Source: an optimization exercise on an open RTL-to-GDS flow (aim: small area). Production flows keep margins and buffers that such runs may drop. At most, simulation tests tie the RTL to the original design; equivalence was not proved. The series may have gaps, and a smaller design here may also do less where the tests do not look. The RTL of runs 2 to 4, 12 and 13 was laid out without a check of its function.

==> flow/run.sh <==
#!/bin/bash
# synth_recipe.tcl (not shown) runs the flow's synth.tcl, then flattens the netlist and writes it again
# the make line also repeats each setting of config.mk as NAME=value (left out here)
make -C /OpenROAD-flow-scripts/flow DESIGN_CONFIG=/design/flow/config.mk WORK_HOME=/design/flow/orfs CLKGATE_MAP_FILE= SYNTH_SCRIPT=/design/flow/synth_recipe.tcl finish
==> flow/config.mk <==
export PLATFORM = sky130hd
export DESIGN_NAME = top
export DESIGN_NICKNAME = top
export VERILOG_FILES = /design/flow/design.v
export SDC_FILE = /design/flow/constraint.sdc
export NUM_CORES = 4
export LEC_CHECK = 0
export CAP_MARGIN = 20
export CORE_MARGIN = 2
export CORE_UTILIZATION = 45
export PLACE_DENSITY = 0.6
export SLEW_MARGIN = 20
==> flow/constraint.sdc <==
create_clock -name core_clock -period 10.0 [get_ports {clk}]
set_input_delay 2.0000 -clock core_clock [delete_from_list [all_inputs] [get_ports {clk}]]
set_output_delay 2.0000 -clock core_clock [all_outputs]
set_load 0.01 [all_outputs]
==> flow/design.v <==
module alu
#(
    parameter NB_DATA = 8,   
    parameter NB_OP   = 6    
)
(
    input  wire signed  [NB_DATA - 1 : 0] i_data_a,
    input  wire signed  [NB_DATA - 1 : 0] i_data_b,
    input  wire         [NB_OP   - 1 : 0] i_op    ,
    output wire signed  [NB_DATA - 1 : 0] o_result
);
    localparam ADD = 6'b100000;
    localparam SUB = 6'b100010;
    localparam AND = 6'b100100;
    localparam OR  = 6'b100101;
    localparam XOR = 6'b100110;
    localparam SRA = 6'b000011;  
    localparam SRL = 6'b000010;  
    localparam NOR = 6'b100111;
    reg signed [NB_DATA-1 : 0] r_result;
    always @(*) begin
        case (i_op)
            ADD     : r_result = i_data_a + i_data_b;
            SUB     : r_result = i_data_a - i_data_b;
            AND     : r_result = i_data_a & i_data_b;
            OR      : r_result = i_data_a | i_data_b;
            XOR     : r_result = i_data_a ^ i_data_b;
            SRA     : r_result = i_data_a >>> i_data_b;
            SRL     : r_result = $unsigned(i_data_a) >> i_data_b[$clog2(NB_DATA)-1:0];
            NOR     : r_result = ~(i_data_a | i_data_b);
            default : r_result = {NB_DATA{1'b0}};  
        endcase
    end
    assign o_result = r_result;
endmodule
`timescale 1ns / 1ps
module baud_gen #(
    parameter CLK_FREQ = 100_000_000,  
    parameter BAUD_RATE = 9600         
)(
    input  wire clk, reset,
    output reg  sample_tick
);
    localparam integer DIVISOR = CLK_FREQ / (BAUD_RATE * 16);
    reg [$clog2(DIVISOR)-1:0] count_reg, count_next;
    always @(posedge clk)
        if (reset)
            count_reg <= 0;
        else
            count_reg <= count_next;
    always @* begin
        count_next  = count_reg + 1;
        sample_tick = 1'b0;
        if (count_reg == (DIVISOR-1)) begin
            count_next  = 0;
            sample_tick = 1'b1;
        end
    end
endmodule
`timescale 1ns / 1ps
module uart_rx #(
    parameter DBIT = 8,           
    parameter SB_TICK = 16        
)(
    input  wire       clk, reset,
    input  wire       rx,
    input  wire       sample_tick,
    output reg        rx_done_tick,
    output wire [7:0] dout
);
    localparam [1:0]
        IDLE  = 2'b00,
        START = 2'b01,
        DATA  = 2'b10,
        STOP  = 2'b11;
    reg [1:0] state_reg, state_next;
    reg [3:0] tick_count_reg, tick_count_next; 
    reg [2:0] bit_count_reg, bit_count_next;  
    reg [7:0] rx_shift_reg, rx_shift_next;    
    always @(posedge clk)
        if (reset) begin
            state_reg      <= IDLE;
            tick_count_reg <= 0;
            bit_count_reg  <= 0;
            rx_shift_reg   <= 0;
        end else begin
            state_reg      <= state_next;
            tick_count_reg <= tick_count_next;
            bit_count_reg  <= bit_count_next;
            rx_shift_reg   <= rx_shift_next;
        end
    always @* begin
        state_next      = state_reg;
        tick_count_next = tick_count_reg;
        bit_count_next  = bit_count_reg;
        rx_shift_next   = rx_shift_reg;
        rx_done_tick    = 1'b0;
        case (state_reg)
            IDLE: 
                if (~rx) begin
                    state_next      = START;
                    tick_count_next = 0;
                end
            START: 
                if (sample_tick)
                    if (tick_count_reg == 7) begin
                        state_next      = DATA;
                        tick_count_next = 0;
                        bit_count_next  = 0;
                    end else
                        tick_count_next = tick_count_reg + 1;
            DATA:
                if (sample_tick)
                    if (tick_count_reg == 15) begin
                        tick_count_next = 0;
                        rx_shift_next   = {rx, rx_shift_reg[7:1]};
                        if (bit_count_reg == (DBIT-1))
                            state_next = STOP;
                        else
                            bit_count_next = bit_count_reg + 1;
                    end else
                        tick_count_next = tick_count_reg + 1;
            STOP:
                if (sample_tick)
                    if (tick_count_reg == (SB_TICK-1)) begin
                        state_next      = IDLE;
                        rx_done_tick    = 1'b1;
                    end else
                        tick_count_next = tick_count_reg + 1;
        endcase
    end
    assign dout = rx_shift_reg;
endmodule
`timescale 1ns / 1ps
module uart_tx #(
    parameter DBIT = 8,
    parameter SB_TICK = 16
)(
    input  wire       clk, reset,
    input  wire       tx_start, sample_tick,
    input  wire [7:0] din,
    output reg        tx_done_tick,
    output wire       tx
);
    localparam [1:0]
        IDLE  = 2'b00,
        START = 2'b01,
        DATA  = 2'b10,
        STOP  = 2'b11;
    reg [1:0] state_reg, state_next;
    reg [3:0] tick_count_reg, tick_count_next;
    reg [2:0] bit_count_reg, bit_count_next;
    reg [7:0] tx_shift_reg, tx_shift_next;
    reg       tx_reg, tx_next;
    always @(posedge clk)
        if (reset) begin
            state_reg      <= IDLE;
            tick_count_reg <= 0;
            bit_count_reg  <= 0;
            tx_shift_reg   <= 0;
            tx_reg         <= 1'b1;
        end else begin
            state_reg      <= state_next;
            tick_count_reg <= tick_count_next;
            bit_count_reg  <= bit_count_next;
            tx_shift_reg   <= tx_shift_next;
            tx_reg         <= tx_next;
        end
    always @* begin
        state_next      = state_reg;
        tick_count_next = tick_count_reg;
        bit_count_next  = bit_count_reg;
        tx_shift_next   = tx_shift_reg;
        tx_next         = tx_reg;
        tx_done_tick    = 1'b0;
        case (state_reg)
            IDLE: begin
                tx_next = 1'b1;
                if (tx_start) begin
                    state_next      = START;
                    tick_count_next = 0;
                    tx_shift_next   = din;
                end
            end
            START: begin
                tx_next = 1'b0;
                if (sample_tick)
                    if (tick_count_reg == 15) begin
                        state_next      = DATA;
                        tick_count_next = 0;
                        bit_count_next  = 0;
                    end else
                        tick_count_next = tick_count_reg + 1;
            end
            DATA: begin
                tx_next = tx_shift_reg[0];
                if (sample_tick)
                    if (tick_count_reg == 15) begin
                        tick_count_next = 0;
                        tx_shift_next   = tx_shift_reg >> 1;
                        if (bit_count_reg == (DBIT-1))
                            state_next = STOP;
                        else
                            bit_count_next = bit_count_reg + 1;
                    end else
                        tick_count_next = tick_count_reg + 1;
            end
            STOP: begin
                tx_next = 1'b1;
                if (sample_tick)
                    if (tick_count_reg == (SB_TICK-1)) begin
                        state_next   = IDLE;
                        tx_done_tick = 1'b1;
                    end else
                        tick_count_next = tick_count_reg + 1;
            end
        endcase
    end
    assign tx = tx_reg;
endmodule
`timescale 1ns / 1ps
module fifo #(
    parameter W = 8,    
    parameter N = 16    
)(
    input  wire         clk, reset,
    input  wire         wr, rd,
    input  wire [W-1:0] w_data,
    output wire [W-1:0] r_data,
    output wire         full, empty
);
    localparam ADDR_W = $clog2(N);
    reg [W-1:0] array_reg [0:N-1];
    integer i;
    reg [ADDR_W-1:0] w_ptr_reg, w_ptr_next;
    reg [ADDR_W-1:0] r_ptr_reg, r_ptr_next;
    reg [ADDR_W:0]   count_reg, count_next;   
    always @(posedge clk) begin
        if (reset) begin
            for (i = 0; i < N; i = i + 1)
                array_reg[i] <= {W{1'b0}};
        end else if (wr && !full) begin
            array_reg[w_ptr_reg] <= w_data;
        end
    end
    always @(posedge clk) begin
        if (reset) begin
            w_ptr_reg <= 0;
            r_ptr_reg <= 0;
            count_reg <= 0;
        end else begin
            w_ptr_reg <= w_ptr_next;
            r_ptr_reg <= r_ptr_next;
            count_reg <= count_next;
        end
    end
    always @* begin
        w_ptr_next = w_ptr_reg;
        r_ptr_next = r_ptr_reg;
        count_next = count_reg;
        case ({wr && !full, rd && !empty})
            2'b01: begin  
                r_ptr_next = r_ptr_reg + 1;
                count_next = count_reg - 1;
            end
            2'b10: begin  
                w_ptr_next = w_ptr_reg + 1;
                count_next = count_reg + 1;
            end
            2'b11: begin  
                w_ptr_next = w_ptr_reg + 1;
                r_ptr_next = r_ptr_reg + 1;
            end
            2'b00: begin
            end
        endcase
    end
    assign full  = (count_reg == N);
    assign empty = (count_reg == 0);
    assign r_data = array_reg[r_ptr_reg];
endmodule
module rv_decoder #(
    parameter NB_OP = 6
)(
    input  wire [31:0] instr,
    output wire [4:0]  rs1,
    output wire [4:0]  rs2,
    output wire [4:0]  rd,
    output reg  [NB_OP-1:0] alu_op,
    output wire         is_rtype,
    output wire         is_itype,
    output wire signed [11:0] imm_i
);
    wire [6:0] opcode = instr[6:0];
    wire [2:0] funct3 = instr[14:12];
    wire [6:0] funct7 = instr[31:25];
    assign rd   = instr[11:7];
    assign rs1  = instr[19:15];
    assign rs2  = instr[24:20];
    assign imm_i = instr[31:20];   
    assign is_rtype = (opcode == 7'b0110011);
    assign is_itype = (opcode == 7'b0010011);
    localparam ADD = 6'b100000,
               SUB = 6'b100010,
               AND = 6'b100100,
               OR  = 6'b100101,
               XOR = 6'b100110,
               SRA = 6'b000011,
               SRL = 6'b000010,
               NOR = 6'b100111;
    always @* begin
        alu_op = ADD;  
        if (is_rtype) begin
            case (funct3)
                3'b000: alu_op = (funct7 == 7'b0100000) ? SUB : ADD;
                3'b111: alu_op = AND;
                3'b110: alu_op = OR;
                3'b100: alu_op = XOR;
                3'b101: alu_op = (funct7 == 7'b0100000) ? SRA : SRL;
                default: alu_op = ADD;
            endcase
        end
        else if (is_itype) begin
            case (funct3)
                3'b000: alu_op = ADD;  
                3'b111: alu_op = AND;
                3'b110: alu_op = OR;
                3'b100: alu_op = XOR;
                default: alu_op = ADD;
            endcase
        end
    end
endmodule
module rv_interface #(
    parameter FIFO_W = 8,
    parameter NB_OP  = 6
)(
    input  wire clk, reset,
    input  wire [FIFO_W-1:0] r_data,
    input  wire              rx_empty,
    output reg               rd_uart,
    input  wire              tx_full,
    output reg               wr_uart,
    output reg               rf_we,
    output reg  [4:0]        rf_waddr,
    output reg  [FIFO_W-1:0] rf_wdata,
    output reg  [4:0]        rf_raddr1,
    output reg  [4:0]        rf_raddr2,
    input  wire [FIFO_W-1:0] rf_rdata1,
    input  wire [FIFO_W-1:0] rf_rdata2,
    output wire [NB_OP-1:0]  o_op,
    output wire signed [11:0] o_imm_i,
    output wire              o_is_itype,
    input  wire [FIFO_W-1:0] alu_result_in
);
    reg [31:0] instr;
    reg [2:0]  state, state_n;
    wire [4:0] rs1, rs2, rd;
    wire       is_rtype, is_itype;
    wire signed [11:0] imm_i;
    wire [NB_OP-1:0] alu_op;
    rv_decoder #(.NB_OP(NB_OP)) dec_i (
        .instr(instr),
        .rs1(rs1), .rs2(rs2), .rd(rd),
        .alu_op(alu_op),
        .is_rtype(is_rtype),
        .is_itype(is_itype),
        .imm_i(imm_i)
    );
    assign o_op = alu_op;
    assign o_imm_i    = imm_i;
    assign o_is_itype = is_itype;
    localparam S_IDLE = 3'd0,
               S_I0   = 3'd1,
               S_I1   = 3'd2,
               S_I2   = 3'd3,
               S_I3   = 3'd4,
               S_EX   = 3'd5,
               S_WB   = 3'd6,
               S_TX   = 3'd7;
    always @(posedge clk) begin
        if (reset) begin
            state <= S_IDLE;
        end else begin
            state <= state_n;
        end
    end
    always @(posedge clk) begin
        if (reset) begin
            instr <= 32'd0;
        end else begin
            case (state)
                S_I0: if (!rx_empty && rd_uart) instr[7:0]    <= r_data;    
                S_I1: if (!rx_empty && rd_uart) instr[15:8]   <= r_data;    
                S_I2: if (!rx_empty && rd_uart) instr[23:16]  <= r_data;    
                S_I3: if (!rx_empty && rd_uart) instr[31:24]  <= r_data;    
                default: ;
            endcase
        end
    end
    always @* begin
        state_n   = state;
        rd_uart   = 1'b0;
        wr_uart   = 1'b0;
        rf_we     = 1'b0;
        rf_waddr  = 5'd0;
        rf_wdata  = {FIFO_W{1'b0}};
        rf_raddr1 = rs1;
        rf_raddr2 = rs2;
        case (state)
            S_IDLE: begin
                if (!rx_empty) state_n = S_I0;
            end
            S_I0: begin
                if (!rx_empty) begin
                    rd_uart = 1'b1;
                    state_n = S_I1;
                end
            end
            S_I1: begin
                if (!rx_empty) begin
                    rd_uart = 1'b1;
                    state_n = S_I2;
                end
            end
            S_I2: begin
                if (!rx_empty) begin
                    rd_uart = 1'b1;
                    state_n = S_I3;
                end
            end
            S_I3: begin
                if (!rx_empty) begin
                    rd_uart = 1'b1;
                    state_n = S_EX;
                end
            end
            S_EX: begin
                state_n = S_WB;
            end
            S_WB: begin
                if (!tx_full) begin
                    if ((is_rtype || is_itype) && (rd != 5'd0)) begin
                        rf_we    = 1'b1;
                        rf_waddr = rd;
                        rf_wdata = alu_result_in;    
                    end
                    wr_uart = 1'b1;
                    state_n = S_IDLE;
                end
            end
            default: state_n = S_IDLE;
        endcase
    end
endmodule
module regfile #(
    parameter DATA_W = 8,
    parameter NREGS  = 32
)(
    input  wire               clk,
    input  wire [4:0]         raddr1,
    input  wire [4:0]         raddr2,
    output wire [DATA_W-1:0]  rdata1,
    output wire [DATA_W-1:0]  rdata2,
    input  wire               we,
    input  wire [4:0]         waddr,
    input  wire [DATA_W-1:0]  wdata
);
    reg [DATA_W-1:0] regs [0:NREGS-1];
    integer i;
    always @(posedge clk) begin
        if (we && (waddr != 5'd0))
            regs[waddr] <= wdata;
    end
    assign rdata1 = (raddr1 == 5'd0) ? {DATA_W{1'b0}} : regs[raddr1];
    assign rdata2 = (raddr2 == 5'd0) ? {DATA_W{1'b0}} : regs[raddr2];
endmodule
`timescale 1ns / 1ps
module top #(
    parameter integer DBIT    = 8,     
    parameter integer SB_TICK = 16,    
    parameter integer FIFO_W  = 8,     
    parameter integer NB_DATA  = 16,    
    parameter integer NB_OP   = 6,     
    parameter integer CLK_FREQ  = 100_000_000,
    parameter integer BAUD_RATE = 625_000
)(
    input  wire       clk, reset,
    input  wire       rx,              
    output wire       tx              
);
    wire sample_tick;
    wire [FIFO_W-1:0] rx_dout;   
    wire       rx_done_tick;
    wire [FIFO_W-1:0] tx_din;   
    wire       tx_start, tx_done_tick;
    wire       tx_empty;
    wire       rd_uart;         
    wire [FIFO_W-1:0] r_data;          
    wire       rx_empty;        
    wire       wr_uart;         
    wire       tx_full;         
    wire [NB_OP-1:0] op;
    wire [FIFO_W-1:0] alu_result;
    wire [7:0] rf_rdata1, rf_rdata2, rf_wdata;
    wire       rf_we;
    wire [4:0] rf_waddr, rf_raddr1, rf_raddr2;
    baud_gen #(
        .CLK_FREQ(CLK_FREQ),
        .BAUD_RATE(BAUD_RATE)
    ) baud_unit (
        .clk(clk),
        .reset(reset),
        .sample_tick(sample_tick)
    );
    uart_rx #(.DBIT(DBIT), .SB_TICK(SB_TICK)) rx_unit (
        .clk(clk), .reset(reset),
        .rx(rx),
        .sample_tick(sample_tick),
        .rx_done_tick(rx_done_tick),
        .dout(rx_dout)
    );
    fifo #(.W(FIFO_W), .N(NB_DATA)) fifo_rx (
        .clk(clk), .reset(reset),
        .wr(rx_done_tick),        
        .rd(rd_uart),             
        .w_data(rx_dout),
        .r_data(r_data),      
        .full(),                  
        .empty(rx_empty)          
    );
    fifo #(.W(FIFO_W), .N(NB_DATA)) fifo_tx (
        .clk(clk), .reset(reset),
        .wr(wr_uart),             
        .rd(tx_done_tick),        
        .w_data(alu_result),      
        .r_data(tx_din),
        .full(tx_full),           
        .empty(tx_empty)          
    );
    assign tx_start = ~tx_empty;   
    uart_tx #(.DBIT(DBIT), .SB_TICK(SB_TICK)) tx_unit (
        .clk(clk), .reset(reset),
        .tx_start(tx_start),
        .sample_tick(sample_tick),
        .din(tx_din),
        .tx_done_tick(tx_done_tick),
        .tx(tx)
    );
    wire signed [11:0] imm_i;
    wire               is_itype;
    wire [FIFO_W-1:0] alu_src_b = is_itype ? imm_i[7:0] : rf_rdata2;
    alu alu_inst (
        .i_data_a(rf_rdata1),
        .i_data_b(alu_src_b),
        .i_op(op),
        .o_result(alu_result)
    );
    rv_interface #(.FIFO_W(FIFO_W), .NB_OP(NB_OP)) iface_inst (
        .clk(clk), .reset(reset),
        .r_data(r_data),
        .rx_empty(rx_empty),
        .rd_uart(rd_uart),
        .tx_full(tx_full),
        .wr_uart(wr_uart),
        .rf_we(rf_we),
        .rf_waddr(rf_waddr),
        .rf_wdata(rf_wdata),
        .rf_raddr1(rf_raddr1),
        .rf_raddr2(rf_raddr2),
        .rf_rdata1(rf_rdata1),
        .rf_rdata2(rf_rdata2),
        .o_op(op),
        .o_imm_i(imm_i),
        .o_is_itype(is_itype),
        .alu_result_in(alu_result)
    );
    regfile #(.DATA_W(FIFO_W), .NREGS(32)) rf0 (
        .clk(clk),
        .raddr1(rf_raddr1),
        .raddr2(rf_raddr2),
        .rdata1(rf_rdata1),
        .rdata2(rf_rdata2),
        .we(rf_we),
        .waddr(rf_waddr),
        .wdata(rf_wdata)
    );
endmodule
Run 1, wiring heat map:
Drawn at 1.5 px/um. The die is cut into 26 by 26 equal tiles; white is low, dark blue is high, scaled to the fullest tile. Values are wire area over tile area, all layers added.
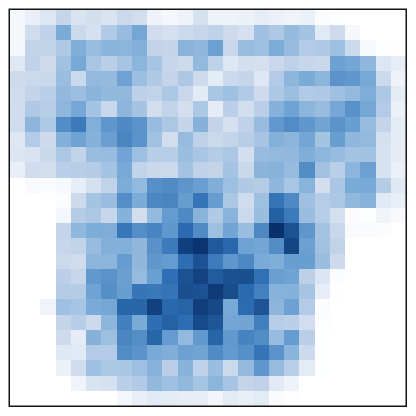
emptiest ninth of the die: bottom right
tiles over half the peak: 22%
mean over tiles: 0.18

Run 1, placed cells, one color a class:
Drawn at 2 px/um.
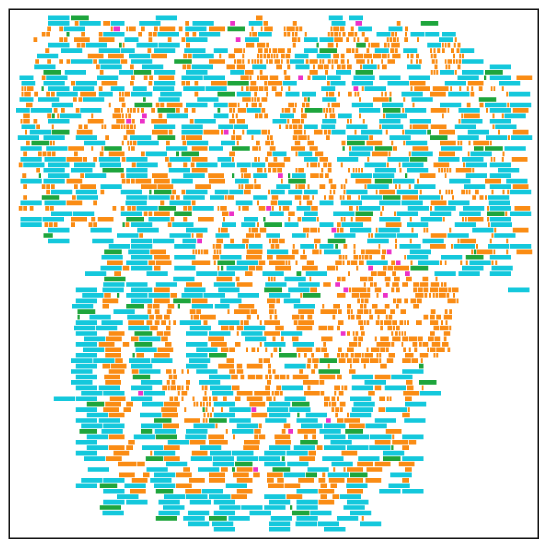
[green] clock drivers and dummy loads | cells: 118
[magenta] other buffers and delay cells | cells: 28
[orange] all other logic | cells: 1423
[cyan] flip-flops | cells: 620

==> impl_metrics.ini, run 1 <==
[setup_path]
r2r_slack_ns = 3.45
timing.rr.start = iface_inst.instr[22]$_SDFFE_PP0P_
r2r-end = rf0.regs[27][7]$_DFFE_PP_
crit_start = iface_inst.instr[22]$_SDFFE_PP0P_
cp_max_fo = 38
cpLargestDelayFamily = compound AO/OA/AOI/OAI gates

[outcome]
status = finished clean

[logic_synthesis]
synthXorXnorAreaFrac_pct = 1.10
syn-instance-count = 2172
synth_top_area_share_pct = 50.6
synth.most_common_cell = edfxtp_1
netlist.top_cell.by_area = edfxtp_1
yosys.area_share.simple_pct = 11.8
yosysUniqueCellTypes = 88

[clock_network]
htree_levels = 3

[global_routing]
grtUsageTotal_pct = 21.8
use_met1_pct = 30.1

[layout]
n_sequential_cell = 620
n_antenna_cell = 0
fillers = 5631
multi_input_area_mm2 = 0.0120

[place]
post-place-cells = 2944
placed_area_mm2 = 0.0311
place_hpwl_um = 50300
port_buffers = 3

[sta]
clock_skew_ns = 0.0322
fmax_mhz = 153
min_period_ns = 6.55

[routing]
wl_met1_um = 31800
via_per_inst = 5.97
drt_first_pass_iters = 6
met2_wirelength_um = 36100

[floorplanning]
floorplan.rows = 95
die-width_um = 264
num_io_pins = 4
initial_utilization_pct = 45.4
Run 1, selected gate families:
Drawn at 2 px/um.
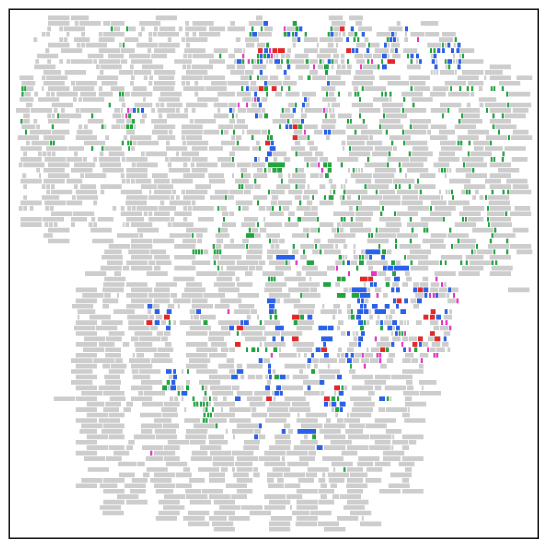
[green] NOR gates | cells: 358 | most used: nor2_1
[blue] inverting AOI/OAI gates | cells: 179 | most used: a21oi_1
[red] AND-OR and OR-AND gates | cells: 33 | most used: a21o_1
[magenta] inverters | cells: 48 | most used: inv_1

Run 1, placement view:
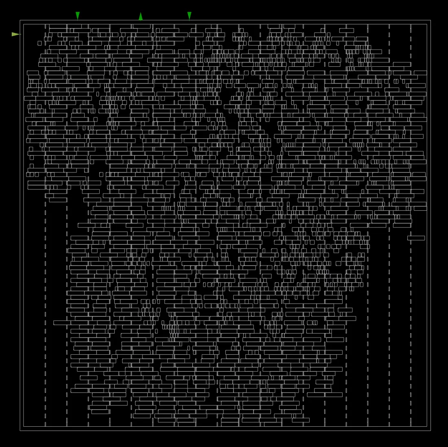

--- run 2 (changed files replaced; the others as in run 1) ---
==> flow/design.v <==
`timescale 1ns / 1ps
module top (
    input  wire clk,
    input  wire reset,
    input  wire rx,
    output wire tx
);
    reg [2:0] ph;      
    reg [1:0] x;       
    reg [2:0] q;       
    reg [4:0] s;       
    wire wend = (ph == 3'd7);
    wire tick = wend & (x == 2'd3) & (q == 3'd4);
    always @(posedge clk) begin
        ph <= ph + 3'd1;
        s  <= {s[3:0], (s[4] ^ s[2]) | (s == 5'd0)};
        if (reset) begin
            x <= 2'd0;
            q <= 3'd0;
        end else begin
            x <= x + {1'b0, wend};
            q <= {q[1:0], ~q[2] & ~q[1]};
        end
    end
    reg  [247:0] rf;
    wire tap = rf[247];
    wire lin;
    always @(posedge clk) rf <= {rf[246:0], lin};
    reg       inframe;
    reg [4:0] ib;            
    wire rxd = tick & inframe;
    always @(posedge clk) begin
        if (reset) begin
            inframe <= 1'b0;
            ib      <= 5'd0;
        end else begin
            ib <= ib + {4'd0, rxd};
            if (tick) begin
                if (!inframe) begin
                    if (!rx) inframe <= 1'b1;
                end else if (ib[2:0] == 3'd7) begin
                    inframe <= 1'b0;
                end
            end
        end
    end
    reg [20:0] sr;
    wire [4:0] rd  = sr[4:0];
    wire [2:0] f3  = sr[7:5];
    wire [4:0] rs1 = sr[12:8];
    wire [7:0] imm = sr[20:13];
    wire [4:0] rs2 = sr[17:13];
    reg mlo, b5, f7s;
    always @(posedge clk) begin
        if (rxd) begin
            case (ib)
                5'd0: mlo <= rx;
                5'd1, 5'd4: mlo <= mlo & rx;
                5'd2, 5'd3, 5'd6: mlo <= mlo & ~rx;
                5'd5: b5 <= rx;
                5'd25: f7s <= ~rx;
                5'd30: f7s <= f7s & rx;
                5'd26, 5'd27, 5'd28, 5'd29, 5'd31: f7s <= f7s & ~rx;
                default: ;
            endcase
        end
    end
    wire is_r = mlo & b5;
    wire is_i = mlo & ~b5;
    wire ev27 = rxd & (ib == 5'd27);
    wire ev31 = rxd & (ib == 5'd31);
    localparam S_IDLE = 5'd0,  S_LAW = 5'd1,  S_LAD = 5'd2,  S_LBW = 5'd3,
               S_LBD  = 5'd4,  S_LBZ = 5'd5,  S_WT  = 5'd6,  S_EX0 = 5'd7,
               S_EX1  = 5'd8,  S_EX2 = 5'd9,  S_EX3 = 5'd10, S_WRW = 5'd11,
               S_WRD  = 5'd12, S_TXW = 5'd13, S_WRX = 5'd14, S_TST = 5'd15,
               S_D0   = 5'd16;
    reg [4:0] st, st_n;
    wire rs1z = (rs1 == 5'd0);
    wire rs2z = (rs2 == 5'd0);
    wire wen  = (is_r | is_i) & (rd != 5'd0);
    always @* begin
        st_n = st;
        case (st)
            S_IDLE: if (ev27) st_n = S_LAW;
            S_LAW:  if (rs1z || s == rs1) st_n = S_LAD;
            S_LAD:  st_n = S_LBW;
            S_LBW:  if (is_i) st_n = S_WT;
                    else if (rs2z) st_n = S_LBZ;
                    else if (s == rs2) st_n = S_LBD;
            S_LBD, S_LBZ: st_n = S_WT;
            S_WT:   if (ev31) st_n = S_EX0;
            S_EX0:  st_n = S_EX1;
            S_EX1:  st_n = S_EX2;
            S_EX2:  st_n = S_EX3;
            S_EX3:  st_n = S_WRW;
            S_WRW:  if (!wen) st_n = S_TXW;
                    else if (s == rd) st_n = S_WRD;
            S_WRD:  st_n = S_TXW;
            S_WRX:  st_n = S_IDLE;    
            S_TXW:  if (tick) st_n = S_TST;
            S_TST:  if (tick) st_n = S_D0;
            default: if (!st[0] || tick) st_n = st + 5'd1;    
        endcase
    end
    always @(posedge clk) begin
        if (reset)
            st <= (st == S_WRD || st == S_WRX) ? ((wend) ? S_IDLE : S_WRX) : S_IDLE;
        else if (wend)
            st <= st_n;
    end
    reg  [7:0] acc;           
    reg        cy;
    wire a  = acc[7];
    wire b  = sr[13];
    wire shift = is_r & (f3 == 3'b101);
    wire sub   = is_r & (f3 == 3'b000) & f7s;
    wire sra   = shift & f7s;
    wire logic_op = (is_r | is_i) & f3[2] & (f3[1] | ~f3[0]);
    wire bb  = b ^ sub;
    wire cin = (ph == 3'd0) ? sub : cy;
    wire sum = a ^ bb ^ cin;
    wire co  = (a & bb) | (a & cin) | (bb & cin);
    wire lres = f3[1] ? (f3[0] ? (a & b) : (a | b)) : (a ^ b);
    wire res  = logic_op ? lres : sum;
    wire [2:0] shamt = (sra && imm[7:3] != 5'd0) ? 3'b111 : imm[2:0];
    reg txr;
    wire tx_shw = st[4] & ~st[0];
    always @(posedge clk) begin
        if (reset)
            txr <= 1'b1;
        else if (tick)
            txr <= (st_n == S_TST) ? 1'b0 : st_n[4] ? acc[6] : 1'b1;
    end
    assign tx = txr;
    reg ain;
    always @* begin
        ain = a;
        case (st)
            S_LAD: ain = tap & ~rs1z;
            S_EX0: ain = shift ? a : res;
            S_EX1: if (shift && shamt[0]) ain = (ph == 3'd7) ? (sra & cy) : acc[6];
            S_EX2: if (shift && shamt[1]) ain = (ph >= 3'd6) ? (sra & cy) : acc[5];
            S_EX3: if (shift && shamt[2]) ain = (ph >= 3'd4) ? (sra & cy) : acc[3];
            default: if (tx_shw) ain = acc[6];
        endcase
    end
    always @(posedge clk) begin
        acc <= {acc[6:0], ain};
        if (st == S_EX0) cy <= shift ? a : co;
    end
    wire sr_rx = rxd & (ib < 5'd28);
    always @(posedge clk) begin
        if (sr_rx)
            sr <= {rx, sr[20:1]};
        else if (st == S_LBD || st == S_LBZ)
            sr[20:13] <= {tap & (st == S_LBD), sr[20:14]};
        else if (st == S_EX0)
            sr[20:13] <= {sr[13], sr[20:14]};
    end
    wire wr_win = (st == S_WRD) || (st == S_WRX);
    assign lin = wr_win ? a : tap;
endmodule
==> flow/config.mk <==
export PLATFORM = sky130hd
export DESIGN_NAME = top
export DESIGN_NICKNAME = top
export VERILOG_FILES = /design/flow/design.v
export SDC_FILE = /design/flow/constraint.sdc
export NUM_CORES = 4
export LEC_CHECK = 0
export CAP_MARGIN = 20
export CORE_MARGIN = 2
export CORE_UTILIZATION = 70
export CTS_BUF_LIST = sky130_fd_sc_hd__clkbuf_8 sky130_fd_sc_hd__clkbuf_16
export CTS_CLUSTER_DIAMETER = 70
export CTS_CLUSTER_SIZE = 24
export PLACE_DENSITY = 0.85
export SLEW_MARGIN = 20
Run 2, placement view:
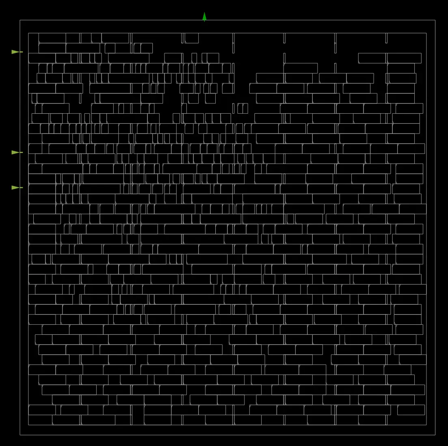
Layout Utilization: 77.4%
Seq area share: 72.8%
non-filler cells, final: 744

Run 2, wiring heat map:
Drawn at 3 px/um. The die is cut into 22 by 22 equal tiles; white is low, dark blue is high, scaled to the fullest tile. Values are wire area over tile area, all layers added.
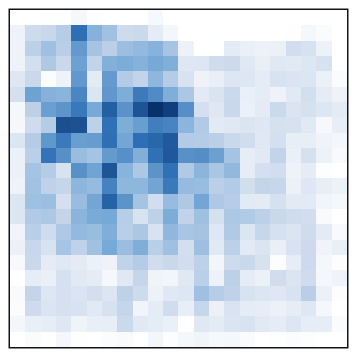
nearly empty tiles: 11%
tiles over half the peak: 12%
mean over tiles: 0.17
emptiest ninth of the die: top right

Run 2, selected gate families:
Drawn at 4 px/um.
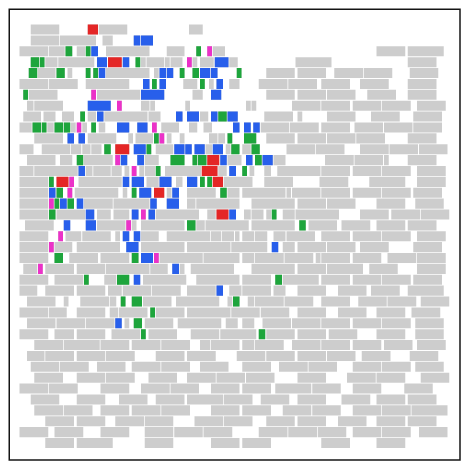
[magenta] inverters | cells: 18 | most used: inv_1
[green] NOR gates | cells: 61 | most used: nor2_1
[blue] inverting AOI/OAI gates | cells: 67 | most used: o21ai_0
[red] AND-OR and OR-AND gates | cells: 9 | most used: o21a_1

==> run 2 against run 1 <==
Against the previous run:
- synthesized cell count fell by 73%
- design area fell by 73%
- still clean
- die area fell by 82%
- critical endpoint is now tx
==> impl_metrics.ini, run 2 <==
[outcome]
status = finished clean

[setup_path]
timing.rr.start = st[1]$_DFFE_PP_
crit_start = txr$_SDFFE_PP1P_
r2r_slack_ns = 6.68
cpLargestDelayFamily = buffers and inverters
cp_max_fo = 2
r2r-end = txr$_SDFFE_PP1P_

[logic_synthesis]
ys_ff_latch = 306
netlist.top_cell.by_area = dfxtp_1
synth.most_common_cell = dfxtp_1
syn-instance-count = 588
synth_top_area_share_pct = 67.3
yosys.area_share.simple_pct = 8.21
yosysUniqueCellTypes = 61

[place]
port_buffers = 3
place_hpwl_um = 7780
placed_area_mm2 = 0.00835
post-place-cells = 719

[floorplanning]
die_height_um = 112
floorplan.rows = 39
num_io_pins = 4
die-width_um = 112
initial_utilization_pct = 71.9

[routing]
met2_wirelength_um = 6150
wl_met1_um = 5720
drt_first_pass_iters = 5
via_per_inst = 5.57
totalWireLength_um = 13100

[global_routing]
use_met1_pct = 29.4
grtUsageTotal_pct = 21.6
grt_use_met3_pct = 3.62

[sta]
fmax_mhz = 296
min_period_ns = 3.38
clock_skew_ns = 0.0146

[min_path]
hp-class = register to register

[layout]
n_sequential_cell = 306
inverters_excl_clock = 18
n_antenna_cell = 0
top_register = rf
multi_input_area_mm2 = 0.00164
final-seq-area_mm2 = 0.00643
clk_share_pct = 5.51
largest_reg_flops = 248
fillers = 661

[clock_network]
htree_levels = 1
worstSkewPairLatency_ns = 0.49
numCtsBuffers = 16
Run 2, placement density heat map:
Drawn at 3 px/um. The die is cut into 11 by 11 equal tiles; white is low, dark blue is high, 0 to 100% covered.
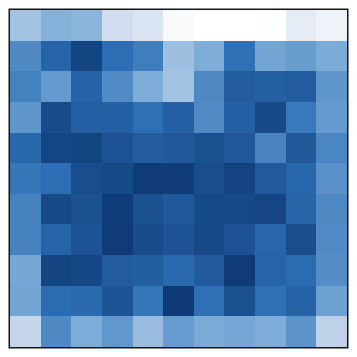

## Run 3: what changed since run 2
==> flow/config.mk (replaced) <==
export PLATFORM = sky130hd
export DESIGN_NAME = top
export DESIGN_NICKNAME = top
export VERILOG_FILES = /design/flow/design.v
export SDC_FILE = /design/flow/constraint.sdc
export NUM_CORES = 4
export LEC_CHECK = 0
export CAP_MARGIN = 20
export CORE_MARGIN = 2
export CORE_UTILIZATION = 60
export CTS_BUF_LIST = sky130_fd_sc_hd__clkbuf_8
export CTS_CLUSTER_DIAMETER = 60
export CTS_CLUSTER_SIZE = 18
export PLACE_DENSITY = 0.75
export SLEW_MARGIN = 20
Run 3, placement density heat map:
Drawn at 3 px/um. The die is cut into 12 by 12 equal tiles; white is low, dark blue is high, 0 to 100% covered.
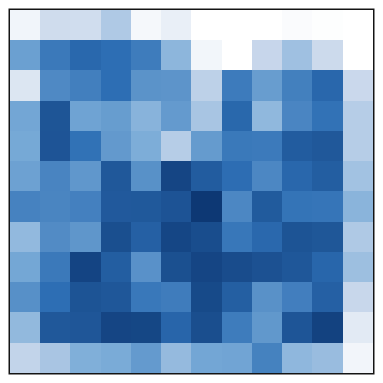
nearly empty tiles: 4.9%
fullest tile: 97%
tiles over 75% full: 32%
mean over tiles: 58%

Run 3, placement view:
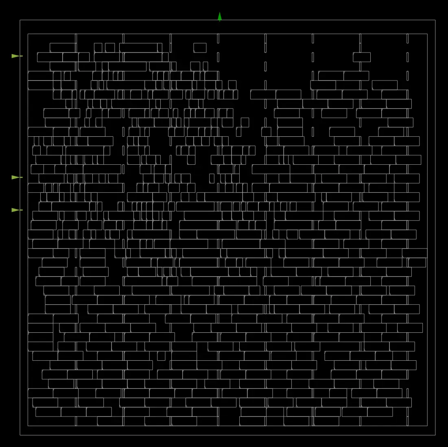
core area: 0.0133 mm2
non-filler cells, final: 782
Seq cells: 306
filler cell count: 935

Run 3, wiring heat map:
Drawn at 3 px/um. The die is cut into 24 by 24 equal tiles; white is low, dark blue is high, scaled to the fullest tile. Values are wire area over tile area, all layers added.
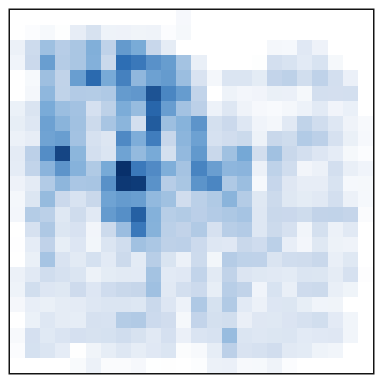
nearly empty tiles: 16%
mean over tiles: 0.13
emptiest ninth of the die: top right
fullest tile: 0.64

==> run 3 against run 2 <==
Against the previous run:
- sequential cell count did not move
- register-to-register slack better by 0.13 ns
- area after synthesis did not move
- count of clock-buffer cells in the layout is 2 higher
- synthesized cell count unchanged
- via count is 1.1% lower
- die area increased by 16%
- wire length decreased by 7.9%
- largest cell class unchanged
- highest routed layer unchanged
==> impl_metrics.ini, run 3 <==
[layout]
final-seq-area_mm2 = 0.00643
top_register = rf
final_cell_mix = 276 x dfxtp_1, 30 x nor2_1, 30 x edfxtp_1, 27 x nand2_1, 23 x inv_1
fin_util_pct = 65.8
sh_seq_area_pct = 73.4
n_antenna_cell = 0
inverters_excl_clock = 18
largest_reg_flops = 248
final_common_cell = dfxtp_1
clk_share_pct = 4.15
multi_input_area_mm2 = 0.00164

[setup_path]
cp.arrival_ns = 1.42
crit_start = txr$_SDFFE_PP1P_
worst-path-stages = 1
r2r_slack_ns = 6.81
cp_max_fo = 2
timing.rr.start = st[0]$_SDFFCE_PP0P_
cpLargestDelayFamily = buffers and inverters

[place]
pre_cts_ws_ns = 6.50
place_hpwl_um = 7540
port_buffers = 3
post-place-cells = 752
placed_area_mm2 = 0.00839

[logic_synthesis]
synthXorXnorAreaFrac_pct = 2.24
syn-instance-count = 588
synth_compound_area_share_pct = 6.20
syn_area_mm2 = 0.00821
netlist.top_cell.by_area = dfxtp_1
yosysUniqueCellTypes = 61
synth.most_common_cell = dfxtp_1
synth_top_area_share_pct = 67.3
ys_ff_latch = 306
yosys.area_share.simple_pct = 8.21

[routing]
wl_met1_um = 5880
totalWireLength_um = 12000
drt_first_pass_iters = 5
met2_wirelength_um = 5280
drc_errors = 0
via_per_inst = 5.24

[clock_network]
htree_levels = 1
cts-root-buf = clkbuf_8
post_cts_resize_count = 0
worstSkewPairLatency_ns = 0.52
numCtsBuffers = 21

[min_path]
min_delay_path_depth = 0
hp-class = register to register

[sta]
fmax_mhz = 293
clock_skew_ns = 0.0159
min_period_ns = 3.42
final.setup.worst_slack_ns = 6.58

[floorplanning]
nWellTaps = 176
die_height_um = 121
num_io_pins = 4
floorplan.rows = 42
die-width_um = 121

[outcome]
status = finished clean

[global_routing]
grtUsageTotal_pct = 17.2
grt_use_met3_pct = 3.01
use_met1_pct = 24.8
grt_overflow = 0
Run 3, placed cells, one color a class:
Drawn at 4 px/um.
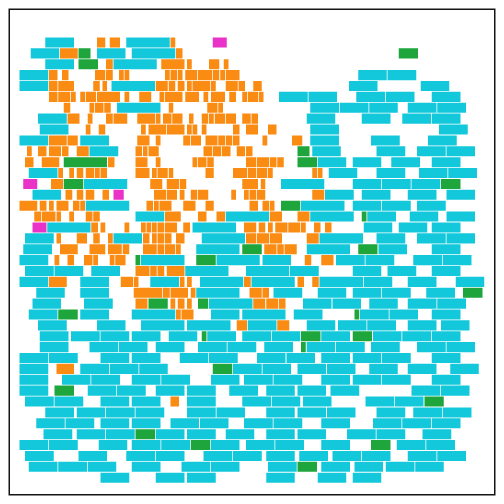

## Run 4: what changed since run 3
--- a/flow/config.mk
+++ b/flow/config.mk
@@ -8,8 +8,8 @@
 export CAP_MARGIN = 20
 export CORE_MARGIN = 2
 export CORE_UTILIZATION = 60
-export CTS_BUF_LIST = sky130_fd_sc_hd__clkbuf_8
-export CTS_CLUSTER_DIAMETER = 60
-export CTS_CLUSTER_SIZE = 18
+export CTS_BUF_LIST = sky130_fd_sc_hd__clkbuf_16
+export CTS_CLUSTER_DIAMETER = 80
+export CTS_CLUSTER_SIZE = 30
 export PLACE_DENSITY = 0.75
 export SLEW_MARGIN = 20
Run 4, placed cells, one color a class:
Drawn at 4 px/um.
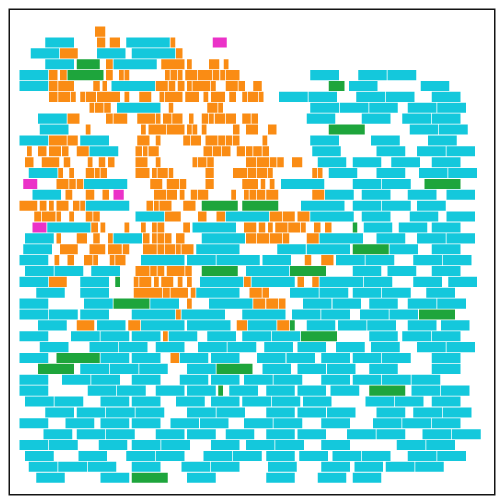
[magenta] other buffers and delay cells | cells: 4
[cyan] flip-flops | cells: 306
[green] clock drivers and dummy loads | cells: 22
[orange] all other logic | cells: 266

Run 4, selected gate families:
Drawn at 4 px/um.
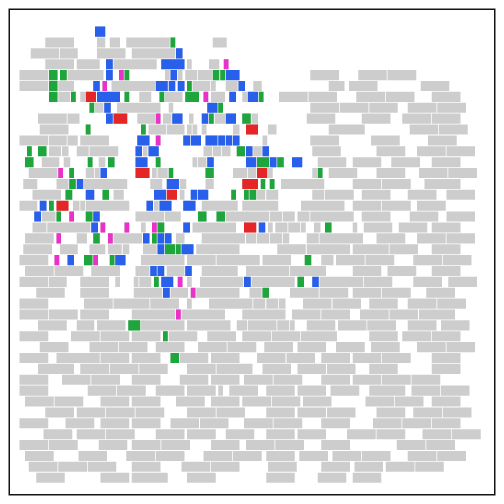
[magenta] inverters | cells: 18 | most used: inv_1
[red] AND-OR and OR-AND gates | cells: 9 | most used: o21a_1
[green] NOR gates | cells: 61 | most used: nor2_1
[blue] inverting AOI/OAI gates | cells: 67 | most used: o21ai_0

==> run 4 against run 3 <==
Against the previous run:
- critical path depth is the same
- sequential cell count stayed put
- area after synthesis stayed put
- largest cell class unchanged
- critical endpoint unchanged
- register-to-register slack got worse by 0.05 ns
- wire length is 2.5% higher
- non-clock buffer count is the same
- highest routed layer unchanged
==> impl_metrics.ini, run 4 <==
[setup_path]
cp_max_fo = 2
r2r_slack_ns = 6.76
crit_start = txr$_SDFFE_PP1P_
cp.arrival_ns = 1.41
slowest_stage = clkdlybuf4s50_1
cp-endpoint = tx
r2r-end = txr$_SDFFE_PP1P_
worst-path-stages = 1
timing.rr.start = st[0]$_SDFFCE_PP0P_
worstPathRequired_ns = 8.00

[floorplanning]
core_region_area_mm2 = 0.0133
num_io_pins = 4
die_height_um = 121
initial_utilization_pct = 61.8
die-width_um = 121

[clock_network]
post_cts_resize_count = 0
htree_levels = 1
post-cts-setup-buffer-count = 0
worstSkewPairLatency_ns = 0.49
cts_buffer_depth = 3
numCtsBuffers = 14

[logic_synthesis]
synthXorXnorAreaFrac_pct = 2.24
syn_avg_cell_area_um2 = 14.0
yosys.area_share.simple_pct = 8.21
synth_compound_area_share_pct = 6.20
synth.most_common_cell = dfxtp_1
syn_area_mm2 = 0.00821
netlist.top_cell.by_area = dfxtp_1
ys_ff_latch = 306
yosysUniqueCellTypes = 61

[outcome]
status = finished clean

[layout]
n_sequential_cell = 306
n_antenna_cell = 0
final_common_cell = dfxtp_1
sh_seq_area_pct = 72.7
final_cell_mix = 276 x dfxtp_1, 30 x nor2_1, 30 x edfxtp_1, 27 x nand2_1
inverters_excl_clock = 18
clk_share_pct = 5.07
final-seq-area_mm2 = 0.00643
multi_input_area_mm2 = 0.00164
largest_reg_flops = 248
top_register = rf

[place]
port_buffers = 3
placed_area_mm2 = 0.00839
place_hpwl_um = 7540

[routing]
totalWireLength_um = 12300
drt_first_pass_iters = 5
drc_errors = 0
routed-wl-met3_um = 520
met2_wirelength_um = 5580

[global_routing]
grt_use_met3_pct = 2.82
grtUsageTotal_pct = 17.7
use_met1_pct = 25.3
grt_overflow = 0
antenna_found_initial = 0

[sta]
final.setup.worst_slack_ns = 6.59
clock_skew_ns = 0.0228
fmax_mhz = 294
min_period_ns = 3.41

[min_path]
min_delay_path_depth = 0
hp-class = register to register
Run 4, placement view:
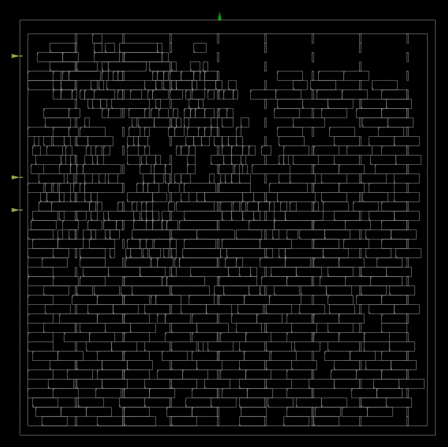
non-filler cells, final: 774
Layout Utilization: 66.5%
n_taps: 176
FP Rows: 42
filler cell count: 926

Run 4, wiring heat map:
Drawn at 3 px/um. The die is cut into 24 by 24 equal tiles; white is low, dark blue is high, scaled to the fullest tile. Values are wire area over tile area, all layers added.
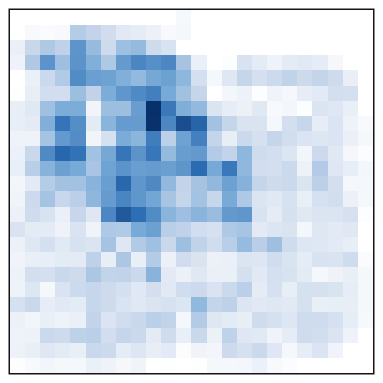

## Run 5: files that changed since run 4, shown whole
==> flow/design.v <==
`timescale 1ns / 1ps
module top (
    input  wire clk,
    input  wire reset,
    input  wire rx,
    output wire tx
);
    reg [2:0] ph;      
    reg [4:0] s;       
    reg [4:0] t;       
    wire wend = (ph == 3'd7);
    wire tick = wend & (t == 5'd19);
    always @(posedge clk) begin
        ph <= ph + 3'd1;
        if (wend)
            s <= (s == 5'd31) ? 5'd1 : s + 5'd1;
        if (reset)
            t <= 5'd0;
        else if (wend)
            t <= (t == 5'd19) ? 5'd0 : t + 5'd1;
    end
    reg  [247:0] rf;
    wire tap = rf[247];
    wire lin;
    always @(posedge clk) rf <= {rf[246:0], lin};
    reg       inframe;
    reg [4:0] ib;            
    wire rxd = tick & inframe;
    always @(posedge clk) begin
        if (reset) begin
            inframe <= 1'b0;
            ib      <= 5'd0;
        end else if (tick) begin
            if (!inframe) begin
                if (!rx) inframe <= 1'b1;
            end else begin
                ib <= ib + 5'd1;
                if (ib[2:0] == 3'd7) inframe <= 1'b0;
            end
        end
    end
    reg [20:0] sr;
    wire [4:0] rd  = sr[4:0];
    wire [2:0] f3  = sr[7:5];
    wire [4:0] rs1 = sr[12:8];
    wire [7:0] imm = sr[20:13];
    wire [4:0] rs2 = sr[17:13];
    reg mlo, b5, f7s;
    always @(posedge clk) begin
        if (rxd) begin
            case (ib)
                5'd0: mlo <= rx;
                5'd1, 5'd4: mlo <= mlo & rx;
                5'd2, 5'd3, 5'd6: mlo <= mlo & ~rx;
                5'd5: b5 <= rx;
                5'd25: f7s <= ~rx;
                5'd30: f7s <= f7s & rx;
                5'd26, 5'd27, 5'd28, 5'd29, 5'd31: f7s <= f7s & ~rx;
                default: ;
            endcase
        end
    end
    wire is_r = mlo & b5;
    wire is_i = mlo & ~b5;
    wire ev27 = rxd & (ib == 5'd27);
    wire ev31 = rxd & (ib == 5'd31);
    localparam S_IDLE = 4'd0, S_LAW = 4'd1, S_LAD = 4'd2, S_LBW = 4'd3,
               S_LBD  = 4'd4, S_WT  = 4'd5, S_EX0 = 4'd6, S_EX1 = 4'd7,
               S_EX2  = 4'd8, S_EX3 = 4'd9, S_WRW = 4'd10, S_WRD = 4'd11,
               S_LBZ  = 4'd12;
    reg [3:0] st, st_n;
    wire rs1z = (rs1 == 5'd0);
    wire rs2z = (rs2 == 5'd0);
    wire wen  = (is_r | is_i) & (rd != 5'd0);
    always @* begin
        st_n = st;
        case (st)
            S_IDLE: if (ev27) st_n = S_LAW;
            S_LAW:  if (rs1z || s == rs1) st_n = S_LAD;
            S_LAD:  st_n = S_LBW;
            S_LBW:  if (is_i) st_n = S_WT;
                    else if (rs2z) st_n = S_LBZ;
                    else if (s == rs2) st_n = S_LBD;
            S_LBD, S_LBZ: st_n = S_WT;
            S_WT:   if (ev31) st_n = S_EX0;
            S_EX0:  st_n = S_EX1;
            S_EX1:  st_n = S_EX2;
            S_EX2:  st_n = S_EX3;
            S_EX3:  st_n = S_WRW;
            S_WRW:  if (!wen) st_n = S_IDLE;
                    else if (s == rd) st_n = S_WRD;
            default: st_n = S_IDLE;
        endcase
    end
    always @(posedge clk) begin
        if (reset && st != S_WRD)
            st <= S_IDLE;
        else if (wend)
            st <= st_n;
    end
    reg  [7:0] acc;           
    reg        cy;
    wire a  = acc[7];
    wire b  = sr[13];
    wire shift = is_r & (f3 == 3'b101);
    wire sub   = is_r & (f3 == 3'b000) & f7s;
    wire sra   = shift & f7s;
    wire logic_op = (is_r | is_i) & f3[2] & (f3[1] | ~f3[0]);
    wire bb  = b ^ sub;
    wire cin = (ph == 3'd0) ? sub : cy;
    wire sum = a ^ bb ^ cin;
    wire co  = (a & bb) | (a & cin) | (bb & cin);
    wire lres = f3[1] ? (f3[0] ? (a & b) : (a | b)) : (a ^ b);
    wire res  = logic_op ? lres : sum;
    wire [2:0] shamt = (sra && imm[7:3] != 5'd0) ? 3'b111 : imm[2:0];
    localparam T_IDLE = 4'd0, T_PRE = 4'd1, T_START = 4'd2, T_D0 = 4'd3, T_D7 = 4'd10;
    reg [3:0] ts, ts_n;
    reg       txr;
    always @* begin
        if (ev31) ts_n = T_PRE;
        else if (ts == T_IDLE) ts_n = T_IDLE;
        else if (ts == T_D7 || ts > T_D7) ts_n = T_IDLE;
        else ts_n = ts + 4'd1;
    end
    wire ts_data = (ts >= T_D0) && (ts <= T_D7);
    wire tx_shw  = ts_data && (ts != T_D7) && (t == 5'd0);
    always @(posedge clk) begin
        if (reset) begin
            ts  <= T_IDLE;
            txr <= 1'b1;
        end else if (tick) begin
            ts  <= ts_n;
            txr <= (ts_n == T_START) ? 1'b0 :
                   (ts_n >= T_D0 && ts_n <= T_D7) ? acc[6] : 1'b1;
        end
    end
    assign tx = txr;
    reg ain;
    always @* begin
        ain = a;
        case (st)
            S_LAD: ain = tap & ~rs1z;
            S_EX0: ain = shift ? a : res;
            S_EX1, S_EX2, S_EX3: begin
                if (shift && ((st == S_EX1 && shamt[0]) || (st == S_EX2 && shamt[1]) || (st == S_EX3 && shamt[2]))) begin
                    case (st)
                        S_EX1:   ain = (ph == 3'd7)  ? (sra & cy) : acc[6];
                        S_EX2:   ain = (ph >= 3'd6)  ? (sra & cy) : acc[5];
                        default: ain = (ph >= 3'd4)  ? (sra & cy) : acc[3];
                    endcase
                end
            end
            default: if (tx_shw) ain = acc[6];
        endcase
    end
    always @(posedge clk) begin
        acc <= {acc[6:0], ain};
        if (st == S_EX0) cy <= shift ? a : co;
    end
    wire sr_rx = rxd & (ib < 5'd28);
    always @(posedge clk) begin
        if (sr_rx)
            sr <= {rx, sr[20:1]};
        else if (st == S_LBD || st == S_LBZ)
            sr[20:13] <= {tap & (st == S_LBD), sr[20:14]};
        else if (st == S_EX0)
            sr[20:13] <= {sr[13], sr[20:14]};
    end
    assign lin = (st == S_WRD) ? a : tap;
endmodule
==> flow/config.mk <==
export PLATFORM = sky130hd
export DESIGN_NAME = top
export DESIGN_NICKNAME = top
export VERILOG_FILES = /design/flow/design.v
export SDC_FILE = /design/flow/constraint.sdc
export NUM_CORES = 4
export LEC_CHECK = 0
export CAP_MARGIN = 20
export CORE_MARGIN = 2
export CORE_UTILIZATION = 45
export PLACE_DENSITY = 0.6
export SLEW_MARGIN = 20
Run 5, wiring heat map:
Drawn at 3 px/um. The die is cut into 28 by 28 equal tiles; white is low, dark blue is high, scaled to the fullest tile. Values are wire area over tile area, all layers added.
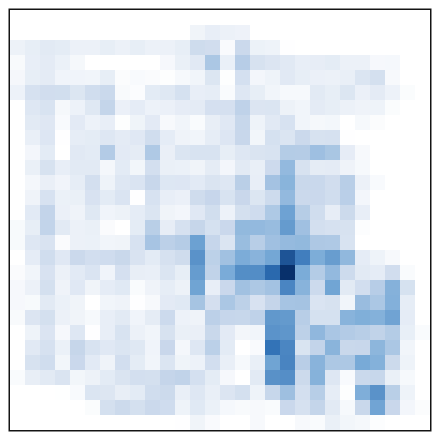
densest ninth of the die: middle
tiles over half the peak: 3.8%
fullest tile: 0.69
mean over tiles: 0.098
nearly empty tiles: 23%

Run 5, selected gate families:
Drawn at 3 px/um.
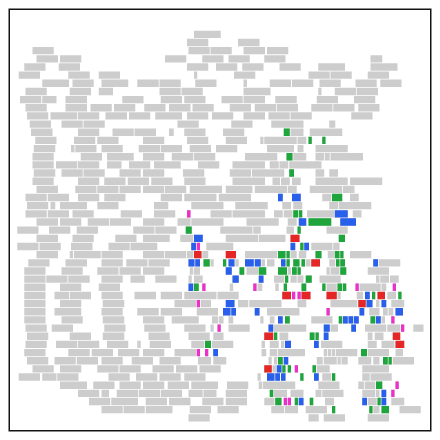
[blue] inverting AOI/OAI gates | cells: 51 | most used: a21oi_1
[green] NOR gates | cells: 66 | most used: nor2_1
[red] AND-OR and OR-AND gates | cells: 13 | most used: a21o_1
[magenta] inverters | cells: 20 | most used: inv_1

==> run 5 against run 4 <==
Against the previous run:
- still clean on timing, DRC and antenna
- hold slack gained 0.0024 ns
- synthesized cell count is 1.7% higher
- wire length decreased by 2.6%
- sequential cell count increased by 3
- design area grew 7.6%
- utilization down 14 points
- via count rose by 3.1%
- global-route usage decreased by 4.8 points
- cell count up 12%
- largest cell class unchanged
==> impl_metrics.ini, run 5 <==
[clock_network]
post_cts_resize_count = 0
cts_buffer_depth = 3
numCtsBuffers = 28
cts-root-buf = clkbuf_16
post-cts-setup-buffer-count = 0
htree_levels = 1

[global_routing]
grt_use_met3_pct = 2.80
use_met1_pct = 18.8
grt_overflow = 0
antenna_found_initial = 0

[layout]
final_common_cell = dfxtp_1
top_register = rf
final_cell_mix = 279 x dfxtp_1, 33 x nor2_1, 30 x edfxtp_1, 28 x clkbuf_16, 27 x nand2_1
nonClkBufAreaFrac_pct = 0.395
multi_input_area_mm2 = 0.00169
sh_seq_area_pct = 68.2
clk_share_pct = 9.77
largest_reg_flops = 248
n_antenna_cell = 0
area_growth_syn_to_layout_pct = 14.2

[place]
place_hpwl_um = 7030
post-place-cells = 814
placed_area_mm2 = 0.00858
port_buffers = 3
pre_cts_ws_ns = 6.50

[logic_synthesis]
yosysUniqueCellTypes = 56
syn_area_mm2 = 0.00833
syn_avg_cell_area_um2 = 13.9
synth_top_family_by_area = simple AND/OR/NAND/NOR gates
yosys.area_share.simple_pct = 8.63
synthXorXnorAreaFrac_pct = 2.73
ys_ff_latch = 309
netlist.top_cell.by_area = dfxtp_1
synth.most_common_cell = dfxtp_1

[sta]
min_period_ns = 3.41
fmax_mhz = 293
final.setup.worst_slack_ns = 6.59
clock_skew_ns = 0.0123

[routing]
met2_wirelength_um = 5040
drt_first_pass_iters = 7
routed-wl-met3_um = 606
via_per_inst = 4.83
wl_met1_um = 5960
drc_errors = 0

[setup_path]
worst-path-stages = 1
r2r_slack_ns = 7.03
crit_start = txr$_SDFFE_PP1N_
cp_max_fo = 2
r2r-end = st[2]$_SDFFE_PP0P_
worstPathRequired_ns = 8.00
cpLargestDelayFamily = buffers and inverters
end_kind = output pin
cp.arrival_ns = 1.41
slowest_stage = clkdlybuf4s50_1
cp-endpoint = tx

[outcome]
status = finished clean

[floorplanning]
core_region_area_mm2 = 0.0181
die_height_um = 140

[min_path]
hp-class = register to register
min_delay_path_depth = 0
Run 5, placement view:
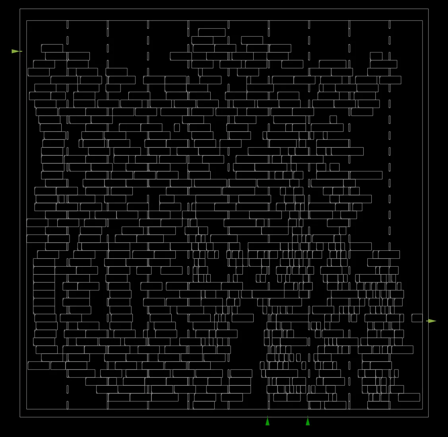
FP Rows: 49
Layout Utilization: 52.6%
filler cell count: 1541
n_taps: 229
Seq cells: 309

Run 5, placed cells, one color a class:
Drawn at 3 px/um.
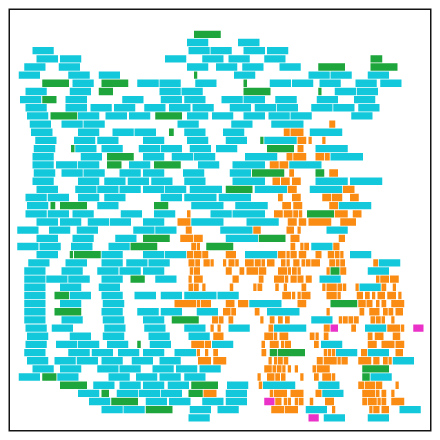

==> run 6: a larger rewrite; changed files in full <==
==> flow/design.v <==
`timescale 1ns / 1ps
module top (
    input  wire clk,
    input  wire reset,
    input  wire rx,
    output wire tx
);
    reg [2:0] ph;      
    reg [1:0] x;       
    reg [2:0] q;       
    reg [4:0] s;       
    wire wend = (ph == 3'd7);
    wire tick = wend & (x == 2'd3) & (q == 3'd4);
    always @(posedge clk) begin
        ph <= ph + 3'd1;
        s  <= {s[3:0], (s[4] ^ s[2]) | (s == 5'd0)};
        if (reset) begin
            x <= 2'd0;
            q <= 3'd0;
        end else begin
            x <= x + {1'b0, wend};
            q <= {q[1:0], ~q[2] & ~q[1]};
        end
    end
    reg  [247:0] rf;
    wire tap = rf[247];
    wire lin;
    always @(posedge clk) rf <= {rf[246:0], lin};
    reg       inframe;
    reg [4:0] ib;            
    wire rxd = tick & inframe;
    always @(posedge clk) begin
        if (reset) begin
            inframe <= 1'b0;
            ib      <= 5'd0;
        end else begin
            ib <= ib + {4'd0, rxd};
            if (tick) begin
                if (!inframe) begin
                    if (!rx) inframe <= 1'b1;
                end else if (ib[2:0] == 3'd7) begin
                    inframe <= 1'b0;
                end
            end
        end
    end
    reg [20:0] sr;
    wire [4:0] rd  = sr[4:0];
    wire [2:0] f3  = sr[7:5];
    wire [4:0] rs1 = sr[12:8];
    wire [7:0] imm = sr[20:13];
    wire [4:0] rs2 = sr[17:13];
    reg mlo, b5, f7s;
    always @(posedge clk) begin
        if (rxd) begin
            case (ib)
                5'd0: mlo <= rx;
                5'd1, 5'd4: mlo <= mlo & rx;
                5'd2, 5'd3, 5'd6: mlo <= mlo & ~rx;
                5'd5: b5 <= rx;
                5'd25: f7s <= ~rx;
                5'd30: f7s <= f7s & rx;
                5'd26, 5'd27, 5'd28, 5'd29, 5'd31: f7s <= f7s & ~rx;
                default: ;
            endcase
        end
    end
    wire is_r = mlo & b5;
    wire is_i = mlo & ~b5;
    wire ev27 = rxd & (ib == 5'd27);
    wire ev31 = rxd & (ib == 5'd31);
    localparam S_IDLE = 5'd0,  S_LAW = 5'd5,  S_LAD = 5'd6,  S_LBW = 5'd7,
               S_LBD  = 5'd8,  S_WT  = 5'd9,  S_EX0 = 5'd10, S_EX1 = 5'd11,
               S_EX2  = 5'd12, S_EX3 = 5'd13, S_TW1 = 5'd14, S_TW2 = 5'd15,
               S_TST  = 5'd16;
    reg [4:0] st;
    wire rs1z = (rs1 == 5'd0);
    wire rs2z = (rs2 == 5'd0);
    wire wen  = (is_r | is_i) & (rd != 5'd0);
    wire d_s   = st[4] & st[0];                        
    wire twait = (st[4] & ~st[0]) | (st[4:1] == 4'b0111);    
    reg adv;
    always @* begin
        case (st)
            S_IDLE:  adv = ev27;
            S_LAW:   adv = rs1z | (s == rs1);
            S_LBW:   adv = is_i | rs2z | (s == rs2);
            S_WT:    adv = ev31;
            default: adv = ~twait | tick;
        endcase
    end
    always @(posedge clk) begin
        if (reset)
            st <= S_IDLE;
        else if (wend)
            st <= st + {4'd0, adv};
    end
    reg wr_act;
    always @(posedge clk)
        if (wend)
            wr_act <= (st == S_TW1 || st == S_TW2 || st == S_TST) && !tick && wen && (s == rd);
    reg  [7:0] acc;           
    reg        cy;
    wire a  = acc[7];
    wire b  = sr[13];
    wire shift = is_r & (f3 == 3'b101);
    wire sub   = is_r & (f3 == 3'b000) & f7s;
    wire sra   = shift & f7s;
    wire logic_op = (is_r | is_i) & f3[2] & (f3[1] | ~f3[0]);
    wire bb  = b ^ sub;
    wire cin = (ph == 3'd0) ? sub : cy;
    wire sum = a ^ bb ^ cin;
    wire co  = (a & bb) | (a & cin) | (bb & cin);
    wire lres = f3[1] ? (f3[0] ? (a & b) : (a | b)) : (a ^ b);
    wire res  = shift ? a : logic_op ? lres : sum;
    wire [2:0] shamt = (sra && imm[7:3] != 5'd0) ? 3'b111 : imm[2:0];
    wire fill = sra & cy;
    reg txr;
    always @(posedge clk) begin
        if (reset)
            txr <= 1'b1;
        else if (tick)
            txr <= (st == S_TW2) ? 1'b0 : (st[4] & ~st[0]) ? acc[6] : 1'b1;
    end
    assign tx = txr;
    reg ain;
    always @* begin
        ain = a;
        case (st)
            S_LAD: ain = tap & ~rs1z;
            S_EX0: ain = res;
            S_EX1: if (shift && shamt[0]) ain = (ph == 3'd7) ? fill : acc[6];
            S_EX2: if (shift && shamt[1]) ain = (ph >= 3'd6) ? fill : acc[5];
            S_EX3: if (shift && shamt[2]) ain = (ph >= 3'd4) ? fill : acc[3];
            default: if (d_s) ain = acc[6];
        endcase
    end
    always @(posedge clk) begin
        acc <= {acc[6:0], ain};
        if (st == S_LBW) cy <= rs2z;           
        else if (st == S_EX0) cy <= shift ? a : co;
    end
    wire sr_rx = rxd & (ib < 5'd28);
    always @(posedge clk) begin
        if (sr_rx)
            sr <= {rx, sr[20:1]};
        else if (st == S_LBD && !is_i)
            sr[20:13] <= {tap & ~cy, sr[20:14]};
        else if (st == S_EX0)
            sr[20:13] <= {sr[13], sr[20:14]};
    end
    assign lin = wr_act ? a : tap;
endmodule
==> flow/config.mk <==
export PLATFORM = sky130hd
export DESIGN_NAME = top
export DESIGN_NICKNAME = top
export VERILOG_FILES = /design/flow/design.v
export SDC_FILE = /design/flow/constraint.sdc
export NUM_CORES = 4
export LEC_CHECK = 0
export CAP_MARGIN = 20
export CORE_MARGIN = 2
export CORE_UTILIZATION = 60
export CTS_BUF_LIST = sky130_fd_sc_hd__clkbuf_4
export CTS_CLUSTER_DIAMETER = 40
export CTS_CLUSTER_SIZE = 10
export PLACE_DENSITY = 0.75
export SLEW_MARGIN = 20
Run 6, placed cells, one color a class:
Drawn at 4 px/um.
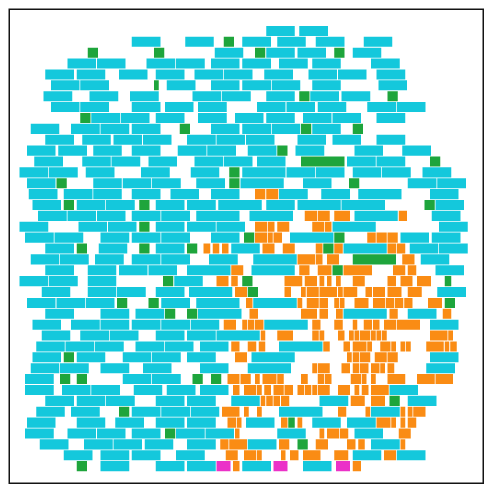
[magenta] other buffers and delay cells | cells: 3
[cyan] flip-flops | cells: 307
[orange] all other logic | cells: 200
[green] clock drivers and dummy loads | cells: 51

Run 6, wiring heat map:
Drawn at 3 px/um. The die is cut into 24 by 24 equal tiles; white is low, dark blue is high, scaled to the fullest tile. Values are wire area over tile area, all layers added.
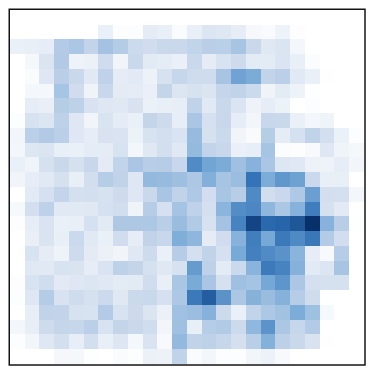
fullest tile: 0.59
mean over tiles: 0.12
tiles over half the peak: 6.1%

Run 6, placement view:
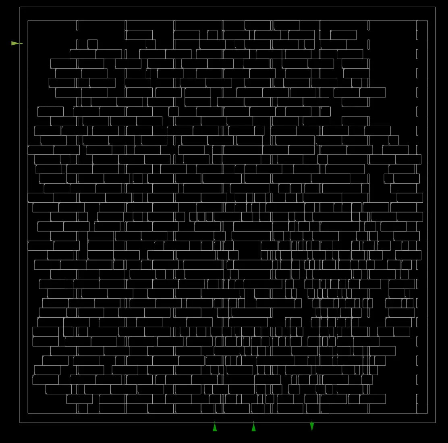
FP Rows: 41
Layout Utilization: 66.5%

==> run 6 against run 5 <==
Against the previous run:
- setup slack got worse by 0.074 ns
- critical endpoint unchanged
- critical path type unchanged
- highest routed layer unchanged
- still clean
- first-iteration DRC count shrank 36%
==> impl_metrics.ini, run 6 <==
[min_path]
hp-class = register to register
min_delay_path_depth = 0

[logic_synthesis]
synth_compound_area_share_pct = 2.53
yosys.area_share.simple_pct = 7.98
synth.most_common_cell = dfxtp_1
syn-instance-count = 519
ys_ff_latch = 307
yosysUniqueCellTypes = 45

[setup_path]
crit_start = txr$_SDFFE_PP1N_
cpLargestDelayFamily = buffers and inverters
r2r-end = st[4]$_SDFFE_PP0N_
slowest_stage = clkdlybuf4s50_1
worstPathRequired_ns = 8.00

[floorplanning]
core_region_area_mm2 = 0.0127
initial_utilization_pct = 61.7
die_height_um = 118
die-width_um = 118

[outcome]
status = finished clean

[layout]
top_register = rf
sh_seq_area_pct = 76.0
inverters_excl_clock = 10
n_sequential_cell = 307
clk_share_pct = 4.97
n_antenna_cell = 0
largest_reg_flops = 248
final-seq-area_mm2 = 0.00641
final_cell_mix = 281 x dfxtp_1, 45 x clkbuf_4, 26 x edfxtp_1, 24 x nor2_1, 14 x nand2_1
area_growth_syn_to_layout_pct = 7.88
nonClkBufAreaFrac_pct = 0.356
final_common_cell = dfxtp_1

[place]
place_hpwl_um = 6080
placed_area_mm2 = 0.00801
port_buffers = 3
pre_cts_ws_ns = 6.80
post-place-cells = 682

[global_routing]
antenna_found_initial = 0
grt_use_met3_pct = 4.17
grtUsageTotal_pct = 15.1
use_met1_pct = 21.3

[routing]
wl_met1_um = 5040
met2_wirelength_um = 4380
drt_first_pass_iters = 4
drc_errors = 0
via_per_inst = 4.88

[sta]
final.setup.worst_slack_ns = 6.52
min_period_ns = 3.48

[clock_network]
numCtsBuffers = 37
worstSkewPairLatency_ns = 0.61
Run 6, placement density heat map:
Drawn at 3 px/um. The die is cut into 12 by 12 equal tiles; white is low, dark blue is high, 0 to 100% covered.
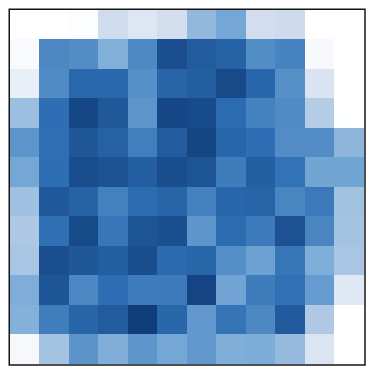

## Run 7: what changed since run 6
--- a/flow/config.mk
+++ b/flow/config.mk
@@ -8,8 +8,8 @@
 export CAP_MARGIN = 20
 export CORE_MARGIN = 2
 export CORE_UTILIZATION = 60
-export CTS_BUF_LIST = sky130_fd_sc_hd__clkbuf_4
+export CTS_BUF_LIST = sky130_fd_sc_hd__clkbuf_8
 export CTS_CLUSTER_DIAMETER = 40
-export CTS_CLUSTER_SIZE = 10
+export CTS_CLUSTER_SIZE = 22
 export PLACE_DENSITY = 0.75
 export SLEW_MARGIN = 20
Run 7, placement density heat map:
Drawn at 3 px/um. The die is cut into 12 by 12 equal tiles; white is low, dark blue is high, 0 to 100% covered.
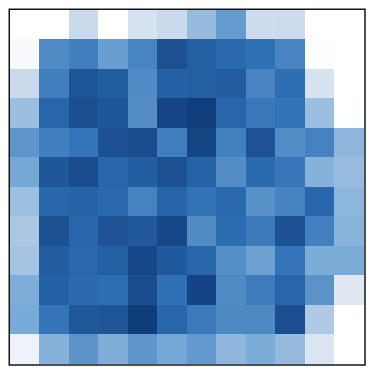
nearly empty tiles: 7.6%
tiles over 75% full: 38%
fullest tile: 95%

Run 7, placement view:
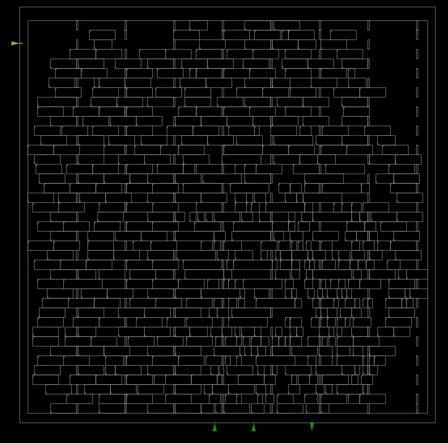
Seq cells: 307
Layout Utilization: 67.8%

Run 7, wiring heat map:
Drawn at 3 px/um. The die is cut into 24 by 24 equal tiles; white is low, dark blue is high, scaled to the fullest tile. Values are wire area over tile area, all layers added.
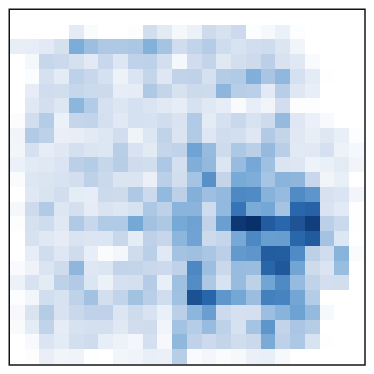
nearly empty tiles: 17%
tiles over half the peak: 8.9%
mean over tiles: 0.12
emptiest ninth of the die: top right
fullest tile: 0.53

==> run 7 against run 6 <==
Against the previous run:
- still clean
- hold slack improved by 0.037 ns
- wire length rose by 2.3%
- die area did not move
- register-to-register slack barely moved
- critical endpoint unchanged
- highest routed layer unchanged
==> impl_metrics.ini, run 7 <==
[place]
port_buffers = 3
post-place-cells = 682
place_hpwl_um = 6080
placed_area_mm2 = 0.00801
pre_cts_ws_ns = 6.80

[clock_network]
htree_levels = 1
cts-root-buf = clkbuf_8
post_cts_resize_count = 0
post-cts-setup-buffer-count = 0
cts_buffer_depth = 3
worstSkewPairLatency_ns = 0.55
numCtsBuffers = 26

[layout]
fillers = 886
inverters_excl_clock = 10
sh_seq_area_pct = 74.5
area_growth_syn_to_layout_pct = 10.0
top_register = rf
final_common_cell = dfxtp_1
final-seq-area_mm2 = 0.00641
final_cell_mix = 281 x dfxtp_1, 27 x clkbuf_8, 26 x edfxtp_1, 24 x nor2_1, 14 x nand2_1
finalNonFillerCells = 730
nonClkBufAreaFrac_pct = 0.349
n_antenna_cell = 0
multi_input_area_mm2 = 0.00132
largest_reg_flops = 248

[setup_path]
cp_max_fo = 2
worst-path-stages = 1
worstPathRequired_ns = 8.00
slowest_stage = clkdlybuf4s50_1
timing.rr.start = ph[1]$_DFF_P_
cp-endpoint = tx
r2r_slack_ns = 7.05
cp.arrival_ns = 1.40
r2r-end = st[4]$_SDFFE_PP0N_
cpLargestDelayFamily = buffers and inverters
end_kind = output pin

[floorplanning]
die-width_um = 118
nWellTaps = 172
num_io_pins = 4
core_region_area_mm2 = 0.0127
die_height_um = 118
floorplan.rows = 41

[logic_synthesis]
netlist.top_cell.by_area = dfxtp_1
ys_ff_latch = 307
synth.most_common_cell = dfxtp_1
synth_top_area_share_pct = 72.0
yosysUniqueCellTypes = 45
syn-instance-count = 519
synth_top_family_by_area = simple AND/OR/NAND/NOR gates
synthXorXnorAreaFrac_pct = 2.80

[outcome]
status = finished clean

[global_routing]
grtUsageTotal_pct = 15.4
grt_use_met3_pct = 3.73
use_met1_pct = 21.8
grt_overflow = 0

[min_path]
hp-class = register to register
min_delay_path_depth = 0

[routing]
via_per_inst = 4.81
drc_errors = 0
totalWireLength_um = 10400
wl_met1_um = 5200

[sta]
min_period_ns = 3.40
fmax_mhz = 294
Run 7, selected gate families:
Drawn at 4 px/um.
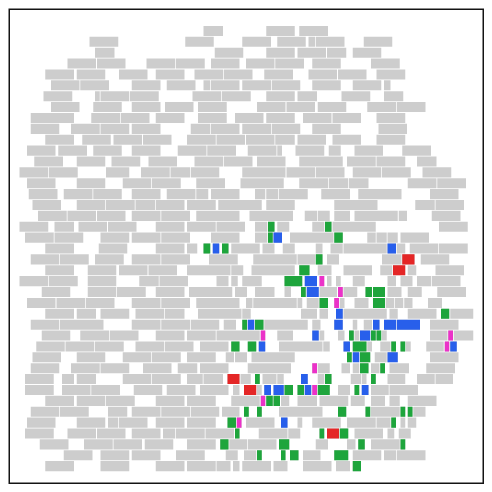

## Run 8: what changed since run 7
--- a/flow/config.mk
+++ b/flow/config.mk
@@ -9,7 +9,7 @@
 export CORE_MARGIN = 2
 export CORE_UTILIZATION = 60
 export CTS_BUF_LIST = sky130_fd_sc_hd__clkbuf_8
-export CTS_CLUSTER_DIAMETER = 40
-export CTS_CLUSTER_SIZE = 22
+export CTS_CLUSTER_DIAMETER = 60
+export CTS_CLUSTER_SIZE = 20
 export PLACE_DENSITY = 0.75
 export SLEW_MARGIN = 20
Run 8, selected gate families:
Drawn at 4 px/um.
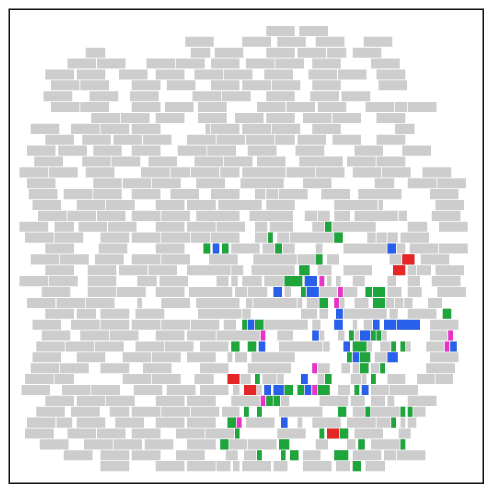
[magenta] inverters | cells: 10 | most used: inv_1
[green] NOR gates | cells: 58 | most used: nor2_1
[blue] inverting AOI/OAI gates | cells: 24 | most used: o21ai_0
[red] AND-OR and OR-AND gates | cells: 5 | most used: a31o_2

Run 8, placement view:
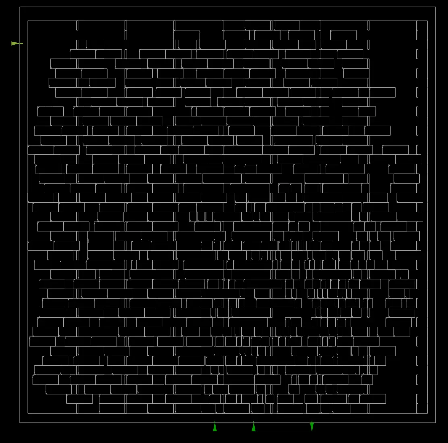
Layout Utilization: 65.9%
n_taps: 172
Seq area share: 76.7%
core area: 0.0127 mm2
non-filler cells, final: 711

Run 8, wiring heat map:
Drawn at 3 px/um. The die is cut into 24 by 24 equal tiles; white is low, dark blue is high, scaled to the fullest tile. Values are wire area over tile area, all layers added.
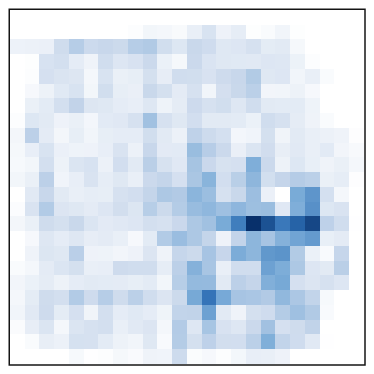
nearly empty tiles: 18%
mean over tiles: 0.12
emptiest ninth of the die: top right
tiles over half the peak: 3.1%
fullest tile: 0.71

==> run 8 against run 7 <==
Against the previous run:
- still clean on timing, DRC and antenna
- clock skew down 0.0066 ns
- setup slack improved by 0.0069 ns
- die area did not move
- count of clock-buffer cells in the layout shrank 7
- register-to-register slack got worse by 0.02 ns
- area after synthesis did not move
- via count fell by 1.0%
- cell count shrank 2.6%
- synthesized cell count stayed put
- highest routed layer unchanged
==> impl_metrics.ini, run 8 <==
[layout]
final_cell_mix = 281 x dfxtp_1, 26 x edfxtp_1, 24 x nor2_1, 20 x clkbuf_8
top_register = rf
multi_input_area_mm2 = 0.00132
area_growth_syn_to_layout_pct = 6.92
nNetsFinal = 547
final-seq-area_mm2 = 0.00641
n_antenna_cell = 0
nonClkBufAreaFrac_pct = 0.359
n_sequential_cell = 307
fillers = 926
fin_area_mm2 = 0.00835
clk_share_pct = 4.12
inverters_excl_clock = 10
largest_reg_flops = 248

[clock_network]
cts_buffer_depth = 3
worstSkewPairLatency_ns = 0.53
cts-root-buf = clkbuf_8
numCtsBuffers = 20
post_cts_resize_count = 0
post-cts-setup-buffer-count = 0
htree_levels = 1

[global_routing]
grtUsageTotal_pct = 14.9
grt_use_met3_pct = 2.91
use_met1_pct = 21.7
grt_overflow = 0
antenna_found_initial = 0

[logic_synthesis]
yosys.area_share.simple_pct = 7.98
syn_avg_cell_area_um2 = 15.1
netlist.top_cell.by_area = dfxtp_1
synth_compound_area_share_pct = 2.53
synth_top_area_share_pct = 72.0
synth_top_family_by_area = simple AND/OR/NAND/NOR gates
syn-instance-count = 519
syn_area_mm2 = 0.00781
synthXorXnorAreaFrac_pct = 2.80
ys_ff_latch = 307
yosysUniqueCellTypes = 45

[sta]
min_period_ns = 3.40
clock_skew_ns = 0.0205
final.setup.worst_slack_ns = 6.60
fmax_mhz = 294

[setup_path]
crit_start = txr$_SDFFE_PP1N_
cp_max_fo = 2
worst-path-stages = 1
r2r-end = st[4]$_SDFFE_PP0N_
r2r_slack_ns = 7.03
cp-endpoint = tx
slowest_stage = clkdlybuf4s50_1
end_kind = output pin
cp.arrival_ns = 1.40
worstPathRequired_ns = 8.00
cpLargestDelayFamily = buffers and inverters

[routing]
totalWireLength_um = 10200
routed-wl-met3_um = 466
drc_errors = 0
wl_met1_um = 5080
via_per_inst = 4.89
met2_wirelength_um = 4410

[place]
post-place-cells = 682
globalplace.congestion = 0.848
place_hpwl_um = 6080
pre_cts_ws_ns = 6.80
placed_area_mm2 = 0.00801

[floorplanning]
die_height_um = 118
die-width_um = 118
dieArea_mm2 = 0.0140
floorplan.rows = 41
num_io_pins = 4
initial_utilization_pct = 61.7

[min_path]
min_delay_path_depth = 0

[outcome]
status = finished clean
Run 8, placed cells, one color a class:
Drawn at 4 px/um.
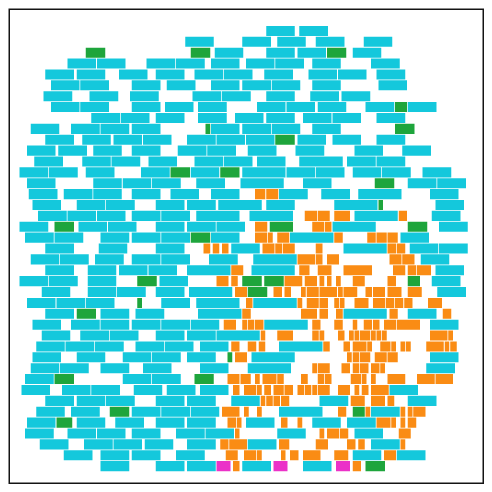

## Run 9: what changed since run 8
--- a/flow/design.v
+++ b/flow/design.v
@@ -50,14 +50,15 @@
     wire [4:0] rs1 = sr[12:8];
     wire [7:0] imm = sr[20:13];
     wire [4:0] rs2 = sr[17:13];
-    reg mlo, b5, f7s;
+    reg is_r, is_i, f7s;
+    wire opc_hit = (sr[15:14] == 2'b11) & (sr[17:16] == 2'b00) & sr[18] & ~sr[20];
     always @(posedge clk) begin
+        if (rxd && ib == 5'd7) begin
+            is_r <= opc_hit & sr[19];
+            is_i <= opc_hit & ~sr[19];
+        end
         if (rxd) begin
             case (ib)
-                5'd0: mlo <= rx;
-                5'd1, 5'd4: mlo <= mlo & rx;
-                5'd2, 5'd3, 5'd6: mlo <= mlo & ~rx;
-                5'd5: b5 <= rx;
                 5'd25: f7s <= ~rx;
                 5'd30: f7s <= f7s & rx;
                 5'd26, 5'd27, 5'd28, 5'd29, 5'd31: f7s <= f7s & ~rx;
@@ -65,20 +66,18 @@
             endcase
         end
     end
-    wire is_r = mlo & b5;
-    wire is_i = mlo & ~b5;
     wire ev27 = rxd & (ib == 5'd27);
     wire ev31 = rxd & (ib == 5'd31);
-    localparam S_IDLE = 5'd0,  S_LAW = 5'd5,  S_LAD = 5'd6,  S_LBW = 5'd7,
-               S_LBD  = 5'd8,  S_WT  = 5'd9,  S_EX0 = 5'd10, S_EX1 = 5'd11,
-               S_EX2  = 5'd12, S_EX3 = 5'd13, S_TW1 = 5'd14, S_TW2 = 5'd15,
-               S_TST  = 5'd16;
+    localparam S_IDLE = 5'd2,  S_LAW = 5'd3,  S_LAD = 5'd4,  S_LBW = 5'd5,
+               S_LBD  = 5'd6,  S_WT  = 5'd7,  S_EX0 = 5'd8,
+               S_TW1  = 5'd16, S_TW2 = 5'd17, S_TST = 5'd18;
     reg [4:0] st;
     wire rs1z = (rs1 == 5'd0);
     wire rs2z = (rs2 == 5'd0);
     wire wen  = (is_r | is_i) & (rd != 5'd0);
-    wire d_s   = st[4] & st[0];                        
-    wire twait = (st[4] & ~st[0]) | (st[4:1] == 4'b0111);    
+    wire d_w   = ~st[0] & ((st[4] & (st[3] | st[2])) | (st == 5'd0));
+    wire d_s   =  st[0] & ((st[4] & (st[3] | st[2] | (st[1:0] == 2'b11))) | (st == 5'd1));
+    wire twait = d_w | (st == S_TW1) | (st == S_TW2) | (st == S_TST);
     reg adv;
     always @* begin
         case (st)
@@ -120,20 +119,19 @@
         if (reset)
             txr <= 1'b1;
         else if (tick)
-            txr <= (st == S_TW2) ? 1'b0 : (st[4] & ~st[0]) ? acc[6] : 1'b1;
+            txr <= (st == S_TW2) ? 1'b0 : (d_w || st == S_TST) ? acc[6] : 1'b1;
     end
     assign tx = txr;
+    wire sh_pass = shift && (st[4:3] == 2'b01) && (st[2:0] != 3'd0) && (st[2:0] <= shamt);
     reg ain;
     always @* begin
         ain = a;
-        case (st)
-            S_LAD: ain = tap & ~rs1z;
-            S_EX0: ain = res;
-            S_EX1: if (shift && shamt[0]) ain = (ph == 3'd7) ? fill : acc[6];
-            S_EX2: if (shift && shamt[1]) ain = (ph >= 3'd6) ? fill : acc[5];
-            S_EX3: if (shift && shamt[2]) ain = (ph >= 3'd4) ? fill : acc[3];
-            default: if (d_s) ain = acc[6];
-        endcase
+        if (st == S_LAD)
+            ain = tap & ~rs1z;
+        else if (st == S_EX0)
+            ain = res;
+        else if (sh_pass || d_s)
+            ain = wend ? fill : acc[6];
     end
     always @(posedge clk) begin
         acc <= {acc[6:0], ain};
--- a/flow/config.mk
+++ b/flow/config.mk
@@ -5,11 +5,11 @@
 export SDC_FILE = /design/flow/constraint.sdc
 export NUM_CORES = 4
 export LEC_CHECK = 0
-export CAP_MARGIN = 20
+export CAP_MARGIN = 0
 export CORE_MARGIN = 2
 export CORE_UTILIZATION = 60
 export CTS_BUF_LIST = sky130_fd_sc_hd__clkbuf_8
 export CTS_CLUSTER_DIAMETER = 60
 export CTS_CLUSTER_SIZE = 20
 export PLACE_DENSITY = 0.75
-export SLEW_MARGIN = 20
+export SLEW_MARGIN = 0
Run 9, placed cells, one color a class:
Drawn at 4 px/um.
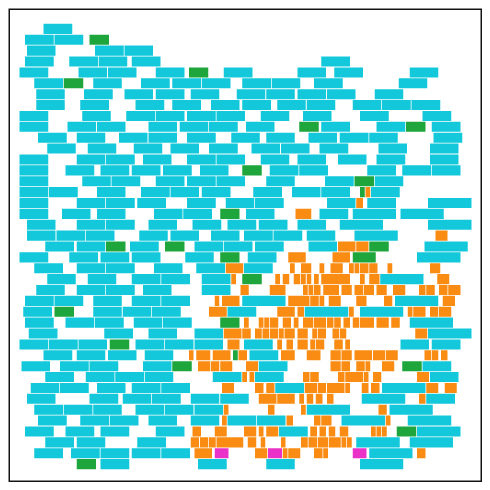
[green] clock drivers and dummy loads | cells: 23
[orange] all other logic | cells: 189
[cyan] flip-flops | cells: 307
[magenta] other buffers and delay cells | cells: 3

Run 9, placement density heat map:
Drawn at 3 px/um. The die is cut into 12 by 12 equal tiles; white is low, dark blue is high, 0 to 100% covered.
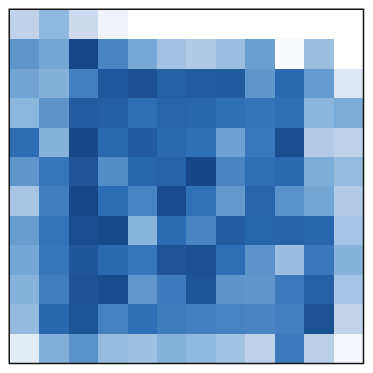
mean over tiles: 58%
tiles over 75% full: 31%
emptiest ninth of the die: top right
fullest tile: 91%

Run 9, placement view:
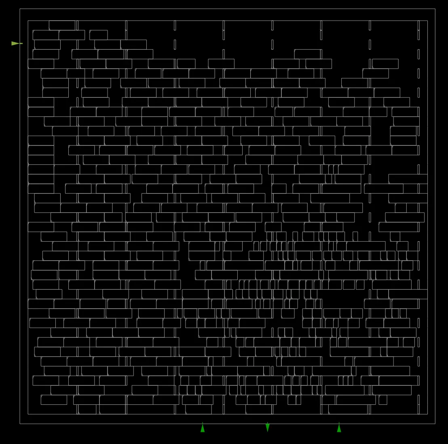
Seq area share: 77.9%
Layout Utilization: 65.2%

==> run 9 against run 8 <==
Against the previous run:
- still clean
- wire length is 3.6% lower
- first-iteration DRC count fell by 31%
- die area fell by 0.85%
- sequential share of layout area rose by 1.2 points
- maximum frequency is 0.80% higher
- hold slack better by 0.0051 ns
- critical path depth is the same
- area after synthesis decreased by 0.88%
- highest routed layer unchanged
==> impl_metrics.ini, run 9 <==
[layout]
largest_reg_flops = 248
area_growth_syn_to_layout_pct = 6.25
n_sequential_cell = 307
clk_share_pct = 3.63
fin_area_mm2 = 0.00823
multi_input_area_mm2 = 0.00124
fillers = 949
top_register = rf
nNetsFinal = 537
final_cell_mix = 281 x dfxtp_1, 26 x edfxtp_1, 24 x nor2_1, 20 x clkbuf_8
nonClkBufAreaFrac_pct = 0.365
n_antenna_cell = 0

[floorplanning]
num_io_pins = 4
core_region_area_mm2 = 0.0126
die_height_um = 118
die-width_um = 118
dieArea_mm2 = 0.0138

[setup_path]
timing.rr.start = ph[0]$_DFF_P_
cp_max_fo = 2
cpLargestDelayFamily = buffers and inverters
r2r_slack_ns = 7.09
slowest_stage = clkdlybuf4s50_1
r2r-end = st[4]$_SDFFE_PP0N_
end_kind = output pin

[outcome]
status = finished clean

[routing]
via_per_inst = 4.94
drt_first_pass_iters = 4
drc_errors = 0
wl_met1_um = 4810
routed-wl-met3_um = 492

[place]
placed_area_mm2 = 0.00793
place_hpwl_um = 6050
port_buffers = 3
pre_cts_ws_ns = 6.80

[logic_synthesis]
syn_avg_cell_area_um2 = 15.3
ys_ff_latch = 307
yosysUniqueCellTypes = 56
syn-instance-count = 506
synth_compound_area_share_pct = 3.41
synth_top_area_share_pct = 72.6
yosys.area_share.simple_pct = 7.16
syn_area_mm2 = 0.00774
netlist.top_cell.by_area = dfxtp_1
synth.most_common_cell = dfxtp_1
synth_top_family_by_area = simple AND/OR/NAND/NOR gates

[global_routing]
grt_use_met3_pct = 3.20
antenna_found_initial = 0
use_met1_pct = 21.7

[clock_network]
htree_levels = 1
post-cts-setup-buffer-count = 0
worstSkewPairLatency_ns = 0.51
cts_buffer_depth = 3
numCtsBuffers = 19
post_cts_resize_count = 0

[min_path]
min_delay_path_depth = 0

[sta]
final.setup.worst_slack_ns = 6.63
min_period_ns = 3.37
Run 9, wiring heat map:
Drawn at 3 px/um. The die is cut into 24 by 24 equal tiles; white is low, dark blue is high, scaled to the fullest tile. Values are wire area over tile area, all layers added.
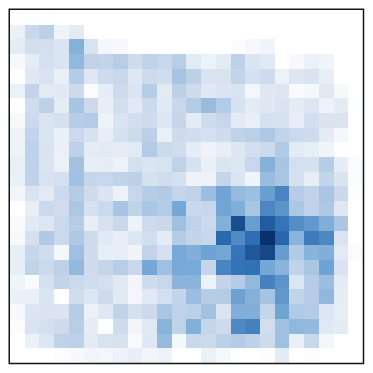

## Run 10: what changed since run 9
--- a/flow/config.mk
+++ b/flow/config.mk
@@ -7,9 +7,9 @@
 export LEC_CHECK = 0
 export CAP_MARGIN = 0
 export CORE_MARGIN = 2
-export CORE_UTILIZATION = 60
+export CORE_UTILIZATION = 75
 export CTS_BUF_LIST = sky130_fd_sc_hd__clkbuf_8
 export CTS_CLUSTER_DIAMETER = 60
 export CTS_CLUSTER_SIZE = 20
-export PLACE_DENSITY = 0.75
+export PLACE_DENSITY = 0.9
 export SLEW_MARGIN = 0
Run 10, wiring heat map:
Drawn at 4 px/um. The die is cut into 21 by 21 equal tiles; white is low, dark blue is high, scaled to the fullest tile. Values are wire area over tile area, all layers added.
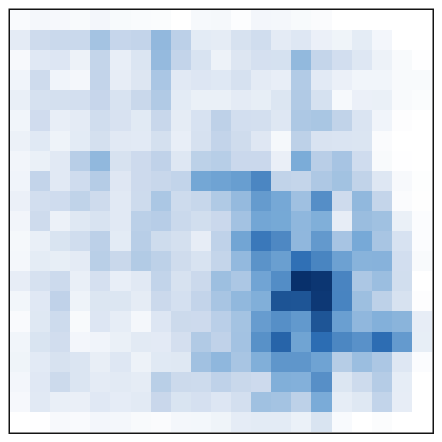
fullest tile: 0.83
tiles over half the peak: 10%
nearly empty tiles: 7.0%
mean over tiles: 0.19

Run 10, placed cells, one color a class:
Drawn at 4 px/um.
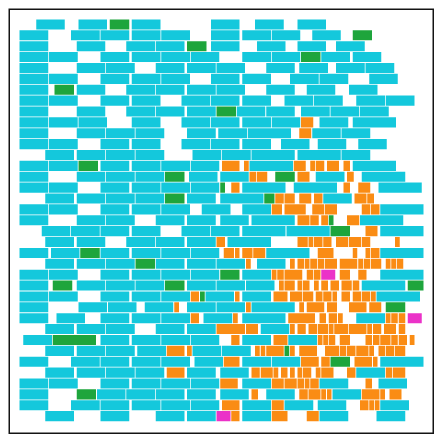
[magenta] other buffers and delay cells | cells: 3
[cyan] flip-flops | cells: 307
[orange] all other logic | cells: 189
[green] clock drivers and dummy loads | cells: 26

==> run 10 against run 9 <==
Against the previous run:
- critical endpoint unchanged
- synthesized cell count did not move
- sequential share of layout area rose by 0.18 points
- cell count decreased by 4.8%
- count of clock-buffer cells in the layout fell by 1
==> impl_metrics.ini, run 10 <==
[sta]
min_period_ns = 3.52
fmax_mhz = 284
clock_skew_ns = 0.0199
final.setup.worst_slack_ns = 6.48

[logic_synthesis]
synthXorXnorAreaFrac_pct = 2.49
yosys.area_share.simple_pct = 7.16
synth_top_family_by_area = simple AND/OR/NAND/NOR gates
ys_ff_latch = 307
netlist.top_cell.by_area = dfxtp_1
synth.most_common_cell = dfxtp_1
syn_avg_cell_area_um2 = 15.3

[clock_network]
numCtsBuffers = 19
post-cts-setup-buffer-count = 0
worstSkewPairLatency_ns = 0.53
post_cts_resize_count = 0
cts-root-buf = clkbuf_8
htree_levels = 1

[layout]
largest_reg_flops = 248
final-seq-area_mm2 = 0.00641
top_register = rf
n_sequential_cell = 307
n_antenna_cell = 0
multi_input_area_mm2 = 0.00124
nonClkBufAreaFrac_pct = 0.366
area_growth_syn_to_layout_pct = 6.01
fin_area_mm2 = 0.00821
fillers = 464

[floorplanning]
die-width_um = 106
num_io_pins = 4
dieArea_mm2 = 0.0112

[global_routing]
antenna_found_initial = 0
use_met1_pct = 32.6
grt_overflow = 0
grtUsageTotal_pct = 24.6
grt_use_met3_pct = 4.39

[routing]
drc_errors = 0
drt_first_pass_iters = 5
via_per_inst = 5.51
routed-wl-met3_um = 578
totalWireLength_um = 12900

[min_path]
min_delay_path_depth = 0
hp-class = register to register

[setup_path]
cpLargestDelayFamily = buffers and inverters
worstPathRequired_ns = 8.00
cp-endpoint = tx
cp.arrival_ns = 1.52
end_kind = output pin
timing.rr.start = ph[1]$_DFF_P_
crit_start = txr$_SDFFE_PP1N_

[place]
globalplace.congestion = 0.940
pre_cts_ws_ns = 6.79
post-place-cells = 635
place_hpwl_um = 7060
placed_area_mm2 = 0.00788
port_buffers = 3

[outcome]
status = finished clean
Run 10, placement view:
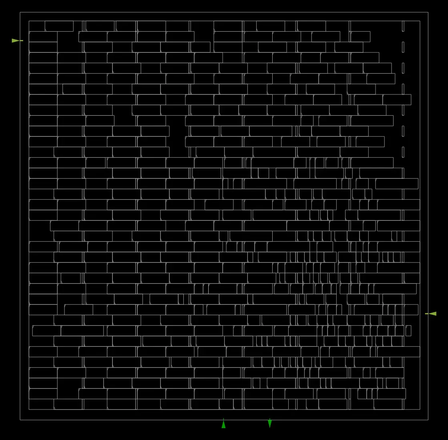
Layout Utilization: 80.6%
Seq area share: 78.0%
n_taps: 136
FP Rows: 37

Run 10, selected gate families:
Drawn at 4 px/um.
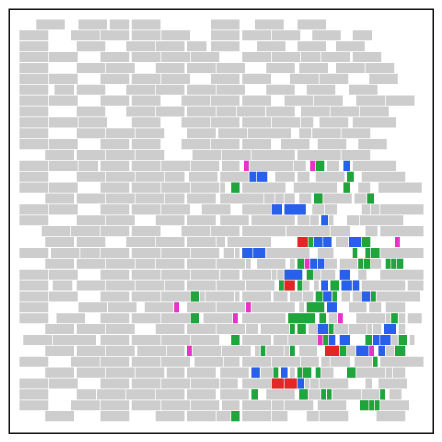

## Run 11: what changed since run 10
==> flow/config.mk (replaced) <==
export PLATFORM = sky130hd
export DESIGN_NAME = top
export DESIGN_NICKNAME = top
export VERILOG_FILES = /design/flow/design.v
export SDC_FILE = /design/flow/constraint.sdc
export NUM_CORES = 4
export LEC_CHECK = 0
export CAP_MARGIN = 20
export CORE_MARGIN = 2
export CORE_UTILIZATION = 60
export CTS_BUF_LIST = sky130_fd_sc_hd__clkbuf_8
export CTS_CLUSTER_DIAMETER = 60
export CTS_CLUSTER_SIZE = 20
export PLACE_DENSITY = 0.75
export SLEW_MARGIN = 20
Run 11, selected gate families:
Drawn at 4 px/um.
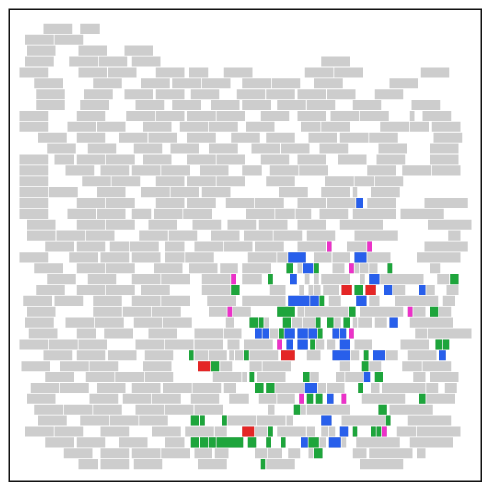
[blue] inverting AOI/OAI gates | cells: 32 | most used: a21oi_1
[green] NOR gates | cells: 56 | most used: nor2_1
[red] AND-OR and OR-AND gates | cells: 5 | most used: a211o_1
[magenta] inverters | cells: 11 | most used: inv_1

Run 11, placed cells, one color a class:
Drawn at 4 px/um.
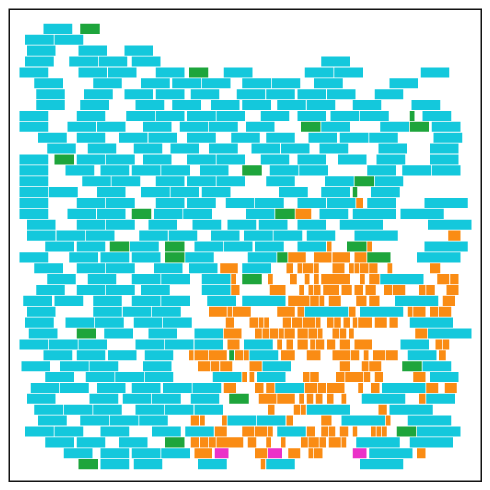
[cyan] flip-flops | cells: 307
[orange] all other logic | cells: 189
[green] clock drivers and dummy loads | cells: 25
[magenta] other buffers and delay cells | cells: 3

Run 11, wiring heat map:
Drawn at 3 px/um. The die is cut into 24 by 24 equal tiles; white is low, dark blue is high, scaled to the fullest tile. Values are wire area over tile area, all layers added.
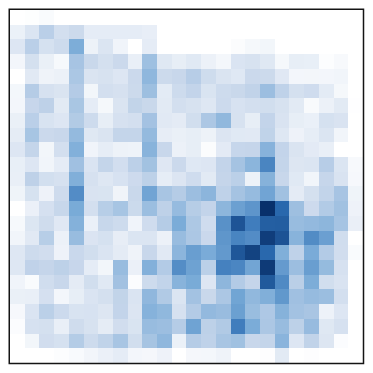
fullest tile: 0.52
nearly empty tiles: 15%
tiles over half the peak: 6.9%
mean over tiles: 0.11

==> run 11 against run 10 <==
Against the previous run:
- area after synthesis stayed put
- clock skew is 0.015 ns higher
- utilization is 15 points lower
- still clean
- first-iteration DRC count is 42% lower
- register-to-register slack better by 0.05 ns
- sequential share of layout area is 0.33 points lower
==> impl_metrics.ini, run 11 <==
[outcome]
status = finished clean

[logic_synthesis]
synthXorXnorAreaFrac_pct = 2.49
synth.most_common_cell = dfxtp_1
synth_top_family_by_area = simple AND/OR/NAND/NOR gates
ys_ff_latch = 307
synth_compound_area_share_pct = 3.41
yosysUniqueCellTypes = 56
yosys.area_share.simple_pct = 7.16
syn_avg_cell_area_um2 = 15.3
syn_area_mm2 = 0.00774
syn-instance-count = 506

[layout]
clk_share_pct = 3.76
final_common_cell = dfxtp_1
n_sequential_cell = 307
multi_input_area_mm2 = 0.00124
n_antenna_cell = 0
final-seq-area_mm2 = 0.00641
largest_cell_class = sequential cells
nonClkBufAreaFrac_pct = 0.364
inverters_excl_clock = 11
largest_reg_flops = 248
nNetsFinal = 537
fin_area_mm2 = 0.00824
final_cell_mix = 281 x dfxtp_1, 26 x edfxtp_1, 24 x nor2_1, 20 x clkbuf_8, 14 x inv_1
sh_seq_area_pct = 77.7
area_growth_syn_to_layout_pct = 6.46
top_register = rf
fillers = 931
finalNonFillerCells = 696
multi_input_gates = 178

[sta]
min_period_ns = 3.40
final.setup.worst_slack_ns = 6.60
clock_skew_ns = 0.0345
fmax_mhz = 294

[setup_path]
cp.arrival_ns = 1.40
end_kind = output pin
worst-path-stages = 1
slowest_stage = clkdlybuf4s50_1
worstPathRequired_ns = 8.00
timing.rr.start = ph[0]$_DFF_P_
cpLargestDelayFamily = buffers and inverters
cp_max_fo = 2
cp-endpoint = tx

[place]
port_buffers = 3
post-place-cells = 671
placed_area_mm2 = 0.00793
globalplace.congestion = 0.887
place_hpwl_um = 6050

[routing]
drc_errors = 0
wl_met1_um = 4890
totalWireLength_um = 9960
via_per_inst = 4.90
met2_wirelength_um = 4350
drt_first_pass_iters = 4

[floorplanning]
initial_utilization_pct = 61.4
dieArea_mm2 = 0.0138
die_height_um = 118
die-width_um = 118
nWellTaps = 172
num_io_pins = 4
core_region_area_mm2 = 0.0126

[global_routing]
antenna_found_initial = 0
grt_overflow = 0
use_met1_pct = 21.7

[clock_network]
worstSkewPairLatency_ns = 0.53
post_cts_resize_count = 0
htree_levels = 1
cts_buffer_depth = 3
cts-root-buf = clkbuf_8
post-cts-setup-buffer-count = 0

[min_path]
hp-class = register to register
Run 11, placement view:
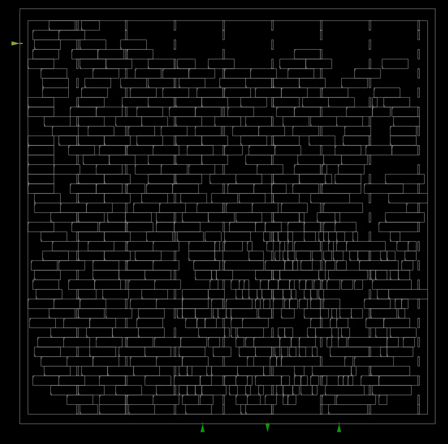

## Run 12: what changed since run 11
--- a/flow/design.v
+++ b/flow/design.v
@@ -113,7 +113,7 @@
     wire lres = f3[1] ? (f3[0] ? (a & b) : (a | b)) : (a ^ b);
     wire res  = shift ? a : logic_op ? lres : sum;
     wire [2:0] shamt = (sra && imm[7:3] != 5'd0) ? 3'b111 : imm[2:0];
-    wire fill = sra & cy;
+    wire fill = sra & a;            
     reg txr;
     always @(posedge clk) begin
         if (reset)
@@ -136,7 +136,7 @@
     always @(posedge clk) begin
         acc <= {acc[6:0], ain};
         if (st == S_LBW) cy <= rs2z;           
-        else if (st == S_EX0) cy <= shift ? a : co;
+        else if (st == S_EX0) cy <= co;
     end
     wire sr_rx = rxd & (ib < 5'd28);
     always @(posedge clk) begin
--- a/flow/config.mk
+++ b/flow/config.mk
@@ -5,11 +5,11 @@
 export SDC_FILE = /design/flow/constraint.sdc
 export NUM_CORES = 4
 export LEC_CHECK = 0
-export CAP_MARGIN = 20
+export CAP_MARGIN = 0
 export CORE_MARGIN = 2
 export CORE_UTILIZATION = 60
 export CTS_BUF_LIST = sky130_fd_sc_hd__clkbuf_8
 export CTS_CLUSTER_DIAMETER = 60
 export CTS_CLUSTER_SIZE = 20
 export PLACE_DENSITY = 0.75
-export SLEW_MARGIN = 20
+export SLEW_MARGIN = 0
Run 12, placement view:
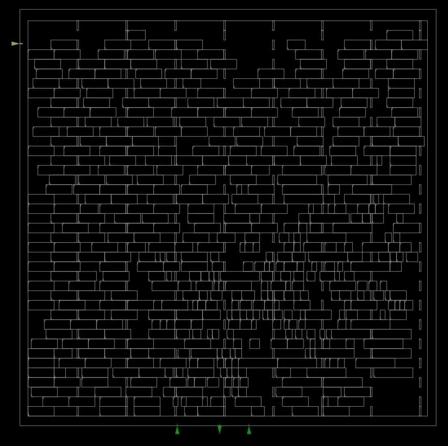
non-filler cells, final: 699
filler cell count: 916
core area: 0.0126 mm2

Run 12, selected gate families:
Drawn at 4 px/um.
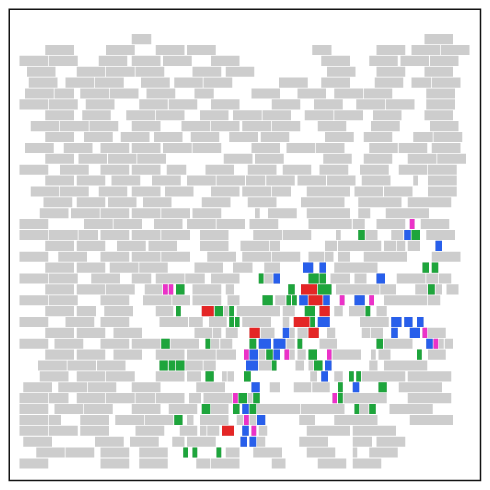
[magenta] inverters | cells: 14 | most used: inv_1
[green] NOR gates | cells: 53 | most used: nor2_1
[blue] inverting AOI/OAI gates | cells: 31 | most used: a21oi_1
[red] AND-OR and OR-AND gates | cells: 8 | most used: a21o_1

==> run 12 against run 11 <==
Against the previous run:
- die area is 0.28% lower
- utilization is 0.16 points higher
- synthesized cell count is 0.20% higher
- via count hardly changed
- wire length is 0.20% higher
- critical path type unchanged
- sequential cell count stayed put
==> impl_metrics.ini, run 12 <==
[logic_synthesis]
ys_ff_latch = 307
synth.most_common_cell = dfxtp_1
yosys.area_share.simple_pct = 6.63
synth_top_family_by_area = simple AND/OR/NAND/NOR gates

[setup_path]
cp.arrival_ns = 1.40
cpLargestDelayFamily = buffers and inverters
cp-endpoint = tx
crit_start = txr$_SDFFE_PP1N_
timing.rr.start = ph[1]$_DFF_P_
cp_max_fo = 2

[outcome]
status = finished clean

[layout]
fin_area_mm2 = 0.00823
top_register = rf
nNetsFinal = 539
multi_input_gates = 176
final_cell_mix = 281 x dfxtp_1, 26 x edfxtp_1, 21 x nor2_1, 19 x clkbuf_8, 18 x inv_1
largest_reg_flops = 248
final-seq-area_mm2 = 0.00641

[floorplanning]
dieArea_mm2 = 0.0138
num_io_pins = 4
floorplan.rows = 41

[clock_network]
htree_levels = 1
cts-root-buf = clkbuf_8
worstSkewPairLatency_ns = 0.51

[sta]
fmax_mhz = 294
min_period_ns = 3.40
clock_skew_ns = 0.0167

[routing]
via_per_inst = 4.87
drc_errors = 0

[global_routing]
antenna_found_initial = 0
use_met1_pct = 23.1
grt_overflow = 0

[place]
globalplace.congestion = 0.898
pre_cts_ws_ns = 6.77
Run 12, placed cells, one color a class:
Drawn at 4 px/um.
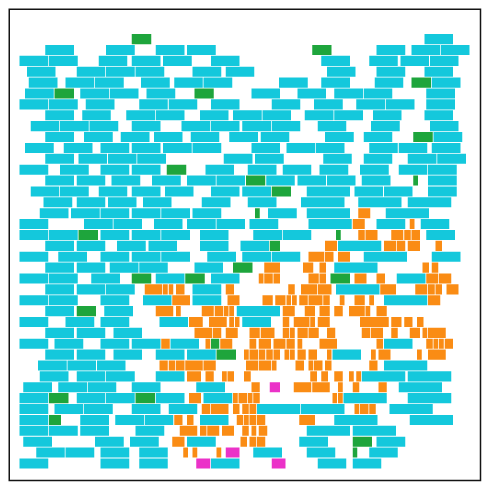
[magenta] other buffers and delay cells | cells: 4
[orange] all other logic | cells: 190
[cyan] flip-flops | cells: 307
[green] clock drivers and dummy loads | cells: 26

Run 12, wiring heat map:
Drawn at 3 px/um. The die is cut into 23 by 23 equal tiles; white is low, dark blue is high, scaled to the fullest tile. Values are wire area over tile area, all layers added.
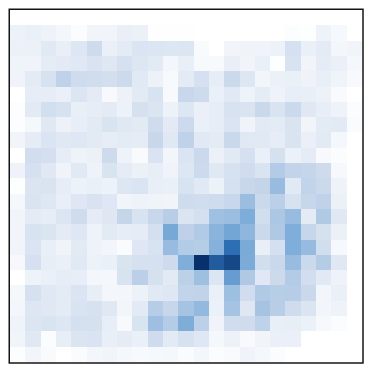

## Run 13: what changed since run 12
--- a/flow/design.v
+++ b/flow/design.v
@@ -44,18 +44,17 @@
             end
         end
     end
-    reg [20:0] sr;
+    reg [15:0] sr;
     wire [4:0] rd  = sr[4:0];
     wire [2:0] f3  = sr[7:5];
-    wire [4:0] rs1 = sr[12:8];
-    wire [7:0] imm = sr[20:13];
-    wire [4:0] rs2 = sr[17:13];
+    wire [7:0] imm = sr[15:8];
+    wire [4:0] rs2 = sr[12:8];
     reg is_r, is_i, f7s;
-    wire opc_hit = (sr[15:14] == 2'b11) & (sr[17:16] == 2'b00) & sr[18] & ~sr[20];
+    wire opc_hit = (sr[10:9] == 2'b11) & (sr[12:11] == 2'b00) & sr[13] & ~sr[15];
     always @(posedge clk) begin
         if (rxd && ib == 5'd7) begin
-            is_r <= opc_hit & sr[19];
-            is_i <= opc_hit & ~sr[19];
+            is_r <= opc_hit & sr[14];
+            is_i <= opc_hit & ~sr[14];
         end
         if (rxd) begin
             case (ib)
@@ -67,12 +66,13 @@
         end
     end
     wire ev27 = rxd & (ib == 5'd27);
+    wire rs1_bit = (ib >= 5'd15) & (ib <= 5'd19);
+    wire rs1_put = (ib >= 5'd16) & (ib <= 5'd20) & (ph == ib[2:0]);
     wire ev31 = rxd & (ib == 5'd31);
     localparam S_IDLE = 5'd2,  S_LAW = 5'd3,  S_LAD = 5'd4,  S_LBW = 5'd5,
                S_LBD  = 5'd6,  S_WT  = 5'd7,  S_EX0 = 5'd8,
                S_TW1  = 5'd16, S_TW2 = 5'd17, S_TST = 5'd18;
     reg [4:0] st;
-    wire rs1z = (rs1 == 5'd0);
     wire rs2z = (rs2 == 5'd0);
     wire wen  = (is_r | is_i) & (rd != 5'd0);
     wire d_w   = ~st[0] & ((st[4] & (st[3] | st[2])) | (st == 5'd0));
@@ -101,7 +101,7 @@
     reg  [7:0] acc;           
     reg        cy;
     wire a  = acc[7];
-    wire b  = sr[13];
+    wire b  = sr[8];
     wire shift = is_r & (f3 == 3'b101);
     wire sub   = is_r & (f3 == 3'b000) & f7s;
     wire sra   = shift & f7s;
@@ -113,7 +113,7 @@
     wire lres = f3[1] ? (f3[0] ? (a & b) : (a | b)) : (a ^ b);
     wire res  = shift ? a : logic_op ? lres : sum;
     wire [2:0] shamt = (sra && imm[7:3] != 5'd0) ? 3'b111 : imm[2:0];
-    wire fill = sra & a;            
+    wire fill = sra & cy;
     reg txr;
     always @(posedge clk) begin
         if (reset)
@@ -126,26 +126,32 @@
     reg ain;
     always @* begin
         ain = a;
-        if (st == S_LAD)
-            ain = tap & ~rs1z;
+        if (rs1_put)
+            ain = cy;
+        else if (st == S_LAD)
+            ain = tap & ~cy;
         else if (st == S_EX0)
             ain = res;
         else if (sh_pass || d_s)
             ain = wend ? fill : acc[6];
     end
+    wire [4:0] rs1 = {acc[2], acc[3], acc[4], acc[5], acc[6]};    
+    wire rs1z = (rs1 == 5'd0);
     always @(posedge clk) begin
         acc <= {acc[6:0], ain};
-        if (st == S_LBW) cy <= rs2z;           
-        else if (st == S_EX0) cy <= co;
+        if (rxd && rs1_bit) cy <= rx;
+        else if (st == S_LAW) cy <= rs1z;      
+        else if (st == S_LBW) cy <= rs2z;      
+        else if (st == S_EX0) cy <= shift ? a : co;
     end
-    wire sr_rx = rxd & (ib < 5'd28);
+    wire sr_rx = rxd & (ib < 5'd28) & ~rs1_bit;
     always @(posedge clk) begin
         if (sr_rx)
-            sr <= {rx, sr[20:1]};
+            sr <= {rx, sr[15:1]};
         else if (st == S_LBD && !is_i)
-            sr[20:13] <= {tap & ~cy, sr[20:14]};
+            sr[15:8] <= {tap & ~cy, sr[15:9]};
         else if (st == S_EX0)
-            sr[20:13] <= {sr[13], sr[20:14]};
+            sr[15:8] <= {sr[8], sr[15:9]};
     end
     assign lin = wr_act ? a : tap;
 endmodule
Run 13, wiring heat map:
Drawn at 3 px/um. The die is cut into 24 by 24 equal tiles; white is low, dark blue is high, scaled to the fullest tile. Values are wire area over tile area, all layers added.
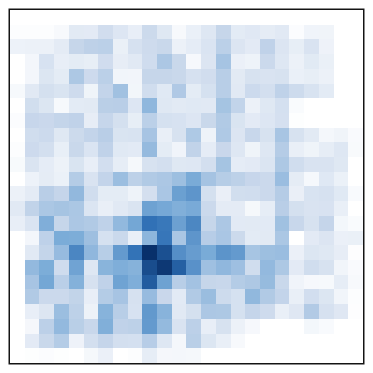
fullest tile: 0.61
mean over tiles: 0.12
densest ninth of the die: bottom middle
emptiest ninth of the die: top right

Run 13, placed cells, one color a class:
Drawn at 4 px/um.
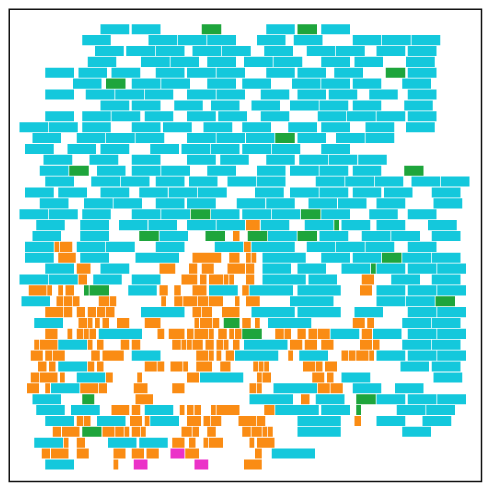
[orange] all other logic | cells: 207
[green] clock drivers and dummy loads | cells: 25
[cyan] flip-flops | cells: 302
[magenta] other buffers and delay cells | cells: 3

==> run 13 against run 12 <==
Against the previous run:
- first-iteration DRC count shrank 7.4%
- largest cell class unchanged
- hold slack gained 0.0030 ns
- still clean
- area after synthesis grew 0.45%
- design area shrank 0.11%
- critical endpoint unchanged
- global-route usage grew 0.45 points
- die area grew 0.43%
- synthesized cell count grew 3.0%
- critical path type unchanged
- highest routed layer unchanged
- register-to-register slack gained 0.14 ns
- via count grew 2.6%
- count of clock-buffer cells in the layout is the same
==> impl_metrics.ini, run 13 <==
[clock_network]
cts_buffer_depth = 3
post_cts_resize_count = 0
htree_levels = 1
cts-root-buf = clkbuf_8
numCtsBuffers = 19
cts_tree = done
worstSkewPairLatency_ns = 0.50
post-cts-setup-buffer-count = 0

[setup_path]
worst-path-stages = 1
cp-endpoint = tx
crit_chain = clkdlybuf4s50_1
cpLargestDelayFamily = buffers and inverters
cp_max_fo = 2
worstPathRequired_ns = 8.00
r2r-end = st[4]$_SDFFE_PP0N_
r2r_slack_ns = 7.01
timing.rr.start = ph[0]$_DFF_P_
cp.arrival_ns = 1.36
crit_start = txr$_SDFFE_PP1N_
slowest_stage = clkdlybuf4s50_1
end_kind = output pin

[logic_synthesis]
syn-instance-count = 522
synth.most_common_cell = dfxtp_1
async_flop_share_pct = 0
yosysUniqueCellTypes = 52
synth_edf_count = 21
synth_top_area_share_pct = 72.5
synth_top_family_by_area = simple AND/OR/NAND/NOR gates
yosysSeqAreaShare_pct = 80.7
synth_compound_area_share_pct = 3.97
syn_avg_cell_area_um2 = 14.9
netlist.top_cell.by_area = dfxtp_1
yosys.area_share.simple_pct = 6.97
syn_area_mm2 = 0.00776
synthXorXnorAreaFrac_pct = 2.94
ys_ff_latch = 302

[global_routing]
first_global_vias = 3511
grtUsageTotal_pct = 15.4
grt_use_met3_pct = 2.96
antenna_found_initial = 0
use_met1_pct = 22.9
grt_overflow = 0

[layout]
fin_util_pct = 65.1
multi_input_area_mm2 = 0.00138
nNetsFinal = 550
clk_share_pct = 3.61
multi_input_gates = 194
fin_area_mm2 = 0.00822
nonClkBufAreaFrac_pct = 0.365
final-seq-area_mm2 = 0.00626
n_antenna_cell = 0
finalNonFillerCells = 709
final_common_cell = dfxtp_1
largest_cell_class = sequential cells
largest_reg_flops = 248
final_cell_mix = 281 x dfxtp_1, 22 x nor2_1, 21 x edfxtp_1, 19 x clkbuf_8, 17 x inv_1
inverters_excl_clock = 13
fillers = 940
sh_seq_area_pct = 76.1
n_sequential_cell = 302
top_register = rf
area_growth_syn_to_layout_pct = 6.00

[floorplanning]
die-width_um = 118
dieArea_mm2 = 0.0139
floorplan.rows = 41
num_io_pins = 4
core_region_area_mm2 = 0.0126
nWellTaps = 172
initial_utilization_pct = 61.5
die_height_um = 118

[routing]
totalWireLength_um = 10300
highest_layer = met4
met2_wirelength_um = 4440
dr.first_iter.drc_count = 212
wl_met1_um = 5070
routed-wl-met3_um = 430
drc_errors = 0
via_per_inst = 4.93

[place]
port_buffers = 3
globalplace.congestion = 0.887
placed_area_mm2 = 0.00793
pre_cts_ws_ns = 6.78
place_hpwl_um = 6250
post-place-cells = 684

[outcome]
status = finished clean

[sta]
finalCritPeriodShare_pct = 33.6
fmax_mhz = 297
setup-violations-final = 0
min_period_ns = 3.36
final.setup.worst_slack_ns = 6.64
clock_skew_ns = 0.0213

[min_path]
hp-class = register to register
min_delay_path_depth = 0

[job]
cap_violations = 0
Run 13, placement density heat map:
Drawn at 3 px/um. The die is cut into 12 by 12 equal tiles; white is low, dark blue is high, 0 to 100% covered.
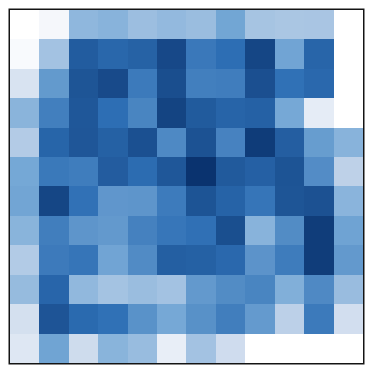
nearly empty tiles: 6.2%
mean over tiles: 58%
fullest tile: 99%


## Gallery

Selected gate families.
Drawn at 4 px/um.
panel A
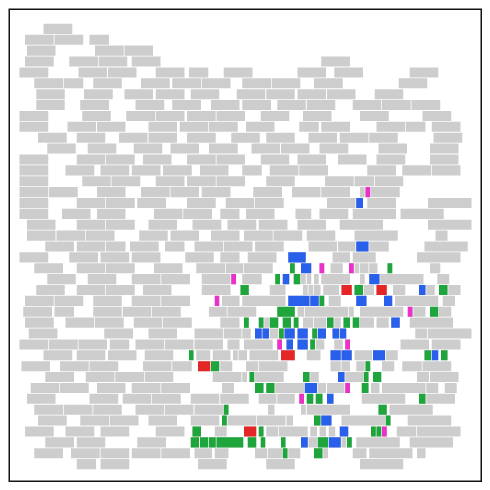
panel B
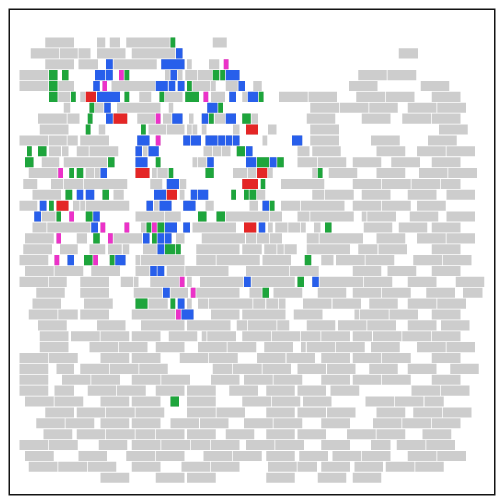
panel C
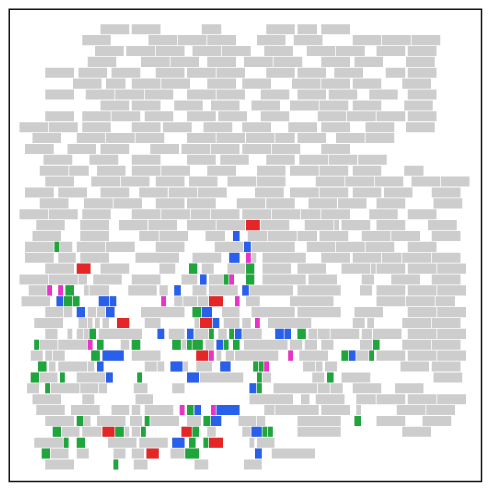
panel D
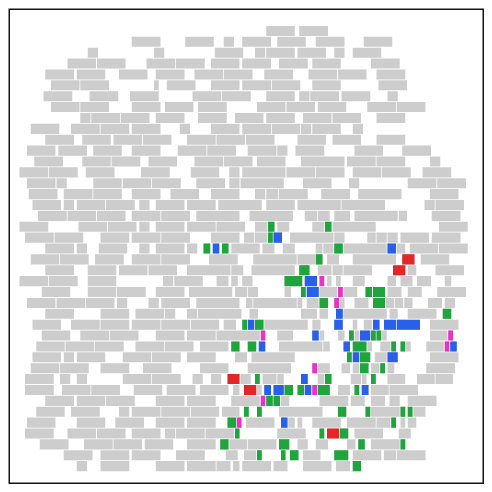
panel C: run 13
panel B: run 3
panel A: run 9
panel D: run 6


==> gallery <==
Placement density heat map.
image #1
Drawn at 3 px/um. The die is cut into 12 by 12 equal tiles; white is low, dark blue is high, 0 to 100% covered.
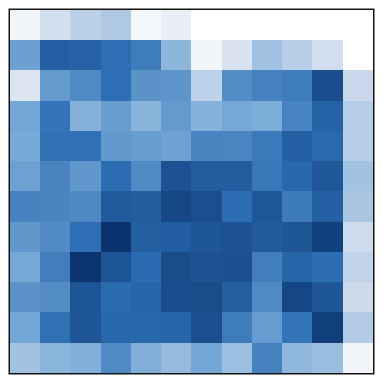
image #2
Drawn at 4 px/um. The die is cut into 11 by 11 equal tiles; white is low, dark blue is high, 0 to 100% covered.
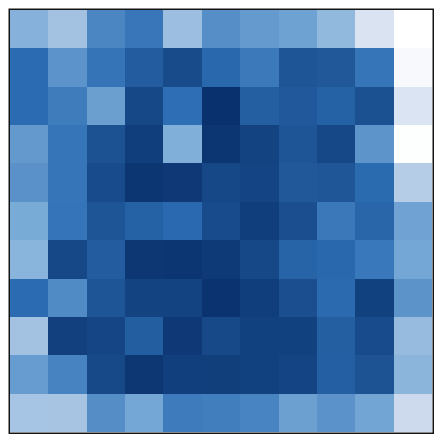
image #3
Drawn at 3 px/um. The die is cut into 12 by 12 equal tiles; white is low, dark blue is high, 0 to 100% covered.
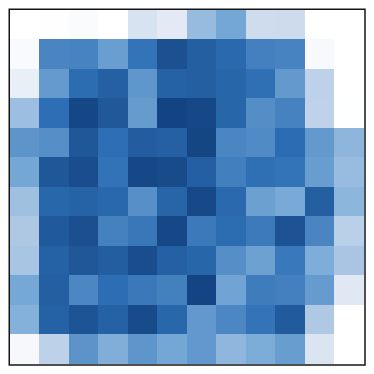
image #4
Drawn at 1.5 px/um. The die is cut into 26 by 26 equal tiles; white is low, dark blue is high, 0 to 100% covered.
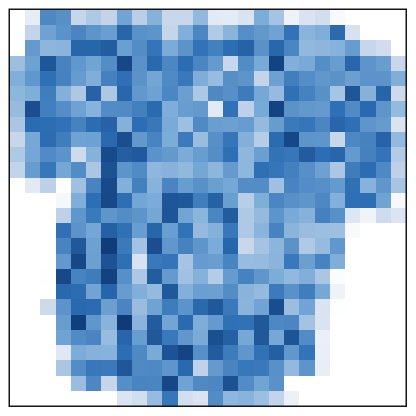
image #5
Drawn at 3 px/um. The die is cut into 12 by 12 equal tiles; white is low, dark blue is high, 0 to 100% covered.
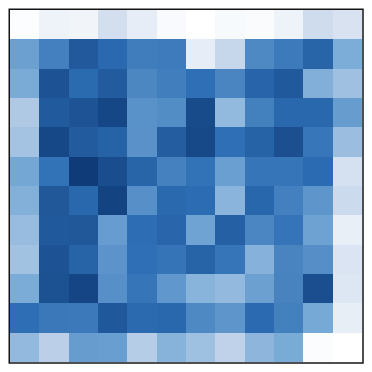
image #6
Drawn at 3 px/um. The die is cut into 14 by 14 equal tiles; white is low, dark blue is high, 0 to 100% covered.
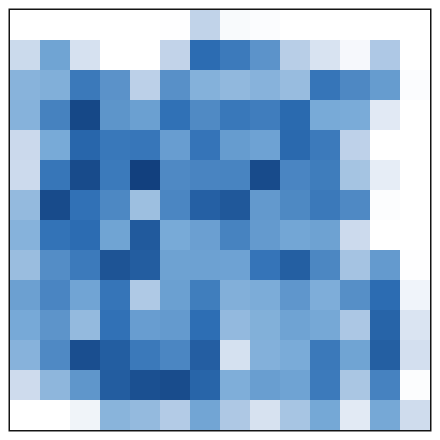
Of these, highest utilization: image #2
Of these, smallest die: image #2
image #4 -> run 1
image #6 -> run 5
image #2 -> run 10
image #5 -> run 12
image #3 -> run 8
image #1 -> run 4

-- static timing again, ports no longer ideal --
Ports are ideal in the flow. The routed layouts listed here were re-timed in OpenROAD.
Step 1 sets driving cells, clkbuf_16 on the clock port and buf_2 on the other inputs (assumed; they add their load-dependent delay and slew).
Step 2, shift: input delay + t, output delay - t, t = (earliest + latest rising clock arrival at the registers) / 2. This alone moves slack from input paths to output paths.
a / b / c = ideal / step 1 / step 2; a / b = the first two.
run | t (ns) | slack for setup (ns) | worst setup path after step 2 | latest minus earliest clock arrival (ns) | worst register clock-pin slew, ns
run 1 | 0.667 | 3.447 / 3.447 / 3.447 | register to register | 0.033 / 0.033 | 0.07 / 0.07
run 2 | 0.528 | 6.624 / 6.581 / 6.515 | input to register | 0.019 / 0.019 | 0.10 / 0.10
run 3 | 0.548 | 6.584 / 6.546 / 6.495 | input to register | 0.016 / 0.017 | 0.11 / 0.11
run 4 | 0.520 | 6.593 / 6.554 / 6.464 | input to register | 0.027 / 0.027 | 0.11 / 0.11
run 5 | 0.573 | 6.592 / 6.550 / 6.466 | input to register | 0.014 / 0.013 | 0.07 / 0.07
run 6 | 0.614 | 6.518 / 6.486 / 6.819 | input to register | 0.054 / 0.054 | 0.11 / 0.11
run 7 | 0.578 | 6.595 / 6.559 / 6.784 | input to register | 0.030 / 0.031 | 0.11 / 0.11
run 8 | 0.553 | 6.602 / 6.565 / 6.813 | input to register | 0.029 / 0.029 | 0.12 / 0.12
run 9 | 0.532 | 6.629 / 6.594 / 6.809 | input to register | 0.020 / 0.020 | 0.12 / 0.12
run 10 | 0.564 | 6.479 / 6.439 / 6.763 | input to register | 0.025 / 0.025 | 0.12 / 0.12
run 11 | 0.549 | 6.597 / 6.562 / 6.812 | input to register | 0.035 / 0.035 | 0.12 / 0.12
run 12 | 0.538 | 6.602 / 6.566 / 6.793 | input to register | 0.024 / 0.024 | 0.12 / 0.12
run 13 | 0.528 | 6.638 / 6.604 / 6.780 | input to register | 0.026 / 0.027 | 0.12 / 0.12
After both steps setup and hold are still met in every run listed. For run 4, which loses most, drivers alone change the setup slack by -0.039 ns; drivers and shift together by -0.129 ns.
